This is an optimization exercise on Yosys and OpenROAD, whose aim is small area, not a production implementation.
In this exercise RTL edits were held to simulation tests only and were not proved equivalent to the original.
Some runs may be left out. An edit can pass the tests and still lose a function that they never use.
Power is estimated from default activity; no workload was simulated.

==> flow/design.v <==
typedef enum logic [6:0] {
  OP_LOAD   = 7'b0000011,
  OP_ITYPE  = 7'b0010011,
  OP_STORE  = 7'b0100011,
  OP_RTYPE  = 7'b0110011,
  OP_BRANCH = 7'b1100011,
  OP_JALR   = 7'b1100111,
  OP_JAL    = 7'b1101111
} opcode_t;
typedef struct packed {
  logic [24:0] upper;
  opcode_t     opcode;
} common_fields_t;
typedef struct packed {
  logic [6:0] funct7;
  logic [4:0] rs2;
  logic [4:0] rs1;
  logic [2:0] funct3;
  logic [4:0] rd;
  logic [6:0] opcode;
} r_type_t;
typedef struct packed {
  logic [11:0] imm;
  logic [4:0]  rs1;
  logic [2:0]  funct3;
  logic [4:0]  rd;
  logic [6:0]  opcode;
} i_type_t;
typedef struct packed {
  logic [6:0] imm_11_5;
  logic [4:0] rs2;
  logic [4:0] rs1;
  logic [2:0] funct3;
  logic [4:0] imm_4_0;
  logic [6:0] opcode;
} s_type_t;
typedef struct packed {
  logic       imm_12;
  logic [5:0] imm_10_5;
  logic [4:0] rs2;
  logic [4:0] rs1;
  logic [2:0] funct3;
  logic [3:0] imm_4_1;
  logic       imm_11;
  logic [6:0] opcode;
} b_type_t;
typedef struct packed {
  logic [19:0] imm;
  logic [4:0]  rd;
  logic [6:0]  opcode;
} u_type_t;
typedef struct packed {
  logic       imm_20;
  logic [9:0] imm_10_1;
  logic       imm_11;
  logic [7:0] imm_19_12;
  logic [4:0] rd;
  logic [6:0] opcode;
} j_type_t;
typedef union packed {
  logic [31:0]    raw;
  common_fields_t common;
  r_type_t        r_type;
  i_type_t        i_type;
  s_type_t        s_type;
  b_type_t        b_type;
  u_type_t        u_type;
  j_type_t        j_type;
} insn_t;
function automatic logic [31:0] get_i_imm(insn_t insn);
  get_i_imm = {{20{insn.i_type.imm[11]}}, insn.i_type.imm};
endfunction
function automatic logic [31:0] get_s_imm(insn_t insn);
  get_s_imm = {{20{insn.s_type.imm_11_5[6]}}, insn.s_type.imm_11_5, insn.s_type.imm_4_0};
endfunction
function automatic logic [31:0] get_b_imm(insn_t insn);
  get_b_imm = {
    {19{insn.b_type.imm_12}},
    insn.b_type.imm_12,
    insn.b_type.imm_11,
    insn.b_type.imm_10_5,
    insn.b_type.imm_4_1,
    1'b0
  };
endfunction
function automatic logic [31:0] get_u_imm(insn_t insn);
  get_u_imm = {insn.u_type.imm, 12'b0};
endfunction
function automatic logic [31:0] get_j_imm(insn_t insn);
  get_j_imm = {
    {11{insn.j_type.imm_20}},
    insn.j_type.imm_20,
    insn.j_type.imm_19_12,
    insn.j_type.imm_11,
    insn.j_type.imm_10_1,
    1'b0
  };
endfunction
typedef enum logic [1:0] {
  ALUOP_ADD     = 2'b00,
  ALUOP_SLTU    = 2'b01,
  ALUOP_FUNCT   = 2'b10,
  ALUOP_INVALID = 2'b11
} alu_ctrl_t;
typedef enum logic [3:0] {
  OP_ADD     = 4'b0000,
  OP_SLL     = 4'b0001,
  OP_SLT     = 4'b0010,
  OP_SLTU    = 4'b0011,
  OP_XOR     = 4'b0100,
  OP_SRL     = 4'b0101,
  OP_OR      = 4'b0110,
  OP_AND     = 4'b0111,
  OP_SUB     = 4'b1000,
  OP_SRA     = 4'b1101,
  OP_INVALID = 4'b1111
} alu_op_t;
typedef enum logic {
  ALUSRC_IMM = 1'b0,
  ALUSRC_REG = 1'b1
} alu_src_t;
typedef struct packed {logic is_jal;} cpu_ctrl_p2_t;
typedef struct packed {
  alu_ctrl_t alu_ctrl;
  alu_src_t  alu_src;
} cpu_ctrl_p3_t;
typedef struct packed {
  logic is_branch;
  logic mem_rd_en;
  logic mem_wr_en;
  logic is_mem_to_reg;
} cpu_ctrl_p4_t;
typedef struct packed {logic reg_wr_en;} cpu_ctrl_p5_t;
typedef struct packed {
  cpu_ctrl_p2_t p2;
  cpu_ctrl_p3_t p3;
  cpu_ctrl_p4_t p4;
  cpu_ctrl_p5_t p5;
} cpu_ctrl_t;
typedef struct packed {
  logic [31:0] pc;
  logic [31:0] pc_plus_4;
} p1p2_t;
typedef struct packed {
  logic [31:0] pc;
  logic [31:0] pc_plus_4;
  logic [31:0] reg_rd_data1;
  logic [31:0] reg_rd_data2;
  cpu_ctrl_t   ctrl;
  insn_t       insn;
} p2p3_t;
typedef struct packed {
  logic [31:0] pc_next;
  logic [31:0] reg_rd_data2;
  logic [31:0] alu_out;
  cpu_ctrl_t   ctrl;
  insn_t       insn;
} p3p4_t;
typedef struct packed {
  logic [31:0] reg_wr_data;
  cpu_ctrl_t   ctrl;
  insn_t       insn;
} p4p5_t;
module alu (
    input  logic    [31:0] i_alu_a,
    input  logic    [31:0] i_alu_b,
    input  alu_op_t        i_alu_ctrl,
    output logic    [31:0] o_alu_out,
    output logic           o_alu_exception
);
  logic [31:0] diff;
  logic [ 4:0] shamt;
  logic [31:0] result;
  assign diff  = i_alu_a - i_alu_b;
  assign shamt = i_alu_b[4:0];
  always_comb begin : alu_result
    case (i_alu_ctrl)
      OP_ADD: result = i_alu_a + i_alu_b;
      OP_SUB: result = diff;
      OP_SLT: begin
        if (i_alu_a[31] ^ i_alu_b[31]) begin
          result = {31'b0, i_alu_a[31]};
        end else begin
          result = {31'b0, diff[31]};
        end
      end
      OP_SLTU: result = {31'b0, (i_alu_a < i_alu_b)};
      OP_AND: result = i_alu_a & i_alu_b;
      OP_OR: result = i_alu_a | i_alu_b;
      OP_XOR: result = i_alu_a ^ i_alu_b;
      OP_SLL: result = i_alu_a << shamt;
      OP_SRL: result = i_alu_a >> shamt;
      OP_SRA: result = $signed(i_alu_a) >>> shamt;
      OP_INVALID: result = '0;
      default: result = '0;
    endcase
  end
  always_comb begin : alu_controller
    if (i_alu_ctrl == OP_INVALID) begin
      o_alu_exception = '1;
    end else begin
      o_alu_exception = '0;
    end
  end
  assign o_alu_out = result;
endmodule
module aluctrl (
    input  alu_ctrl_t       i_aluop,
    input  logic      [2:0] i_funct3,
    input  logic            i_funct7_5,
    output alu_op_t         o_alu_ctrl
);
  alu_op_t ctrl;
  always_comb begin
    case (i_aluop)
      ALUOP_ADD: begin
        ctrl = OP_ADD;
      end
      ALUOP_SLTU: begin
        ctrl = OP_SLTU;
      end
      ALUOP_FUNCT: begin
        ctrl = alu_op_t'({i_funct7_5, i_funct3});
      end
      ALUOP_INVALID: begin
        ctrl = OP_INVALID;
      end
    endcase
  end
  assign o_alu_ctrl = ctrl;
endmodule
module control (
    input  opcode_t   i_opcode,
    output cpu_ctrl_t o_ctrl
);
  alu_ctrl_t aluop;
  logic      mem_rd_en;
  logic      mem_wr_en;
  logic      reg_wr_en;
  logic      is_mem_to_reg;
  logic      is_branch;
  logic      is_jal;   
  logic      is_jalr;   
  alu_src_t  alu_src;
  always_comb begin
    mem_rd_en     = '0;
    mem_wr_en     = '0;
    reg_wr_en     = '0;
    is_mem_to_reg = '0;
    is_branch     = '0;
    is_jal        = '0;
    is_jalr       = '0;
    alu_src       = ALUSRC_IMM;
    aluop         = ALUOP_ADD;
    case (i_opcode)
      OP_RTYPE: begin
        reg_wr_en = '1;
        alu_src   = ALUSRC_REG;
        aluop     = ALUOP_FUNCT;
      end
      OP_ITYPE: begin
        reg_wr_en = '1;
        aluop     = ALUOP_FUNCT;
      end
      OP_LOAD: begin
        mem_rd_en     = '1;
        reg_wr_en     = '1;
        is_mem_to_reg = '1;
      end
      OP_STORE: begin
        mem_wr_en = '1;
      end
      OP_BRANCH: begin
        is_branch = '1;
      end
      OP_JAL: begin
        is_jal    = '1;
        reg_wr_en = '1;
      end
      OP_JALR: begin
        is_jalr   = '1;
        reg_wr_en = '1;
      end
    endcase
    o_ctrl                  = '0;
    o_ctrl.p2.is_jal        = is_jal;
    o_ctrl.p3.alu_ctrl      = aluop;
    o_ctrl.p3.alu_src       = alu_src;
    o_ctrl.p4.is_branch     = is_branch;
    o_ctrl.p4.mem_rd_en     = mem_rd_en;
    o_ctrl.p4.mem_wr_en     = mem_wr_en;
    o_ctrl.p4.is_mem_to_reg = is_mem_to_reg;
    o_ctrl.p5.reg_wr_en     = reg_wr_en;
  end
endmodule
module regfile #(
    parameter int XW = 32
) (
    input  logic          i_clk,
    input  logic          i_rst_n,
    input  logic [   4:0] i_rd_addr1,   
    input  logic [   4:0] i_rd_addr2,   
    output logic [XW-1:0] o_rd_data1,
    output logic [XW-1:0] o_rd_data2,
    input  logic [XW-1:0] i_wr_data,
    input  logic [   4:0] i_wr_addr,    
    input  logic          i_wr_en
);
  logic   [XW-1:0] x        [31];
  logic   [XW-1:0] rd_data1;
  logic   [XW-1:0] rd_data2;
  integer          i;
  always_ff @(posedge i_clk or negedge i_rst_n) begin
    if (~i_rst_n) begin
      for (i = 0; i < 31; i++) begin
        x[i] <= '0;
      end
      rd_data1 <= '0;
      rd_data2 <= '0;
    end else begin
      if (i_wr_en) begin
        if (i_wr_addr != 5'b0) begin   
          x[i_wr_addr-1] <= i_wr_data;
        end
      end
      rd_data1 <= i_rd_addr1 == 0 ? '0 : x[i_rd_addr1-1];
      rd_data2 <= i_rd_addr2 == 0 ? '0 : x[i_rd_addr2-1];
    end
  end
  assign o_rd_data1 = rd_data1;
  assign o_rd_data2 = rd_data2;
endmodule
module insnmem #(
    parameter int SIZE = 512
) (
    input  logic         i_clk,
    input  logic         i_rst_n,
    input  logic  [31:0] i_pc,
    output insn_t        o_insn,
    output logic         o_imem_exception,
    output logic  [31:0] o_imem_addr,
    input  logic  [31:0] i_imem_rdata
);
  logic [31:0] next_insn;
  logic [31:0] addr;
  logic [ 1:0] align_bits;
  assign align_bits = i_pc[1:0];
  always_comb begin : imem_controller
    if (align_bits == 2'b0) begin
      o_imem_exception = 1'b0;
      addr             = i_pc;
    end else begin
      o_imem_exception = 1'b1;
      addr             = '0;
    end
  end
  always_ff @(posedge i_clk or negedge i_rst_n) begin : fetch_insn
    if (~i_rst_n) begin
      next_insn <= 32'h00000013;   
    end else begin
      next_insn <= i_imem_rdata;
    end
  end
  assign o_insn      = next_insn;
  assign o_imem_addr = addr;
endmodule
module memory (
    input         i_rst_n,
    input         i_clk,
    input         i_ctrl_mem_rd_en,
    input         i_ctrl_mem_wr_en,
    input  [31:0] i_mem_addr,
    input  [31:0] i_mem_wdata,
    output [31:0] o_mem_rdata,
    output [31:0] o_dmem_addr,
    output [31:0] o_dmem_wdata,
    output        o_dmem_rd_en,
    output        o_dmem_wr_en,
    input  [31:0] i_dmem_rdata
);
  logic [31:0] next_rdata;
  always_ff @(posedge i_clk or negedge i_rst_n) begin
    if (~i_rst_n) begin
      next_rdata <= 0;
    end else begin
      if (i_ctrl_mem_rd_en) begin
        next_rdata <= i_dmem_rdata;
      end
    end
  end
  assign o_mem_rdata  = next_rdata;
  assign o_dmem_addr  = i_mem_addr;
  assign o_dmem_wdata = i_mem_wdata;
  assign o_dmem_rd_en = i_ctrl_mem_rd_en;
  assign o_dmem_wr_en = i_ctrl_mem_wr_en & ~i_ctrl_mem_rd_en;
endmodule
module p1p2 (
    input  logic  i_clk,
    input  logic  i_rst_n,
    input  p1p2_t i_p1p2,
    output p1p2_t o_p1p2
);
  p1p2_t p1p2_next;
  always_ff @(posedge i_clk or negedge i_rst_n) begin
    if (~i_rst_n) begin
      p1p2_next <= '0;
    end else begin
      p1p2_next <= i_p1p2;
    end
  end
  assign o_p1p2 = p1p2_next;
endmodule
module p2p3 (
    input  logic  i_clk,
    input  logic  i_rst_n,
    input  p2p3_t i_p2p3,
    output p2p3_t o_p2p3
);
  p2p3_t p2p3_next;
  always_ff @(posedge i_clk or negedge i_rst_n) begin
    if (~i_rst_n) begin
      p2p3_next      <= '0;
      p2p3_next.insn <= 32'h00000013;   
    end else begin
      p2p3_next <= i_p2p3;
    end
  end
  assign o_p2p3 = p2p3_next;
endmodule
module p3p4 (
    input         i_clk,
    input         i_rst_n,
    input  p3p4_t i_p3p4,
    output p3p4_t o_p3p4
);
  p3p4_t p3p4_next;
  always @(posedge i_clk or negedge i_rst_n) begin
    if (~i_rst_n) begin
      p3p4_next      <= '0;
      p3p4_next.insn <= 32'h00000013;   
    end else begin
      p3p4_next <= i_p3p4;
    end
  end
  assign o_p3p4 = p3p4_next;
endmodule
module p4p5 (
    input         i_clk,
    input         i_rst_n,
    input  p4p5_t i_p4p5,
    output p4p5_t o_p4p5
);
  p4p5_t p4p5_next;
  always @(posedge i_clk or negedge i_rst_n) begin
    if (~i_rst_n) begin
      p4p5_next      <= '0;
      p4p5_next.insn <= 32'h00000013;   
    end else begin
      p4p5_next <= i_p4p5;
    end
  end
  assign o_p4p5 = p4p5_next;
endmodule
module cpu_core #(
    parameter int HAZARD_TECHNIQUE           = 0,
    parameter int ENABLE_LOAD_USE_FORWARDING = 1
) (
    input i_clk,
    input i_rst_n,
    output logic [31:0] o_imem_addr,
    input  logic [31:0] i_imem_rdata,
    output logic [31:0] o_dmem_addr,
    output logic [31:0] o_dmem_wdata,
    output logic        o_dmem_rd_en,
    output logic        o_dmem_wr_en,
    input  logic [31:0] i_dmem_rdata,
    output logic        o_wb_en,
    output logic [ 4:0] o_wb_addr,
    output logic [31:0] o_wb_data
);
  p1p2_t p1p2, p1p2_q;
  p2p3_t p2p3, p2p3_q;
  p3p4_t p3p4, p3p4_q;
  p4p5_t p4p5, p4p5_q;
  insn_t p2_insn, p3_insn;
  logic [31:0] p2_pc_next;   
  assign p3_insn = p2p3_q.insn;
  logic    [31:0] p3_imm_se;
  logic    [31:0] p3_pc_next;   
  logic    [31:0] p4_reg_wr_data;
  logic    [31:0] alu_in1;
  logic    [31:0] alu_in2;
  alu_op_t        alu_ctrl;
  logic    [31:0] alu_in2_pre;
  logic    [31:0] p3_alu_out;
  logic    [31:0] mem_wdata;
  logic    [31:0] mem_rdata;
  logic    [31:0] mem_wdata_forwarded;
  logic stall_if, stall_id, stall_ex;
  logic flush_id, flush_ex;
  logic        enable_forwarding;
  logic [31:0] pc;
  logic [31:0] pc_plus_4_next;
  logic [31:0] pc_plus_4_q;
  logic        p2_pc_jal;
  logic [31:0] alu_in1_forwarded;
  logic [31:0] alu_in2_forwarded;
  always_comb begin
    pc = pc_plus_4_q;
    if (p2p3.ctrl.p2.is_jal) begin
      pc = p2_pc_next;
    end else if (p3p4_q.ctrl.p4.is_branch) begin
      pc = p3p4_q.pc_next;
    end
  end
  always_ff @(posedge i_clk or negedge i_rst_n) begin
    if (~i_rst_n) begin
      pc_plus_4_q <= '0;
    end else begin
      pc_plus_4_q <= pc_plus_4_next;
    end
  end
  assign pc_plus_4_next = pc + 4;
  insnmem #(
      .SIZE(4096)
  ) insnmem_u (
      .i_clk           (i_clk),
      .i_rst_n         (i_rst_n),
      .i_pc            (pc),
      .o_insn          (p2_insn),
      .o_imem_exception(   ),
      .o_imem_addr     (o_imem_addr),
      .i_imem_rdata    (i_imem_rdata)
  );
  assign p1p2.pc        = pc;
  assign p1p2.pc_plus_4 = pc_plus_4_q;
  p1p2 p1p2_u (
      .i_clk  (i_clk),
      .i_rst_n(i_rst_n),
      .i_p1p2 (p1p2),
      .o_p1p2 (p1p2_q)
  );
  regfile regfile_u (
      .i_clk     (i_clk),
      .i_rst_n   (i_rst_n),
      .i_rd_addr1(p2_insn.r_type.rs1),
      .i_rd_addr2(p2_insn.r_type.rs2),
      .o_rd_data1(p2p3.reg_rd_data1),
      .o_rd_data2(p2p3.reg_rd_data2),
      .i_wr_addr (p4p5_q.insn.r_type.rd),
      .i_wr_data (p4p5_q.reg_wr_data),
      .i_wr_en   (p4p5_q.ctrl.p5.reg_wr_en)
  );
  control control_u (
      .i_opcode(p2_insn.common.opcode),
      .o_ctrl  (p2p3.ctrl)
  );
  always_comb begin
    p2p3.pc        = p1p2_q.pc;
    p2p3.pc_plus_4 = p1p2_q.pc_plus_4;
    p2p3.insn      = p2_insn;
  end
  p2p3 p2p3_u (
      .i_clk  (i_clk),
      .i_rst_n(i_rst_n),
      .i_p2p3 (p2p3),
      .o_p2p3 (p2p3_q)
  );
  always_comb begin : sign_extend_immediate
    case (p2p3_q.insn.common.opcode)
      OP_ITYPE, OP_LOAD, OP_JALR: p3_imm_se = get_i_imm(p3_insn);
      OP_STORE:                   p3_imm_se = get_s_imm(p3_insn);
      OP_BRANCH:                  p3_imm_se = get_b_imm(p3_insn);
      OP_JAL:                     p3_imm_se = get_j_imm(p3_insn);
      default:                    p3_imm_se = get_i_imm(p3_insn);
    endcase
  end
  aluctrl alucontrol_u (
      .i_aluop   (p2p3_q.ctrl.p3.alu_ctrl),
      .i_funct3  (p2p3_q.insn.r_type.funct3),
      .i_funct7_5(p2p3_q.insn.r_type.funct7[5]),
      .o_alu_ctrl(alu_ctrl)
  );
  alu alu_u (
      .i_alu_a        (alu_in1),
      .i_alu_b        (alu_in2),
      .i_alu_ctrl     (alu_ctrl),
      .o_alu_out      (p3_alu_out),
      .o_alu_exception(   )
  );
  always_comb begin
    p3p4.pc_next      = p3_pc_next;
    p3p4.alu_out      = p3_alu_out;
    p3p4.reg_rd_data2 = p2p3_q.reg_rd_data2;
    p3p4.ctrl         = p2p3_q.ctrl;
    p3p4.insn         = p2p3_q.insn;
  end
  p3p4 p3p4_u (
      .i_clk  (i_clk),
      .i_rst_n(i_rst_n),
      .i_p3p4 (p3p4),
      .o_p3p4 (p3p4_q)
  );
  memory memory_u (
      .i_rst_n         (i_rst_n),
      .i_clk           (i_clk),
      .i_ctrl_mem_rd_en(p3p4_q.ctrl.p4.mem_rd_en),
      .i_ctrl_mem_wr_en(p3p4_q.ctrl.p4.mem_wr_en),
      .i_mem_addr      (p3_alu_out),
      .i_mem_wdata     (mem_wdata),
      .o_mem_rdata     (mem_rdata),
      .o_dmem_addr     (o_dmem_addr),
      .o_dmem_wdata    (o_dmem_wdata),
      .o_dmem_rd_en    (o_dmem_rd_en),
      .o_dmem_wr_en    (o_dmem_wr_en),
      .i_dmem_rdata    (i_dmem_rdata)
  );
  always_comb begin
    p4p5.reg_wr_data = p4_reg_wr_data;
    p4p5.ctrl        = p3p4_q.ctrl;
    p4p5.insn        = p3p4_q.insn;
  end
  p4p5 p4p5_u (
      .i_clk  (i_clk),
      .i_rst_n(i_rst_n),
      .i_p4p5 (p4p5),
      .o_p4p5 (p4p5_q)
  );
  assign enable_forwarding   = 1'b0;
  assign alu_in1_forwarded   = p2p3_q.reg_rd_data1;
  assign alu_in2_forwarded   = alu_in2_pre;
  assign mem_wdata_forwarded = p3p4_q.reg_rd_data2;
  assign o_wb_en   = p4p5_q.ctrl.p5.reg_wr_en;
  assign o_wb_addr = p4p5_q.insn.r_type.rd;
  assign o_wb_data = p4p5_q.reg_wr_data;
  assign p4_reg_wr_data = p3p4_q.ctrl.p4.is_mem_to_reg ? mem_rdata : p3p4_q.alu_out;
  assign alu_in1        = enable_forwarding ? alu_in1_forwarded : p2p3_q.reg_rd_data1;
  assign alu_in2        = enable_forwarding ? alu_in2_forwarded : alu_in2_pre;
  assign alu_in2_pre    = p2p3_q.ctrl.p3.alu_src == ALUSRC_REG ? p2p3_q.reg_rd_data2 : p3_imm_se;
  assign mem_wdata      = mem_wdata_forwarded;
  assign p2_pc_next     = p1p2_q.pc + get_j_imm(p2_insn);
  assign p3_pc_next     = p2p3_q.pc + p3_imm_se;
endmodule
==> flow/run.sh <==
#!/bin/bash
# synth_recipe.tcl (not shown) runs the flow's synth.tcl, then flattens the netlist and writes it again
# the make line also repeats each setting of config.mk as NAME=value (left out here)
make -C /OpenROAD-flow-scripts/flow DESIGN_CONFIG=/design/flow/config.mk WORK_HOME=/design/flow/orfs CLKGATE_MAP_FILE= SYNTH_SCRIPT=/design/flow/synth_recipe.tcl finish
==> flow/config.mk <==
export PLATFORM = sky130hd
export DESIGN_NAME = cpu_core
export DESIGN_NICKNAME = cpu_core
export VERILOG_FILES = /design/flow/design.v
export SDC_FILE = /design/flow/constraint.sdc
export NUM_CORES = 4
export LEC_CHECK = 0
export CAP_MARGIN = 20
export CORE_MARGIN = 2
export CORE_UTILIZATION = 40
export PLACE_DENSITY = 0.6
export SLEW_MARGIN = 20
==> flow/constraint.sdc <==
create_clock -name core_clock -period 12.0 [get_ports {i_clk}]
set_input_delay 2.4000 -clock core_clock [delete_from_list [all_inputs] [get_ports {i_clk}]]
set_output_delay 2.4000 -clock core_clock [all_outputs]
set_load 0.01 [all_outputs]
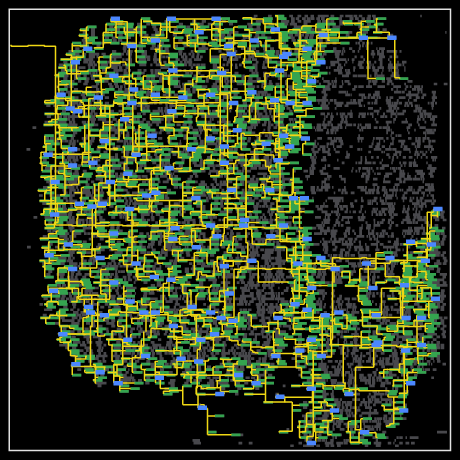
*Clock network drawn from the DEF, run 1*
Drawn at 1 px/um.
[clock wires] yellow | length: 19200 um
[clock drivers] blue | count: 159
[flip-flops] green | count: 1459
flops lie: spread over the die
clock group total power: 5150 uW
post-route clock skew: 0.0466 ns

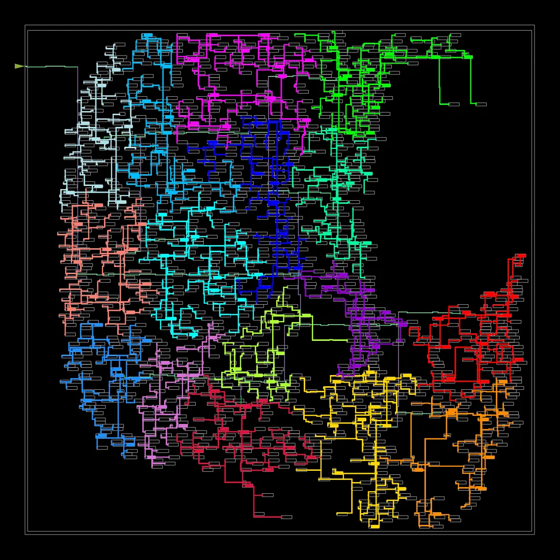
*The clock tree on the layout, run 1*
clock tree root driver cell: sky130_fd_sc_hd__clkbuf_16
total number of sequential cells: 1459
H-Tree Level Count: 4
Inserted Clock Buffers: 159

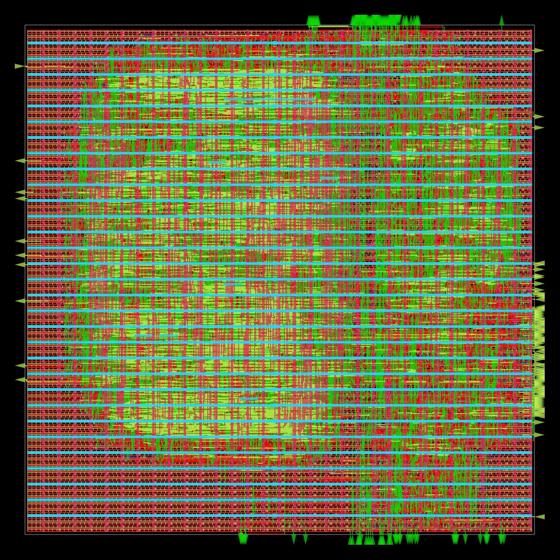
*Finished layout with every layer on, run 1*
Non-Filler Cell Area, Final: 86200 sq um
core occupancy in the finished layout: 0.458
die footprint: 193000 sq um
number of cell rows: 159

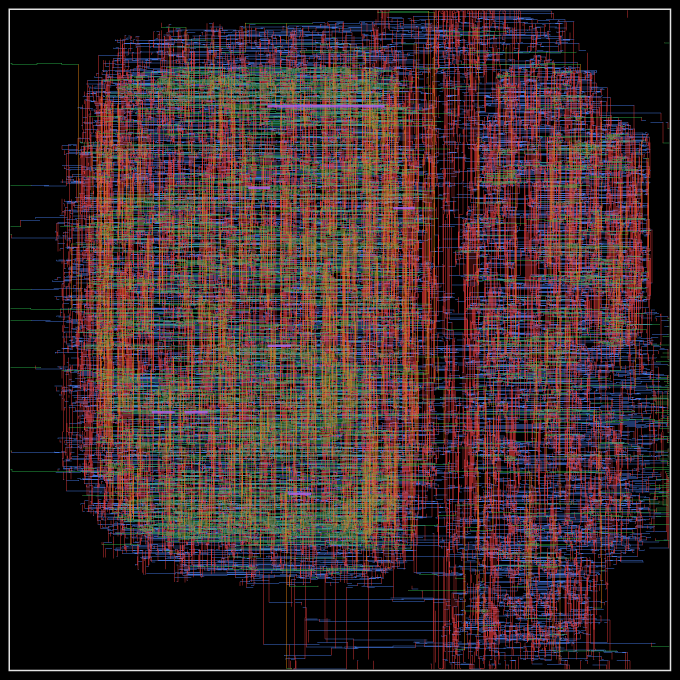
*Metal layers overlaid, run 1*
Drawn at 1.5 px/um.
[metal 3] green | wire length: 47.4 mm
[metal 4] orange | wire length: 24.4 mm
[metal 5] purple | wire length: 157 um
[metal 1] blue | wire length: 134 mm
[metal 2] red | wire length: 145 mm
global routing usage summed across all routing layers: 0.353
final routed wirelength across all metal layers: 351 mm
WL/cell: 37.4 um
vias post-DR: 65700

==> flow_metrics.env, run 1 <==
export IMPL_minimum_hold_slack_ns=0.342
export IMPL_place_detailed_hpwl_mm=209
export IMPL_synthMostInstantiatedCell="sky130_fd_sc_hd__dfrtp_1"
export IMPL_grt_use_met3=0.134
export IMPL_routedLengthMet1_mm=134
export IMPL_yosys_warnings=12
export IMPL_count_of_state_elements_after_synthesis=1459
export IMPL_tritoncts_num_sinks=1459
export IMPL_worstReg2RegStart="p2p3_u.p2p3_next[1]$_DFF_PN1_"
export IMPL_instances_no_fill=9396
export IMPL_grt_start_max_net_pins=163
export IMPL_postCtsSetupRepairBufs=0
export IMPL_timing_fmax_mhz=97.4
export IMPL_proportion_of_cell_area_occupied_by_registers=0.424
export IMPL_clock_tree_area_fraction=0.0631
export IMPL_nNonClkInverters=139
export IMPL_async_reset_ff_frac=1.00
export IMPL_critical_path_cell_count=22
export IMPL_netlist_top_cells_count="sky130_fd_sc_hd__dfrtp_1 (1453), sky130_fd_sc_hd__mux2_2 (1077), sky130_fd_sc_hd__clkbuf_1 (503), sky130_fd_sc_hd__a22oi_1 (372), sky130_fd_sc_hd__nor2_1 (353)"
export IMPL_placement_cell_area_sq_um=80700
export IMPL_result_of_the_run="timing/DRC/antenna clean"
export IMPL_worst_hold_path_type="flip-flop to flip-flop"
export IMPL_top_area_cell_type_share_of_the_netlist_area=0.479
export IMPL_largest_register="regfile_u.x"
export IMPL_n_fill_cell=17400
export IMPL_port_buffers=199
export IMPL_timing_hold_worst_start="regfile_u.rd_data1[24]$_DFF_PN0_"
export IMPL_layout_nonclk_buf_frac=0.0425
export IMPL_place_gp_congestion=0.987
export IMPL_grt_antenna_before_repair=16
export IMPL_core_region_area_sq_um=188000
export IMPL_setup_worst_path_end="o_dmem_addr[31]"
export IMPL_slowest_stage="sky130_fd_sc_hd__and4b_1"
export IMPL_n_antenna_cell=10
export IMPL_holdBufCountCts=0
export IMPL_routed_length_on_met2_mm=145
export IMPL_switching_power_uw=4070
export IMPL_place_worst_setup_slack_ns=2.76
export IMPL_grt_overflow=0
export IMPL_worst_slack_ns=1.73
export IMPL_crit_type="flip-flop to output port"
export IMPL_critical_path_top_delay_family="compound AO/OA/AOI/OAI gates"
export IMPL_synth_edf_count=0
export IMPL_grt_met2_usage=0.506
export IMPL_cts_reportedPaths_clkPinSlew_ns=0.06
export IMPL_clkPwrFrac=0.388
--- run 2 (changed files replaced; the others as in run 1) ---
==> flow/design.v <==
module add_bk #(
    parameter int N = 32
) (
    input  logic [N-1:0] i_a,
    input  logic [N-1:0] i_b,
    input  logic         i_cin,
    output logic [N-1:0] o_s,
    output logic         o_cout,
    output logic [N-1:0] o_p,
    output logic [N-1:0] o_g
);
  localparam int M = N + 1;   
  localparam int L = (M > 32) ? 6 : (M > 16) ? 5 : (M > 8) ? 4 : (M > 4) ? 3 : 2;
  logic [M-1:0] gs[0:2*L];
  logic [M-1:0] ps[0:2*L];
  assign o_p = i_a ^ i_b;
  assign o_g = i_a & i_b;
  always_comb begin
    gs[0] = {o_g, i_cin};
    ps[0] = {o_p, 1'b0};
    for (int l = 0; l < L; l++) begin
      gs[l+1] = gs[l];
      ps[l+1] = ps[l];
      for (int i = 0; i < M; i++)
        if ((i + 1) % (2 << l) == 0) begin
          gs[l+1][i] = gs[l][i] | (ps[l][i] & gs[l][i-(1<<l)]);
          ps[l+1][i] = ps[l][i] & ps[l][i-(1<<l)];
        end
    end
    for (int l = L - 1; l >= 0; l--) begin
      gs[2*L-l] = gs[2*L-l-1];
      ps[2*L-l] = ps[2*L-l-1];
      for (int i = 0; i < M; i++)
        if ((i + 1) % (2 << l) == (1 << l) && i >= (2 << l)) begin
          gs[2*L-l][i] = gs[2*L-l-1][i] | (ps[2*L-l-1][i] & gs[2*L-l-1][i-(1<<l)]);
          ps[2*L-l][i] = ps[2*L-l-1][i] & ps[2*L-l-1][i-(1<<l)];
        end
    end
  end
  assign o_s    = o_p ^ gs[2*L][N-1:0];
  assign o_cout = gs[2*L][N];
endmodule
module alu (
    input  logic [31:0] i_a,
    input  logic [31:0] i_b,
    input  logic [ 3:0] i_op,
    output logic [31:0] o_y
);
  logic        sub;
  logic [31:0] sum, p, g;
  logic        cout, lt, ltu;
  logic        left, fill;
  logic [31:0] sh_in, sh_out, sh_rev;
  assign sub = (i_op[2:1] == 2'b01) | i_op[3];
  add_bk #(.N(32)) add_u (
      .i_a   (i_a),
      .i_b   (i_b ^ {32{sub}}),
      .i_cin (sub),
      .o_s   (sum),
      .o_cout(cout),
      .o_p   (p),
      .o_g   (g)
  );
  assign ltu = ~cout;
  assign lt  = (i_a[31] ^ i_b[31]) ? i_a[31] : sum[31];
  assign left = ~i_op[2];
  always_comb for (int i = 0; i < 32; i++) sh_in[i] = left ? i_a[31-i] : i_a[i];
  assign fill   = i_op[3] & i_a[31];
  assign sh_out = $signed({fill, sh_in}) >>> i_b[4:0];
  always_comb for (int i = 0; i < 32; i++) sh_rev[i] = sh_out[31-i];
  always_comb begin
    case (i_op)
      4'b0000, 4'b1000: o_y = sum;
      4'b0001:          o_y = sh_rev;
      4'b0010:          o_y = {31'b0, lt};
      4'b0011:          o_y = {31'b0, ltu};
      4'b0100:          o_y = p;
      4'b0101, 4'b1101: o_y = sh_out;
      4'b0110:          o_y = p | g;
      4'b0111:          o_y = g;
      default:          o_y = '0;
    endcase
  end
endmodule
module regfile (
    input  logic        i_clk,
    input  logic        i_rst_n,
    input  logic [ 4:0] i_ra1_next,
    input  logic [ 4:0] i_ra2_next,
    output logic [31:0] o_rd1,
    output logic [31:0] o_rd2,
    input  logic        i_we,
    input  logic [ 4:0] i_wa,
    input  logic [31:0] i_wd
);
  logic [31:0] x[1:31];
  logic [31:1] valid;
  logic [31:1] wsel, sel1, sel2;
  always_comb
    for (int k = 1; k < 32; k++) wsel[k] = i_we & (i_wa == 5'(k));
  always_ff @(posedge i_clk or negedge i_rst_n)
    if (~i_rst_n) valid <= '0;
    else valid <= valid | wsel;
  always_ff @(posedge i_clk)
    for (int k = 1; k < 32; k++) if (wsel[k]) x[k] <= i_wd;
  always_ff @(posedge i_clk)
    for (int k = 1; k < 32; k++) begin
      sel1[k] <= (i_ra1_next == 5'(k)) & (valid[k] | wsel[k]);
      sel2[k] <= (i_ra2_next == 5'(k)) & (valid[k] | wsel[k]);
    end
  always_comb begin
    o_rd1 = '0;
    o_rd2 = '0;
    for (int k = 1; k < 32; k++) begin
      o_rd1 = o_rd1 | ({32{sel1[k]}} & x[k]);
      o_rd2 = o_rd2 | ({32{sel2[k]}} & x[k]);
    end
  end
endmodule
module cpu_core #(
    parameter int HAZARD_TECHNIQUE           = 0,
    parameter int ENABLE_LOAD_USE_FORWARDING = 1
) (
    input i_clk,
    input i_rst_n,
    output logic [31:0] o_imem_addr,
    input  logic [31:0] i_imem_rdata,
    output logic [31:0] o_dmem_addr,
    output logic [31:0] o_dmem_wdata,
    output logic        o_dmem_rd_en,
    output logic        o_dmem_wr_en,
    input  logic [31:0] i_dmem_rdata,
    output logic        o_wb_en,
    output logic [ 4:0] o_wb_addr,
    output logic [31:0] o_wb_data
);
  localparam logic [6:0] OP_LOAD = 7'b0000011;
  localparam logic [6:0] OP_ITYPE = 7'b0010011;
  localparam logic [6:0] OP_STORE = 7'b0100011;
  localparam logic [6:0] OP_RTYPE = 7'b0110011;
  localparam logic [6:0] OP_BRANCH = 7'b1100011;
  localparam logic [6:0] OP_JALR = 7'b1100111;
  localparam logic [6:0] OP_JAL = 7'b1101111;
  logic [31:0] f_insn;   
  logic [31:0] f_pc;   
  logic [31:0] pc;
  logic [31:0] tgt;
  logic        d_jal;
  logic        p4_br;
  logic [31:0] p4_data;
  assign d_jal = f_insn[6:0] == OP_JAL;
  logic [31:0] f_jimm, f_bimm;
  assign f_jimm = {{12{f_insn[31]}}, f_insn[19:12], f_insn[20], f_insn[30:21], 1'b0};
  assign f_bimm = {{20{f_insn[31]}}, f_insn[7], f_insn[30:25], f_insn[11:8], 1'b0};
  add_bk #(.N(32)) tgt_add_u (
      .i_a   (f_pc),
      .i_b   (d_jal ? f_jimm : f_bimm),
      .i_cin (1'b0),
      .o_s   (tgt),
      .o_cout(),
      .o_p   (),
      .o_g   ()
  );
  always_comb begin
    if (d_jal) pc = tgt;
    else if (p4_br) pc = p4_data;
    else pc = f_pc + 32'd4;
  end
  assign o_imem_addr = (pc[1:0] == 2'b00) ? pc : 32'd0;
  always_ff @(posedge i_clk or negedge i_rst_n)
    if (~i_rst_n) f_pc <= 32'hFFFF_FFFC;
    else f_pc <= pc;
  always_ff @(posedge i_clk or negedge i_rst_n)
    if (~i_rst_n) begin
      f_insn[31:20] <= '0;
      f_insn[14:0]  <= 15'h0013;   
    end else begin
      f_insn[31:20] <= i_imem_rdata[31:20];
      f_insn[14:0]  <= i_imem_rdata[14:0];
    end
  always_ff @(posedge i_clk) f_insn[19:15] <= i_imem_rdata[19:15];
  logic [6:0] d_op;
  logic d_r, d_i, d_ld, d_st, d_br, d_jalr;
  assign d_op   = f_insn[6:0];
  assign d_r    = d_op == OP_RTYPE;
  assign d_i    = d_op == OP_ITYPE;
  assign d_ld   = d_op == OP_LOAD;
  assign d_st   = d_op == OP_STORE;
  assign d_br   = d_op == OP_BRANCH;
  assign d_jalr = d_op == OP_JALR;
  logic p3_wr, p3_ld, p3_st, p3_br;   
  logic p3_fn, p3_sr, p3_j;
  logic [31:7] p3_insn;
  logic [31:0] p3_tgt;
  always_ff @(posedge i_clk or negedge i_rst_n)
    if (~i_rst_n) begin
      p3_wr <= 1'b0;
      p3_ld <= 1'b0;
      p3_st <= 1'b0;
      p3_br <= 1'b0;
    end else begin
      p3_wr <= d_r | d_i | d_ld | d_jal | d_jalr;
      p3_ld <= d_ld;
      p3_st <= d_st;
      p3_br <= d_br;
    end
  always_ff @(posedge i_clk) begin
    p3_fn   <= d_r | d_i;
    p3_sr   <= d_r;
    p3_j    <= d_jal;
    p3_insn <= f_insn[31:7];
    p3_tgt  <= tgt;
  end
  logic [31:0] imm;
  always_comb begin
    if (p3_st) imm = {{21{p3_insn[31]}}, p3_insn[30:25], p3_insn[11:7]};
    else if (p3_br) imm = {{20{p3_insn[31]}}, p3_insn[7], p3_insn[30:25], p3_insn[11:8], 1'b0};
    else if (p3_j) imm = {{12{p3_insn[31]}}, p3_insn[19:12], p3_insn[20], p3_insn[30:21], 1'b0};
    else imm = {{21{p3_insn[31]}}, p3_insn[30:20]};
  end
  logic [31:0] rs1v, rs2v;
  logic        w2_en;
  logic [ 4:0] w2_rd;
  logic [31:0] w2_data;
  regfile regfile_u (
      .i_clk  (i_clk),
      .i_rst_n(i_rst_n),
      .i_ra1_next(p3_insn[19:15]),
      .i_ra2_next(p3_insn[24:20]),
      .o_rd1  (rs1v),
      .o_rd2  (rs2v),
      .i_we   (w2_en),
      .i_wa   (w2_rd),
      .i_wd   (w2_data)
  );
  logic [31:0] alu_y;
  alu alu_u (
      .i_a (rs1v),
      .i_b (p3_sr ? rs2v : imm),
      .i_op(p3_fn ? {p3_insn[30], p3_insn[14:12]} : 4'b0000),
      .o_y (alu_y)
  );
  assign o_dmem_addr = alu_y;
  logic p4_wr, p4_ld, p4_st;   
  logic [4:0] p4_rd;
  always_ff @(posedge i_clk or negedge i_rst_n)
    if (~i_rst_n) begin
      p4_wr <= 1'b0;
      p4_ld <= 1'b0;
      p4_st <= 1'b0;
      p4_br <= 1'b0;
    end else begin
      p4_wr <= p3_wr;
      p4_ld <= p3_ld;
      p4_st <= p3_st;
      p4_br <= p3_br;
    end
  always_ff @(posedge i_clk) begin
    p4_rd   <= p3_insn[11:7];
    p4_data <= p3_br ? p3_tgt : (p3_st ? rs2v : alu_y);
  end
  assign o_dmem_rd_en = p4_ld;
  assign o_dmem_wr_en = p4_st;
  assign o_dmem_wdata = p4_data;
  logic [31:0] ld_data;
  logic        ld_valid;
  always_ff @(posedge i_clk or negedge i_rst_n)
    if (~i_rst_n) ld_valid <= 1'b0;
    else if (p4_ld) ld_valid <= 1'b1;
  always_ff @(posedge i_clk) if (p4_ld) ld_data <= i_dmem_rdata;
  logic        p5_wr;
  logic [ 4:0] p5_rd;
  logic [31:0] p5_data;
  logic        w1_en;
  logic [ 4:0] w1_rd;
  logic [31:0] w1_data;
  always_ff @(posedge i_clk or negedge i_rst_n)
    if (~i_rst_n) begin
      p5_wr <= 1'b0;
      w1_en <= 1'b0;
      w2_en <= 1'b0;
    end else begin
      p5_wr <= p4_wr;
      w1_en <= p5_wr;
      w2_en <= w1_en;
    end
  always_ff @(posedge i_clk) begin
    p5_rd   <= p4_rd;
    p5_data <= p4_ld ? (ld_valid ? ld_data : 32'd0) : p4_data;
    w1_rd   <= p5_rd;
    w1_data <= p5_data;
    w2_rd   <= w1_rd;
    w2_data <= w1_data;
  end
  assign o_wb_en   = p5_wr;
  assign o_wb_addr = p5_rd;
  assign o_wb_data = p5_data;
endmodule
==> flow_metrics.env, run 2 <==
export IMPL_largest_register="regfile_u.x"
export IMPL_result_of_the_run="timing/DRC/antenna clean"
export IMPL_yosys_warnings=7
export IMPL_placement_cell_area_sq_um=65200
export IMPL_postLayoutCoreUtil=0.468
export IMPL_r2r_cells=24
export IMPL_internal_power_uw=8620
export IMPL_avgRoutedWirePerCell_um=42.1
export IMPL_setup_worst_path_end="o_dmem_addr[0]"
export IMPL_dieArea_sq_um=154000
export IMPL_nNonClkInverters=169
export IMPL_top_area_cell_type_share_of_the_netlist_area=0.509
export IMPL_min_to="w2_data[28]$_DFF_P_"
export IMPL_post_route_clock_skew_ns=0.0631
export IMPL_critical_path_cell_count=24
export IMPL_place_gp_congestion=1.02
export IMPL_worstReg2RegStart="regfile_u.sel2[27]$_DFF_P_"
export IMPL_synth_largest_area_cell="sky130_fd_sc_hd__edfxtp_1"
export IMPL_worst_hold_path_type="flip-flop to flip-flop"
export IMPL_grt_overflow=0
export IMPL_synth_edf_count=1024
export IMPL_tapCellCount=2016
export IMPL_routedLengthMet1_mm=102
export IMPL_place_worst_setup_slack_ns=2.28
export IMPL_n_antenna_cell=9
export IMPL_sequential_cell_area_fraction_in_the_yosys_report=0.643
export IMPL_timing_hold_worst_start="w1_data[28]$_DFF_P_"
export IMPL_holdBufCountCts=0
export IMPL_postCtsSetupRepairBufs=0
export IMPL_netlist_top_cells_count="sky130_fd_sc_hd__edfxtp_1 (1024), sky130_fd_sc_hd__a22oi_1 (629), sky130_fd_sc_hd__dfxtp_1 (275), sky130_fd_sc_hd__nand2_1 (224), sky130_fd_sc_hd__nor2_1 (196)"
export IMPL_n_fill_cell=13300
export IMPL_cts_root_buffer_cell="sky130_fd_sc_hd__clkbuf_16"
export IMPL_place_detailed_hpwl_mm=180
export IMPL_routed_length_on_met2_mm=117
export IMPL_worst_slack_ns=1.03
export IMPL_final_routed_wirelength_across_all_metal_layers_mm=294
export IMPL_instances_no_fill=6986
export IMPL_maxSlewViolCount=0
export IMPL_switching_power_uw=2930
export IMPL_critical_path_top_delay_family="compound AO/OA/AOI/OAI gates"
export IMPL_grt_use_met3=0.165
export IMPL_crit_type="flip-flop to output port"
export IMPL_grt_start_max_net_pins=68
export IMPL_async_reset_ff_frac=0.0728
export IMPL_post_route_cell_area_sq_um=70200
export IMPL_row_count=142
export IMPL_core_region_area_sq_um=150000
export IMPL_clkPwrFrac=0.405
export IMPL_slowest_stage="sky130_fd_sc_hd__dfxtp_2"
export IMPL_synthMostInstantiatedCell="sky130_fd_sc_hd__edfxtp_1"
export IMPL_h_tree_depth=4
export IMPL_clock_tree_area_fraction=0.0705
export IMPL_count_of_state_elements_after_synthesis=1401
export IMPL_proportion_of_cell_area_occupied_by_registers=0.555
export IMPL_minimum_hold_slack_ns=0.321
export IMPL_port_buffers=199
export IMPL_cts_reportedPaths_clkPinSlew_ns=0.06
export IMPL_share_comb_of_total_power=0.092
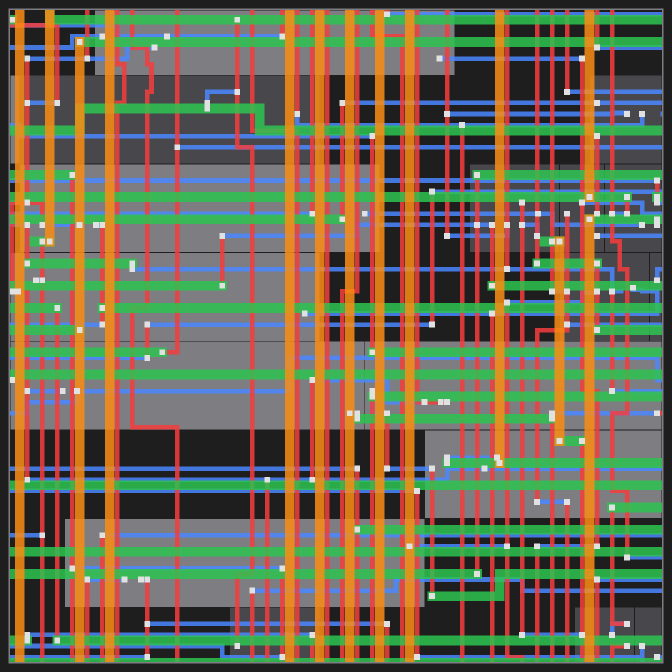
*Close-up of the layout, run 2*
Window x 186 to 206, y 186 to 206 um. Cells in gray, sequential cells in the stronger gray; small squares are vias.
[metal 4] orange
[metal 2] red
[metal 3] green
[metal 1] blue
netlist names of flops here include: regfile_u.x (7)
sequential cells in the window: 7
cells with their middle in the window: 15
most frequent: edfxtp_1 (7), a22oi_1 (4)

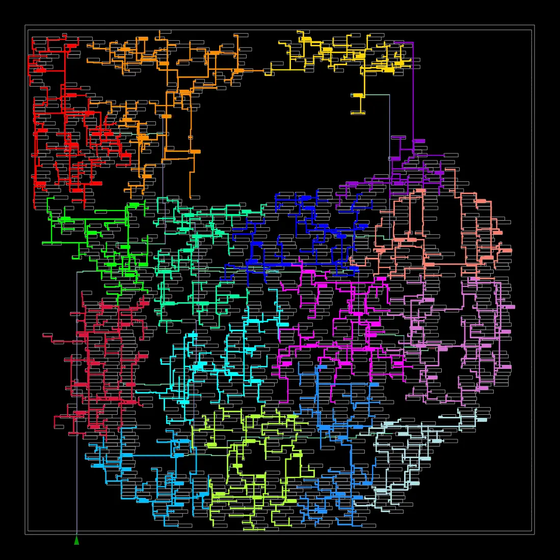
*The clock tree on the layout, run 2*
total number of sequential cells: 1401
number of sinks handled by clock tree synthesis: 1401
Inserted Clock Buffers: 148

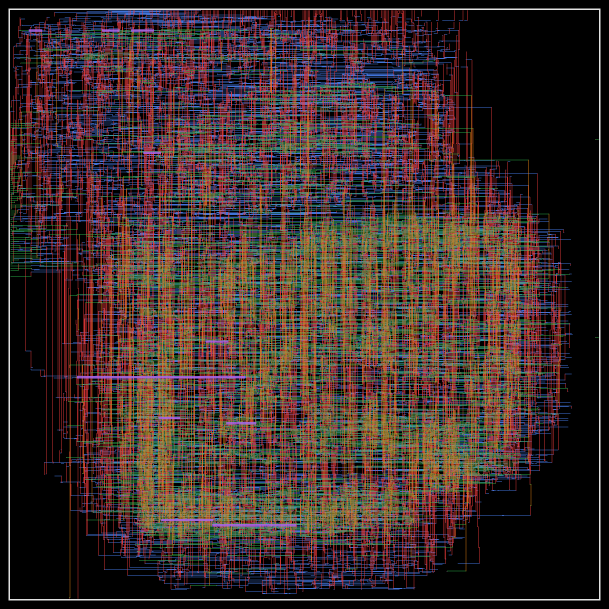
*Metal layers overlaid, run 2*
Drawn at 1.5 px/um.
[metal 5] purple | wire length: 284 um
[metal 4] orange | wire length: 24.3 mm
[metal 3] green | wire length: 50.4 mm
[metal 2] red | wire length: 117 mm
[metal 1] blue | wire length: 102 mm

--- run 3 (diff from run 2) ---
==> flow/flow/run.sh (new file) <==
#!/bin/bash
# The standard layout (standard.sh) with these changes to how the
# layout is made:
# - synthesis: the standard flow's synthesis script unchanged, except that its one call
#   of abc (the cell mapping of the combinational logic; registers are mapped
#   before it and are not touched) uses flow/area.abc, an area-oriented
#   mapping with a delay target, instead of ORFS's speed script;
# - port buffers are the smallest buffer (buf_1) instead of the default cell;
# - clock tree: clkbuf_4/clkbuf_8 only, sink clusters of up to 12 flops within
#   60 um, and no dummy loads.
# The make output goes to flow_finish.log; ORFS's own per-step logs stay under
# orfs/logs/.
set -euo pipefail
here=$(pwd)
{
  cat <<'TCL'
proc abc {args} {
  set i [lsearch -exact $args -script]
  if {$i >= 0} { lset args [expr {$i + 1}] $::env(FLOW_ABC_SCRIPT) }
  yosys abc {*}$args
}
TCL
  cat synth_recipe.tcl
} > flow_synth.tcl
export FLOW_ABC_SCRIPT="$here/flow/area.abc"
bash standard.sh \
  "SYNTH_SCRIPT=$here/flow_synth.tcl" \
  "BUFFER_PORTS_ARGS=-buffer_cell sky130_fd_sc_hd__buf_1" \
  "CTS_ARGS=-sink_clustering_enable -repair_clock_nets -dont_use_dummy_load -buf_list {sky130_fd_sc_hd__clkbuf_4 sky130_fd_sc_hd__clkbuf_8} -sink_clustering_size 12 -sink_clustering_max_diameter 60" \
  finish > flow_finish.log 2>&1
==> flow/flow/area.abc (new file) <==
strash
&get -n
&st
&dch
&nf -R 1000
&st
&dch
&nf -R 1000
&st
&dch
&nf -R 1000
&put
topo
stime -c
upsize -D 4000
dnsize -D 4000
==> flow/standard.sh (new file) <==
#!/bin/bash
# synth_recipe.tcl (not shown) runs the flow's synth.tcl, then flattens the netlist and writes it again
# the make line also repeats each setting of config.mk as NAME=value (left out here)
make -C /OpenROAD-flow-scripts/flow DESIGN_CONFIG=/design/flow/config.mk WORK_HOME=/design/flow/orfs CLKGATE_MAP_FILE= SYNTH_SCRIPT=/design/flow/synth_recipe.tcl "${@:-finish}"
removed: flow/run.sh
==> flow_metrics.env, run 3 <==
export IMPL_largestClassByArea="flip-flops and latches"
export IMPL_placed_cells_incl_taps=6381
export IMPL_grt_use_met3=0.153
export IMPL_top_area_cell_type_share_of_the_netlist_area=0.534
export IMPL_layout_nonclk_buf_frac=0.0306
export IMPL_largest_register="regfile_u.x"
export IMPL_setup_repair_after_global_routing_missed_its_margin="false"
export IMPL_post_synth_instance_area_sq_um=57500
export IMPL_synthMostInstantiatedCell="sky130_fd_sc_hd__edfxtp_1"
export IMPL_globalRoute_busiestLayer="met2"
export IMPL_synth_largest_area_cell="sky130_fd_sc_hd__edfxtp_1"
export IMPL_netlist_top_cells_count="sky130_fd_sc_hd__edfxtp_1 (1024), sky130_fd_sc_hd__nand2_1 (364), sky130_fd_sc_hd__a222oi_1 (346), sky130_fd_sc_hd__a22oi_1 (318), sky130_fd_sc_hd__dfxtp_1 (275)"
export IMPL_grt_antenna_before_repair=15
export IMPL_totalPowerFinal_uw=9410
export IMPL_worstPathMaxFanout=29
export IMPL_critical_path_top_delay_family="compound AO/OA/AOI/OAI gates"
export IMPL_synth_simple_area_share=0.0837
export IMPL_internal_power_uw=6910
export IMPL_r2r_cells=31
export IMPL_sequential_cell_total=1401
export IMPL_global_route_track_usage_on_met1=0.482
export IMPL_core_region_area_sq_um=143000
export IMPL_minimum_hold_slack_ns=0.302
export IMPL_cts_root_buffer_cell="sky130_fd_sc_hd__clkbuf_8"
export IMPL_setup_violations=0
export IMPL_h_tree_depth=4
export IMPL_min_to="w2_data[20]$_DFF_P_"
export IMPL_nNonClkInverters=146
export IMPL_firstDrtPassIters=22
export IMPL_critPathMaxStageDelay_ns=0.86
export IMPL_grt_start_max_net_pins=69
export IMPL_synth_area_top_cells="sky130_fd_sc_hd__edfxtp_1 (53%), sky130_fd_sc_hd__dfxtp_1 (9.6%), sky130_fd_sc_hd__a222oi_1 (6.0%)"
export IMPL_post_route_clock_skew_ns=0.113
export IMPL_grt_overflow=0
export IMPL_tritoncts_num_sinks=1401
export IMPL_grt_met2_usage=0.498
export IMPL_critPathRequiredTime_ns=9.60
export IMPL_sequential_cell_area_fraction_in_the_yosys_report=0.675
export IMPL_result_of_the_run="timing/DRC/antenna clean"
export IMPL_via_per_inst=7.38
export IMPL_critical_path_cell_count=30
export IMPL_pin_count=202
export IMPL_avgRoutedWirePerCell_um=42.1
export IMPL_crit_type="flip-flop to output port"
export IMPL_timing_hold_worst_start="w1_data[20]$_DFF_P_"
export IMPL_count_of_state_elements_after_synthesis=1401
export IMPL_grt_first_pass_wirelength_mm=371
export IMPL_seq_power_uw=5820
export IMPL_clock_tree_area_fraction=0.0306
export IMPL_cts_reportedPaths_clkPinSlew_ns=0.08
export IMPL_placement_cell_area_sq_um=62200
export IMPL_top_power_group="registers"
export IMPL_final_routed_wirelength_across_all_metal_layers_mm=277
export IMPL_proportion_of_cell_area_occupied_by_registers=0.605
export IMPL_holdBufCountCts=0
export IMPL_yosys_area_share_adder=0.0312
export IMPL_setup_worst_path_end="o_dmem_addr[0]"
export IMPL_routedLengthMet1_mm=95.1
export IMPL_areaGrowthSynthToFinish_pct=11.9
export IMPL_worstReg2RegStart="regfile_u.sel2[24]$_DFF_P_"
export IMPL_place_gp_congestion=0.977
export IMPL_inserted_clock_buffers=143
export IMPL_tapCellCount=1903
export IMPL_post_cts_resize_count=0
export IMPL_synth_edf_count=1024
export IMPL_switching_power_uw=2500
export IMPL_maxSlewViolCount=0
export IMPL_powerDensity_nw_per_um2=146
export IMPL_number_of_hold_violations_in_the_final_report=0
export IMPL_startpoint="regfile_u.sel2[24]$_DFF_P_"
export IMPL_post_route_cell_area_sq_um=64400
export IMPL_yosys_warnings=7
export IMPL_post_synth_cell_area_avg_sq_um=13.9
export IMPL_share_comb_of_total_power=0.100
export IMPL_place_worst_setup_slack_ns=2.42
export IMPL_n_antenna_cell=43
export IMPL_routed_length_on_met2_mm=108
export IMPL_worst_hold_path_type="flip-flop to flip-flop"
export IMPL_crit_path_most_repeated_cell="sky130_fd_sc_hd__nor2_1"
export IMPL_port_buffers=199
export IMPL_async_reset_ff_frac=0.0728
export IMPL_slowest_stage="sky130_fd_sc_hd__nor3_1"
export IMPL_drc_errors=0
export IMPL_postLayoutCoreUtil=0.450
export IMPL_clkPwrFrac=0.282
export IMPL_p_sw_frac=0.266
export IMPL_final_min_clock_period_ns=10.63
export IMPL_place_detailed_hpwl_mm=159
export IMPL_worst_slack_ns=1.37
export IMPL_n_fill_cell=12800
export IMPL_critical_path_n_buffers_inverters=4
export IMPL_postCtsSetupRepairBufs=0
export IMPL_clock_latency_ns=0.95
export IMPL_dieArea_sq_um=147000
export IMPL_largest_register_ff_count=992
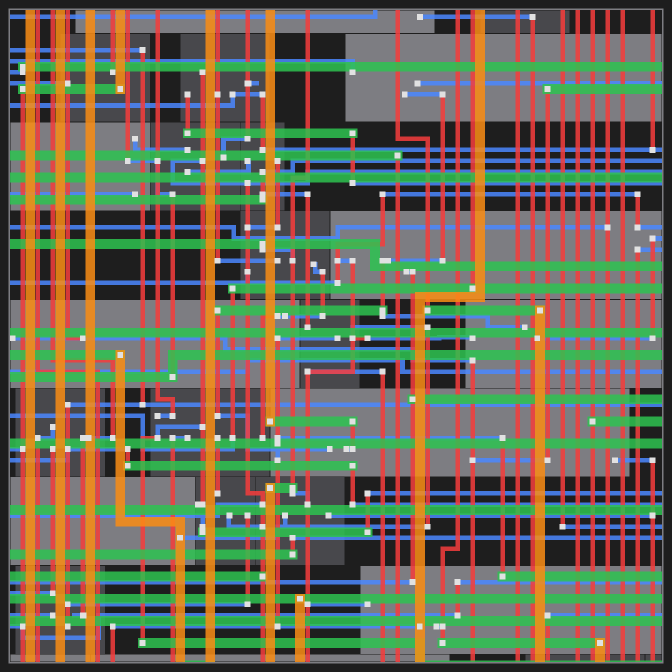
*Close-up of the layout, run 3*
Window x 182 to 202, y 182 to 202 um. Cells in gray, sequential cells in the stronger gray; small squares are vias.
[metal 2] red
[metal 3] green
[metal 4] orange
[metal 1] blue
sequential cells in the window: 7
most frequent: edfxtp_1 (7), a22oi_1 (6)
netlist names of flops here include: regfile_u.x (7)
cells with their middle in the window: 18

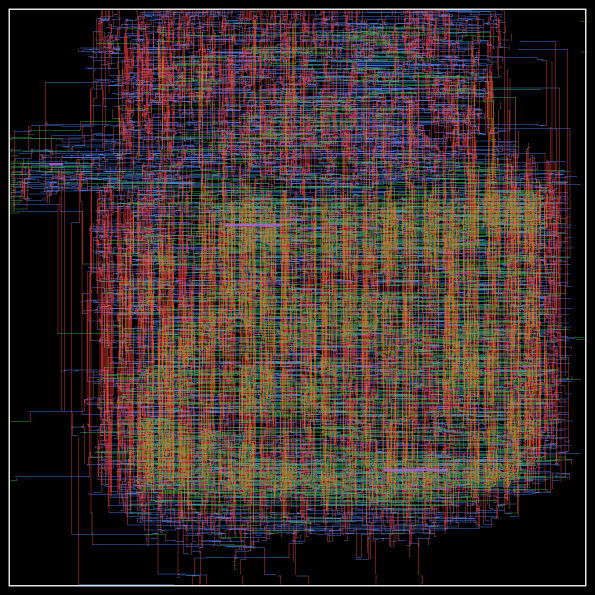
*Metal layers overlaid, run 3*
Drawn at 1.5 px/um.
[metal 5] purple | wire length: 85.3 um
[metal 3] green | wire length: 49.1 mm
[metal 4] orange | wire length: 24.4 mm
[metal 2] red | wire length: 108 mm
[metal 1] blue | wire length: 95.1 mm

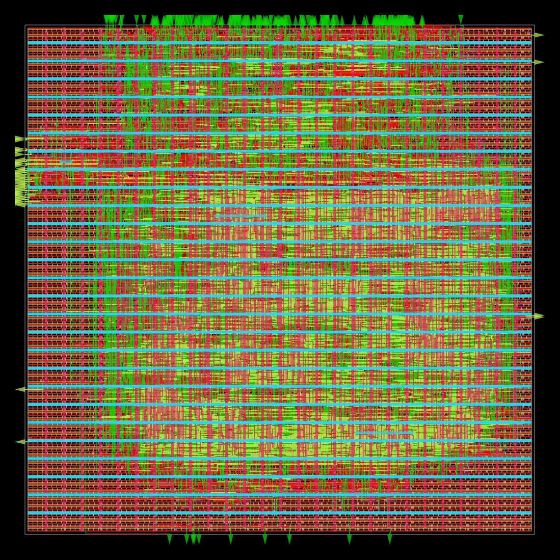
*Finished layout with every layer on, run 3*
number of cell rows: 139
number of standard cells in the layout, taps in and fillers out: 6572

--- run 4 (diff from run 3) ---
--- a/flow/design.v
+++ b/flow/design.v
@@ -85,8 +85,8 @@
 module regfile (
     input  logic        i_clk,
     input  logic        i_rst_n,
-    input  logic [ 4:0] i_ra1_next,
-    input  logic [ 4:0] i_ra2_next,
+    input  logic [ 4:0] i_ra1,
+    input  logic [ 4:0] i_ra2,
     output logic [31:0] o_rd1,
     output logic [31:0] o_rd2,
     input  logic        i_we,
@@ -97,17 +97,16 @@
   logic [31:1] valid;
   logic [31:1] wsel, sel1, sel2;
   always_comb
-    for (int k = 1; k < 32; k++) wsel[k] = i_we & (i_wa == 5'(k));
+    for (int k = 1; k < 32; k++) begin
+      wsel[k] = i_we & (i_wa == 5'(k));
+      sel1[k] = valid[k] & (i_ra1 == 5'(k));
+      sel2[k] = valid[k] & (i_ra2 == 5'(k));
+    end
   always_ff @(posedge i_clk or negedge i_rst_n)
     if (~i_rst_n) valid <= '0;
     else valid <= valid | wsel;
   always_ff @(posedge i_clk)
     for (int k = 1; k < 32; k++) if (wsel[k]) x[k] <= i_wd;
-  always_ff @(posedge i_clk)
-    for (int k = 1; k < 32; k++) begin
-      sel1[k] <= (i_ra1_next == 5'(k)) & (valid[k] | wsel[k]);
-      sel2[k] <= (i_ra2_next == 5'(k)) & (valid[k] | wsel[k]);
-    end
   always_comb begin
     o_rd1 = '0;
     o_rd2 = '0;
@@ -218,6 +217,7 @@
     else if (p3_j) imm = {{12{p3_insn[31]}}, p3_insn[19:12], p3_insn[20], p3_insn[30:21], 1'b0};
     else imm = {{21{p3_insn[31]}}, p3_insn[30:20]};
   end
+  logic [4:0] p4_rs1, p4_rs2;
   logic [31:0] rs1v, rs2v;
   logic        w2_en;
   logic [ 4:0] w2_rd;
@@ -225,8 +225,8 @@
   regfile regfile_u (
       .i_clk  (i_clk),
       .i_rst_n(i_rst_n),
-      .i_ra1_next(p3_insn[19:15]),
-      .i_ra2_next(p3_insn[24:20]),
+      .i_ra1  (p4_rs1),
+      .i_ra2  (p4_rs2),
       .o_rd1  (rs1v),
       .o_rd2  (rs2v),
       .i_we   (w2_en),
@@ -257,6 +257,8 @@
     end
   always_ff @(posedge i_clk) begin
     p4_rd   <= p3_insn[11:7];
+    p4_rs1  <= p3_insn[19:15];
+    p4_rs2  <= p3_insn[24:20];
     p4_data <= p3_br ? p3_tgt : (p3_st ? rs2v : alu_y);
   end
   assign o_dmem_rd_en = p4_ld;
==> flow_metrics.env, run 4 <==
export IMPL_synth_edf_count=1024
export IMPL_synth_simple_area_share=0.0892
export IMPL_n_antenna_cell=24
export IMPL_post_synth_instance_area_sq_um=56700
export IMPL_critical_path_cell_count=30
export IMPL_layout_nonclk_buf_frac=0.0319
export IMPL_place_detailed_hpwl_mm=164
export IMPL_grt_start_max_net_pins=71
export IMPL_top_power_group="registers"
export IMPL_cts_reportedPaths_clkPinSlew_ns=0.08
export IMPL_number_of_hold_violations_in_the_final_report=0
export IMPL_port_buffers=199
export IMPL_postLayoutCoreUtil=0.450
export IMPL_proportion_of_cell_area_occupied_by_registers=0.595
export IMPL_routedLengthMet1_mm=99.0
export IMPL_result_of_the_run="timing/DRC/antenna clean"
export IMPL_critPathMaxStageDelay_ns=1.11
export IMPL_global_route_track_usage_on_met1=0.483
export IMPL_startpoint="p4_rs2[3]$_DFF_P_"
export IMPL_h_tree_depth=4
export IMPL_grt_first_pass_wirelength_mm=366
export IMPL_grt_met2_usage=0.501
export IMPL_place_gp_congestion=0.993
export IMPL_timing_hold_worst_start="w1_data[21]$_DFF_P_"
export IMPL_grt_antenna_before_repair=11
export IMPL_worst_slack_ns=0.601
export IMPL_sequential_cell_total=1349
export IMPL_grt_overflow=0
export IMPL_worstReg2RegStart="p4_rs2[3]$_DFF_P_"
export IMPL_p_sw_frac=0.266
export IMPL_yosys_area_share_adder=0.0317
export IMPL_post_route_clock_skew_ns=0.126
export IMPL_netlist_top_cells_count="sky130_fd_sc_hd__edfxtp_1 (1024), sky130_fd_sc_hd__nand2_1 (351), sky130_fd_sc_hd__a222oi_1 (346), sky130_fd_sc_hd__a22oi_1 (325), sky130_fd_sc_hd__dfxtp_1 (223)"
export IMPL_maxSlewViolCount=0
export IMPL_routed_length_on_met2_mm=109
export IMPL_postCtsSetupRepairBufs=0
export IMPL_tapCellCount=1890
export IMPL_avgRoutedWirePerCell_um=42.5
export IMPL_crit_type="flip-flop to output port"
export IMPL_drc_errors=0
export IMPL_cts_root_buffer_cell="sky130_fd_sc_hd__clkbuf_8"
export IMPL_holdBufCountCts=0
export IMPL_largest_register="regfile_u.x"
export IMPL_largestClassByArea="flip-flops and latches"
export IMPL_largest_register_ff_count=992
export IMPL_setup_repair_after_global_routing_missed_its_margin="false"
export IMPL_placement_cell_area_sq_um=61600
export IMPL_critPathRequiredTime_ns=9.60
export IMPL_synth_area_top_cells="sky130_fd_sc_hd__edfxtp_1 (54%), sky130_fd_sc_hd__dfxtp_1 (7.9%), sky130_fd_sc_hd__a222oi_1 (6.1%)"
export IMPL_critical_path_top_delay_family="compound AO/OA/AOI/OAI gates"
export IMPL_totalPowerFinal_uw=9130
export IMPL_n_fill_cell=12800
export IMPL_clock_latency_ns=0.96
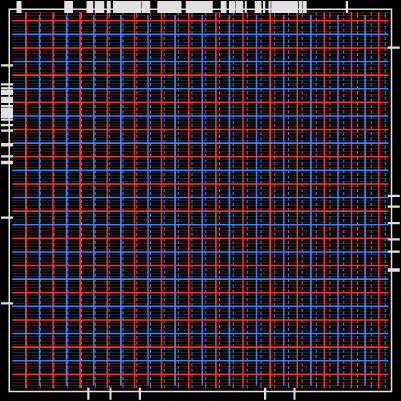
*PDN straps and rails, run 4*
Drawn at 1 px/um. Pins as bars on the die edge. Tap cells in gray.
[VDD] blue
[VSS] red
met5 straps: 27
rows: 138
met4 straps: 27
VDD IR-drop max: 0.0994 mV
Core Footprint: 141000 sq um
Die Ht: 381 um
Die W: 381 um

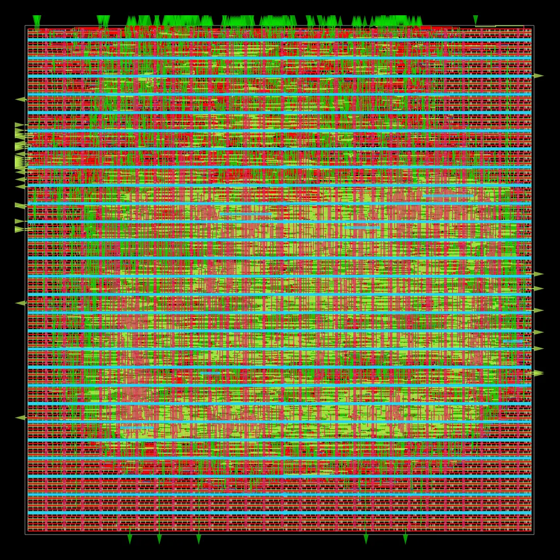
*Finished layout with every layer on, run 4*
Non-Filler Cell Area, Final: 63600 sq um
die footprint: 145000 sq um
number of cell rows: 138
final routed wirelength across all metal layers: 275 mm
number of standard cells in the layout, taps in and fillers out: 6467

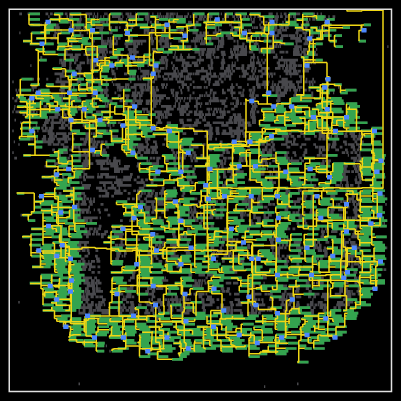
*Clock network drawn from the DEF, run 4*
Drawn at 1 px/um.
[clock wires] yellow | length: 15600 um
[flip-flops] green | count: 1349
[clock drivers] blue | count: 139
routed clock nets: 140
flops lie: spread over the die

--- run 5 (diff from run 4) ---
--- a/flow/flow/run.sh
+++ b/flow/flow/run.sh
@@ -6,8 +6,8 @@
 #   before it and are not touched) uses flow/area.abc, an area-oriented
 #   mapping with a delay target, instead of ORFS's speed script;
 # - port buffers are the smallest buffer (buf_1) instead of the default cell;
-# - clock tree: clkbuf_4/clkbuf_8 only, sink clusters of up to 12 flops within
-#   60 um, and no dummy loads.
+# - clock tree: clkbuf_4/clkbuf_8 only, sink clusters of up to 14 flops within
+#   70 um, and no dummy loads.
 # The make output goes to flow_finish.log; ORFS's own per-step logs stay under
 # orfs/logs/.
 set -euo pipefail
@@ -26,5 +26,5 @@
 bash standard.sh \
   "SYNTH_SCRIPT=$here/flow_synth.tcl" \
   "BUFFER_PORTS_ARGS=-buffer_cell sky130_fd_sc_hd__buf_1" \
-  "CTS_ARGS=-sink_clustering_enable -repair_clock_nets -dont_use_dummy_load -buf_list {sky130_fd_sc_hd__clkbuf_4 sky130_fd_sc_hd__clkbuf_8} -sink_clustering_size 12 -sink_clustering_max_diameter 60" \
+  "CTS_ARGS=-sink_clustering_enable -repair_clock_nets -dont_use_dummy_load -buf_list {sky130_fd_sc_hd__clkbuf_4 sky130_fd_sc_hd__clkbuf_8} -sink_clustering_size 14 -sink_clustering_max_diameter 70" \
   finish > flow_finish.log 2>&1
==> flow_metrics.env, run 5 <==
export IMPL_critPathMaxStageDelay_ns=1.07
export IMPL_grt_use_met3=0.140
export IMPL_synth_simple_area_share=0.0892
export IMPL_grt_met2_usage=0.497
export IMPL_layout_nonclk_buf_frac=0.0327
export IMPL_floorplan_initialDensity=0.402
export IMPL_die_width_um=381
export IMPL_critical_path_top_delay_family="compound AO/OA/AOI/OAI gates"
export IMPL_critical_path_n_buffers_inverters=5
export IMPL_maxSlewViolCount=0
export IMPL_place_gp_congestion=0.993
export IMPL_routedLengthMet1_mm=98.6
export IMPL_proportion_of_cell_area_occupied_by_registers=0.598
export IMPL_netlist_top_cells_count="sky130_fd_sc_hd__edfxtp_1 (1024), sky130_fd_sc_hd__nand2_1 (351), sky130_fd_sc_hd__a222oi_1 (346), sky130_fd_sc_hd__a22oi_1 (325), sky130_fd_sc_hd__dfxtp_1 (223)"
export IMPL_clock_latency_ns=0.92
export IMPL_grt_overflow=0
export IMPL_instances_no_fill=6450
export IMPL_met3RoutedLength_mm=44.3
export IMPL_row_count=138
export IMPL_postLayoutCoreUtil=0.448
export IMPL_fp_dieH_um=381
export IMPL_number_of_hold_violations_in_the_final_report=0
export IMPL_grt_start_max_net_pins=71
export IMPL_ir_drop_mv=0.107
export IMPL_avgRoutedWirePerCell_um=42.4
export IMPL_p_sw_frac=0.268
export IMPL_largestClassByArea="flip-flops and latches"
export IMPL_place_detailed_hpwl_mm=164
export IMPL_vias_post_dr=47200
export IMPL_core_region_area_sq_um=141000
export IMPL_largest_register="regfile_u.x"
export IMPL_global_route_track_usage_on_met1=0.484
export IMPL_cts_root_buffer_cell="sky130_fd_sc_hd__clkbuf_8"
export IMPL_n_fill_cell=12800
export IMPL_final_routed_wirelength_across_all_metal_layers_mm=273
export IMPL_placement_cell_area_sq_um=61600
export IMPL_top_power_group="registers"
export IMPL_postCtsSetupRepairBufs=0
export IMPL_result_of_the_run="timing/DRC/antenna clean"
export IMPL_timing_hold_worst_start="w1_data[21]$_DFF_P_"
export IMPL_worstReg2RegStart="p4_rs2[2]$_DFF_P_"
export IMPL_routed_length_on_met2_mm=108
export IMPL_synth_ff_type="sky130_fd_sc_hd__edfxtp_1"
export IMPL_post_route_cell_area_sq_um=63300
export IMPL_crit_type="flip-flop to output port"
export IMPL_grt_antenna_before_repair=17
export IMPL_detailedRoute_firstIterationViolations=14500
export IMPL_setup_repair_after_global_routing_missed_its_margin="false"
export IMPL_ff_latch_area_sq_um=37800
export IMPL_cts_reportedPaths_clkPinSlew_ns=0.09
export IMPL_grt_first_pass_wirelength_mm=365
export IMPL_holdBufCountCts=0
export IMPL_port_buffers=199
export IMPL_synth_edf_count=1024
export IMPL_worst_slack_ns=0.628
export IMPL_timing_fmax_mhz=87.9
export IMPL_sequential_cell_total=1349
export IMPL_synth_area_top_cells="sky130_fd_sc_hd__edfxtp_1 (54%), sky130_fd_sc_hd__dfxtp_1 (7.9%), sky130_fd_sc_hd__a222oi_1 (6.1%)"
export IMPL_post_synth_instance_area_sq_um=56700
export IMPL_totalPowerFinal_uw=8890
export IMPL_mostFrequentLayoutCell="sky130_fd_sc_hd__edfxtp_1"
export IMPL_largest_register_ff_count=992
export IMPL_drc_errors=0
export IMPL_yosys_area_share_adder=0.0317
export IMPL_tapCellCount=1890
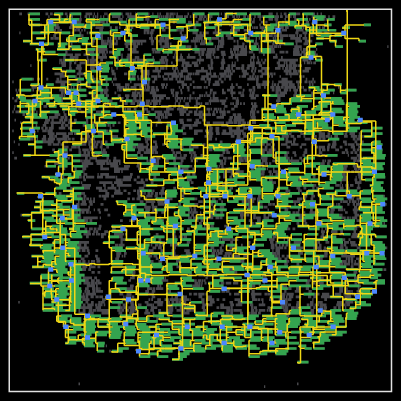
*Clock network drawn from the DEF, run 5*
Drawn at 1 px/um.
[clock wires] yellow | length: 15400 um
[flip-flops] green | count: 1349
[clock drivers] blue | count: 114
flops lie: spread over the die
routed clock nets: 115
clock group total power: 2340 uW
clock network fraction of design power: 0.263
post-route clock skew: 0.125 ns

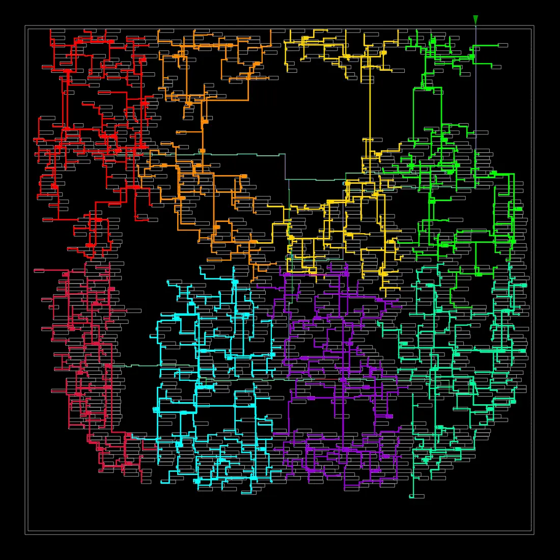
*The clock tree on the layout, run 5*
H-Tree Level Count: 3
Inserted Clock Buffers: 114

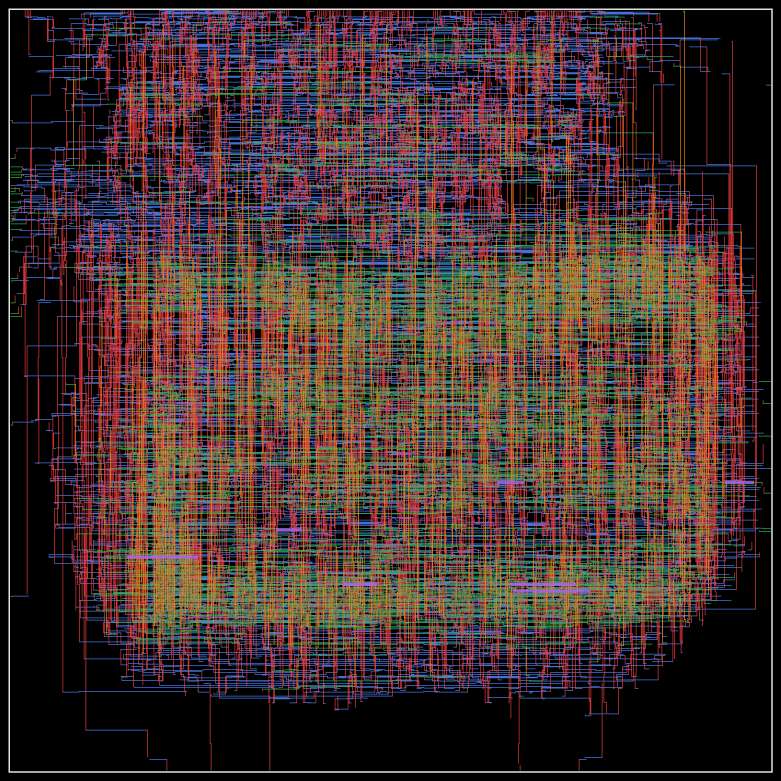
*Metal layers overlaid, run 5*
Drawn at 2 px/um.
[metal 3] green | wire length: 44.3 mm
[metal 1] blue | wire length: 98.6 mm
[metal 5] purple | wire length: 154 um
[metal 4] orange | wire length: 21.9 mm
[metal 2] red | wire length: 108 mm

--- run 6 (diff from run 5) ---
--- a/flow/design.v
+++ b/flow/design.v
@@ -85,8 +85,8 @@
 module regfile (
     input  logic        i_clk,
     input  logic        i_rst_n,
-    input  logic [ 4:0] i_ra1,
-    input  logic [ 4:0] i_ra2,
+    input  logic [ 4:0] i_ra1_next,
+    input  logic [ 4:0] i_ra2_next,
     output logic [31:0] o_rd1,
     output logic [31:0] o_rd2,
     input  logic        i_we,
@@ -97,16 +97,17 @@
   logic [31:1] valid;
   logic [31:1] wsel, sel1, sel2;
   always_comb
-    for (int k = 1; k < 32; k++) begin
-      wsel[k] = i_we & (i_wa == 5'(k));
-      sel1[k] = valid[k] & (i_ra1 == 5'(k));
-      sel2[k] = valid[k] & (i_ra2 == 5'(k));
-    end
+    for (int k = 1; k < 32; k++) wsel[k] = i_we & (i_wa == 5'(k));
   always_ff @(posedge i_clk or negedge i_rst_n)
     if (~i_rst_n) valid <= '0;
     else valid <= valid | wsel;
   always_ff @(posedge i_clk)
     for (int k = 1; k < 32; k++) if (wsel[k]) x[k] <= i_wd;
+  always_ff @(posedge i_clk)
+    for (int k = 1; k < 32; k++) begin
+      sel1[k] <= (i_ra1_next == 5'(k)) & (valid[k] | wsel[k]);
+      sel2[k] <= (i_ra2_next == 5'(k)) & (valid[k] | wsel[k]);
+    end
   always_comb begin
     o_rd1 = '0;
     o_rd2 = '0;
@@ -217,7 +218,6 @@
     else if (p3_j) imm = {{12{p3_insn[31]}}, p3_insn[19:12], p3_insn[20], p3_insn[30:21], 1'b0};
     else imm = {{21{p3_insn[31]}}, p3_insn[30:20]};
   end
-  logic [4:0] p4_rs1, p4_rs2;
   logic [31:0] rs1v, rs2v;
   logic        w2_en;
   logic [ 4:0] w2_rd;
@@ -225,8 +225,8 @@
   regfile regfile_u (
       .i_clk  (i_clk),
       .i_rst_n(i_rst_n),
-      .i_ra1  (p4_rs1),
-      .i_ra2  (p4_rs2),
+      .i_ra1_next(p3_insn[19:15]),
+      .i_ra2_next(p3_insn[24:20]),
       .o_rd1  (rs1v),
       .o_rd2  (rs2v),
       .i_we   (w2_en),
@@ -257,8 +257,6 @@
     end
   always_ff @(posedge i_clk) begin
     p4_rd   <= p3_insn[11:7];
-    p4_rs1  <= p3_insn[19:15];
-    p4_rs2  <= p3_insn[24:20];
     p4_data <= p3_br ? p3_tgt : (p3_st ? rs2v : alu_y);
   end
   assign o_dmem_rd_en = p4_ld;
==> flow_metrics.env, run 6 <==
export IMPL_finish_net_count=4792
export IMPL_cts_reportedPaths_clkPinSlew_ns=0.09
export IMPL_share_of_cell_area_taken_by_multi_input_logic_gates=0.288
export IMPL_postCtsSetupRepairBufs=0
export IMPL_multiplexer_share_of_the_synthesized_area=0.0146
export IMPL_critical_path_n_buffers_inverters=6
export IMPL_worst_slack_ns=1.52
export IMPL_largestClassByArea="flip-flops and latches"
export IMPL_detail_route_antenna_nets=0
export IMPL_dieArea_sq_um=147000
export IMPL_yosys_warnings=7
export IMPL_tritoncts="yes"
export IMPL_core_region_area_sq_um=143000
export IMPL_h_tree_depth=3
export IMPL_vias_post_dr=48200
export IMPL_row_count=139
export IMPL_post_synth_instance_area_sq_um=57500
export IMPL_nNonClkInverters=146
export IMPL_end_kind="output port"
export IMPL_areaGrowthSynthToFinish_pct=11.2
export IMPL_synth_edf_count=1024
export IMPL_place_detailed_hpwl_mm=159
export IMPL_min_to="w2_data[12]$_DFF_P_"
export IMPL_grt_start_max_net_pins=69
export IMPL_clock_latency_ns=0.90
export IMPL_top_power_group="registers"
export IMPL_post_route_clock_skew_ns=0.100
export IMPL_clock_path_buffers=3
export IMPL_p_sw_frac=0.268
export IMPL_floorplan_initialDensity=0.402
export IMPL_met3RoutedLength_mm=49.3
export IMPL_critical_path_top_delay_family="compound AO/OA/AOI/OAI gates"
export IMPL_grt_first_pass_wirelength_mm=370
export IMPL_internal_power_uw=6700
export IMPL_clkPwrFrac=0.262
export IMPL_crit_type="flip-flop to output port"
export IMPL_critPathMaxStageDelay_ns=0.98
export IMPL_post_cts_resize_count=0
export IMPL_pwr_group_clock_uw=2390
export IMPL_firstDrtPassIters=22
export IMPL_place_gp_congestion=0.977
export IMPL_worst_endpoint_arrival_ns=8.08
export IMPL_proportion_of_cell_area_occupied_by_registers=0.609
export IMPL_netlist_top_cells_count="sky130_fd_sc_hd__edfxtp_1 (1024), sky130_fd_sc_hd__nand2_1 (364), sky130_fd_sc_hd__a222oi_1 (346), sky130_fd_sc_hd__a22oi_1 (318), sky130_fd_sc_hd__dfxtp_1 (275)"
export IMPL_timing_setup_tns_ns=0
export IMPL_largest_register="regfile_u.x"
export IMPL_hold_path_cell_count=0
export IMPL_instances_no_fill=6535
export IMPL_top_area_cell_type_share_of_the_netlist_area=0.534
export IMPL_sequential_cell_total=1401
export IMPL_routedLengthMet1_mm=94.5
export IMPL_final_routed_wirelength_across_all_metal_layers_mm=276
export IMPL_slew_headroom=0.0933
export IMPL_timing_fmax_mhz=95.5
export IMPL_port_buffers=199
export IMPL_seq_power_uw=5820
export IMPL_synth_simple_area_share=0.0837
export IMPL_sequential_cell_area_fraction_in_the_yosys_report=0.675
export IMPL_n_fill_cell=12900
export IMPL_maxSlewViolCount=0
export IMPL_cap_violations=0
export IMPL_final_min_clock_period_ns=10.48
export IMPL_ff_latch_area_sq_um=38900
export IMPL_grt_met2_usage=0.498
export IMPL_tapCellCount=1903
export IMPL_synth_ff_type="sky130_fd_sc_hd__edfxtp_1"
export IMPL_number_of_hold_violations_in_the_final_report=0
export IMPL_largest_register_ff_count=992
export IMPL_timing_worst_slew_pin_value_ns=1.35
export IMPL_p_seq_frac=0.636
export IMPL_routed_length_on_met2_mm=108
export IMPL_synth_largest_area_cell="sky130_fd_sc_hd__edfxtp_1"
export IMPL_holdBufCountCts=0
export IMPL_synth_area_top_cells="sky130_fd_sc_hd__edfxtp_1 (53%), sky130_fd_sc_hd__dfxtp_1 (9.6%), sky130_fd_sc_hd__a222oi_1 (6.0%)"
export IMPL_setup_repair_after_global_routing_missed_its_margin="false"
export IMPL_period_share=0.873
export IMPL_yosys_area_share_adder=0.0312
export IMPL_clock_buffer_count=116
export IMPL_crit_path_most_repeated_cell="sky130_fd_sc_hd__nor2_1"
export IMPL_result_of_the_run="timing/DRC/antenna clean"
export IMPL_mostFrequentLayoutCell="sky130_fd_sc_hd__edfxtp_1"
export IMPL_worstReg2RegStart="regfile_u.sel2[14]$_DFF_P_"
export IMPL_timing_hold_worst_start="w1_data[12]$_DFF_P_"
export IMPL_place_worst_setup_slack_ns=2.42
export IMPL_drc_errors=0
export IMPL_grt_antenna_before_repair=14
export IMPL_worst_setup_path_start_kind="flip-flop"
export IMPL_grt_use_met3=0.145
export IMPL_layout_nonclk_buf_frac=0.0309
export IMPL_grt_overflow=0
export IMPL_avgRoutedWirePerCell_um=42.2
export IMPL_detailedRoute_firstIterationViolations=15000
export IMPL_global_route_track_usage_on_met1=0.482
export IMPL_totalPowerFinal_uw=9150
export IMPL_placement_cell_area_sq_um=62200
export IMPL_ir_drop_mv=0.0990
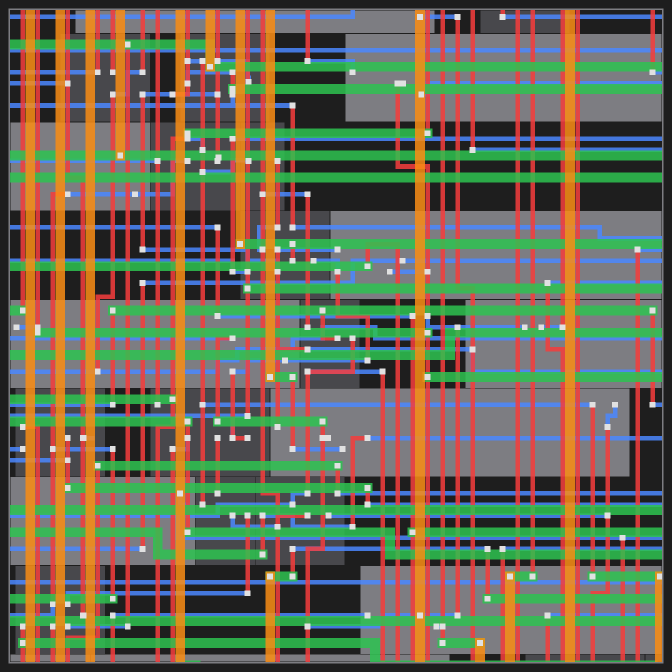
*Close-up of the layout, run 6*
Window x 182 to 202, y 182 to 202 um. Cells in gray, sequential cells in the stronger gray; small squares are vias.
[metal 1] blue
[metal 3] green
[metal 2] red
[metal 4] orange
most frequent: edfxtp_1 (7), a22oi_1 (6)
cells with their middle in the window: 18
netlist names of flops here include: regfile_u.x (7)
sequential cells in the window: 7

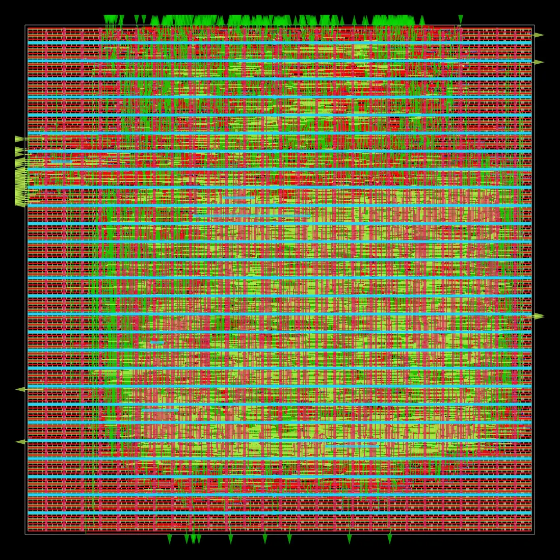
*Finished layout with every layer on, run 6*
Non-Filler Cell Area, Final: 64000 sq um
core occupancy in the finished layout: 0.447
I/O Pins: 202
Die W: 383 um
Die Ht: 383 um

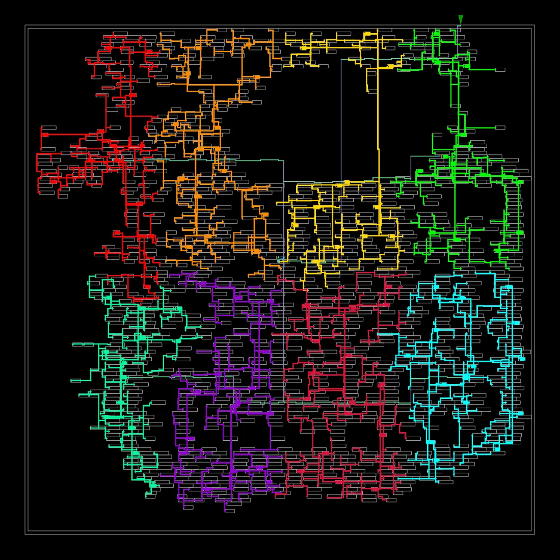
*The clock tree on the layout, run 6*
Inserted Clock Buffers: 116
clock tree root driver cell: sky130_fd_sc_hd__clkbuf_8


==> layout pictures side by side <==
PDN straps and rails.
image #1
Drawn at 1 px/um. Pins as bars on the die edge. Tap cells in gray.
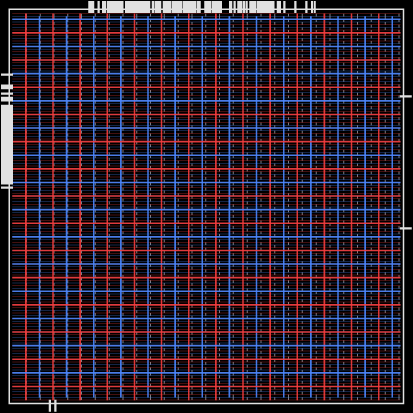
image #2
Pins as bars on the die edge. Tap cells in gray.
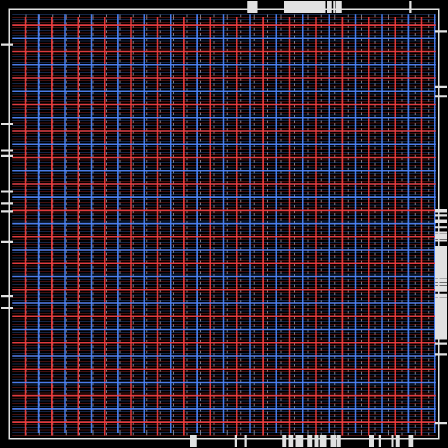
run 2: image #1
run 1: image #2
The one with the largest die is image #2.

Key to image #2:
[VSS] red
[VDD] blue
rows: 159
met4 straps: 32
tap cells: 2495
met5 straps: 31
met1 rails: 160


==> notes/layouts.md <==
Pictures saved along the way, in no particular order.

Clock network drawn from the DEF.
Drawn at 1 px/um.
(a)
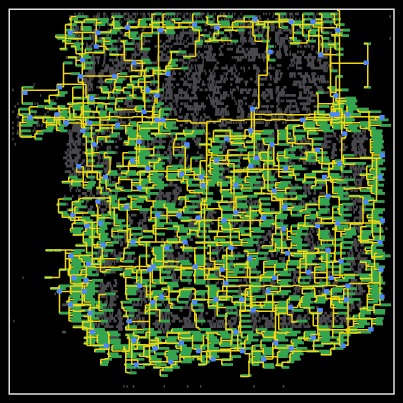
(b)
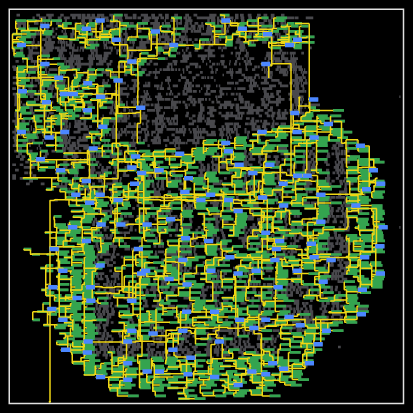
run 3 -> (a)
run 2 -> (b)

Key to (a):
[flip-flops] green | count: 1401
[clock wires] yellow | length: 16100 um
[clock drivers] blue | count: 143
flops lie: spread over the die

[separate check: timing with driven ports]
Ports are ideal in the flow. The routed layouts listed here were re-timed in OpenROAD.
Step 1 sets driving cells, clkbuf_16 on the clock port and buf_2 on the other inputs (assumed; they add their load-dependent delay and slew).
Step 2 times the ports against the registers' clock, not the clock port: input delays grow and output delays shrink by t, the midpoint of the rising clock arrivals with the driver on.
a / b / c = no drivers / after step 1 / after step 2; a / b = the first two.
| run | t (ns) | setup slack, ns | latest minus earliest clock arrival (ns) |
|---|---|---|---|
| run 1 | 0.923 | 1.731 / 1.633 / 2.556 | 0.058 / 0.058 |
| run 2 | 0.883 | 1.029 / 0.949 / 1.831 | 0.063 / 0.063 |
| run 3 | 0.941 | 1.366 / 1.299 / 2.240 | 0.145 / 0.144 |
| run 4 | 0.977 | 0.601 / 0.515 / 1.492 | 0.128 / 0.128 |
| run 5 | 0.929 | 0.628 / 0.550 / 1.479 | 0.129 / 0.129 |
| run 6 | 0.932 | 1.524 / 1.446 / 2.378 | 0.119 / 0.119 |
After both steps setup and hold are still met in every run listed.
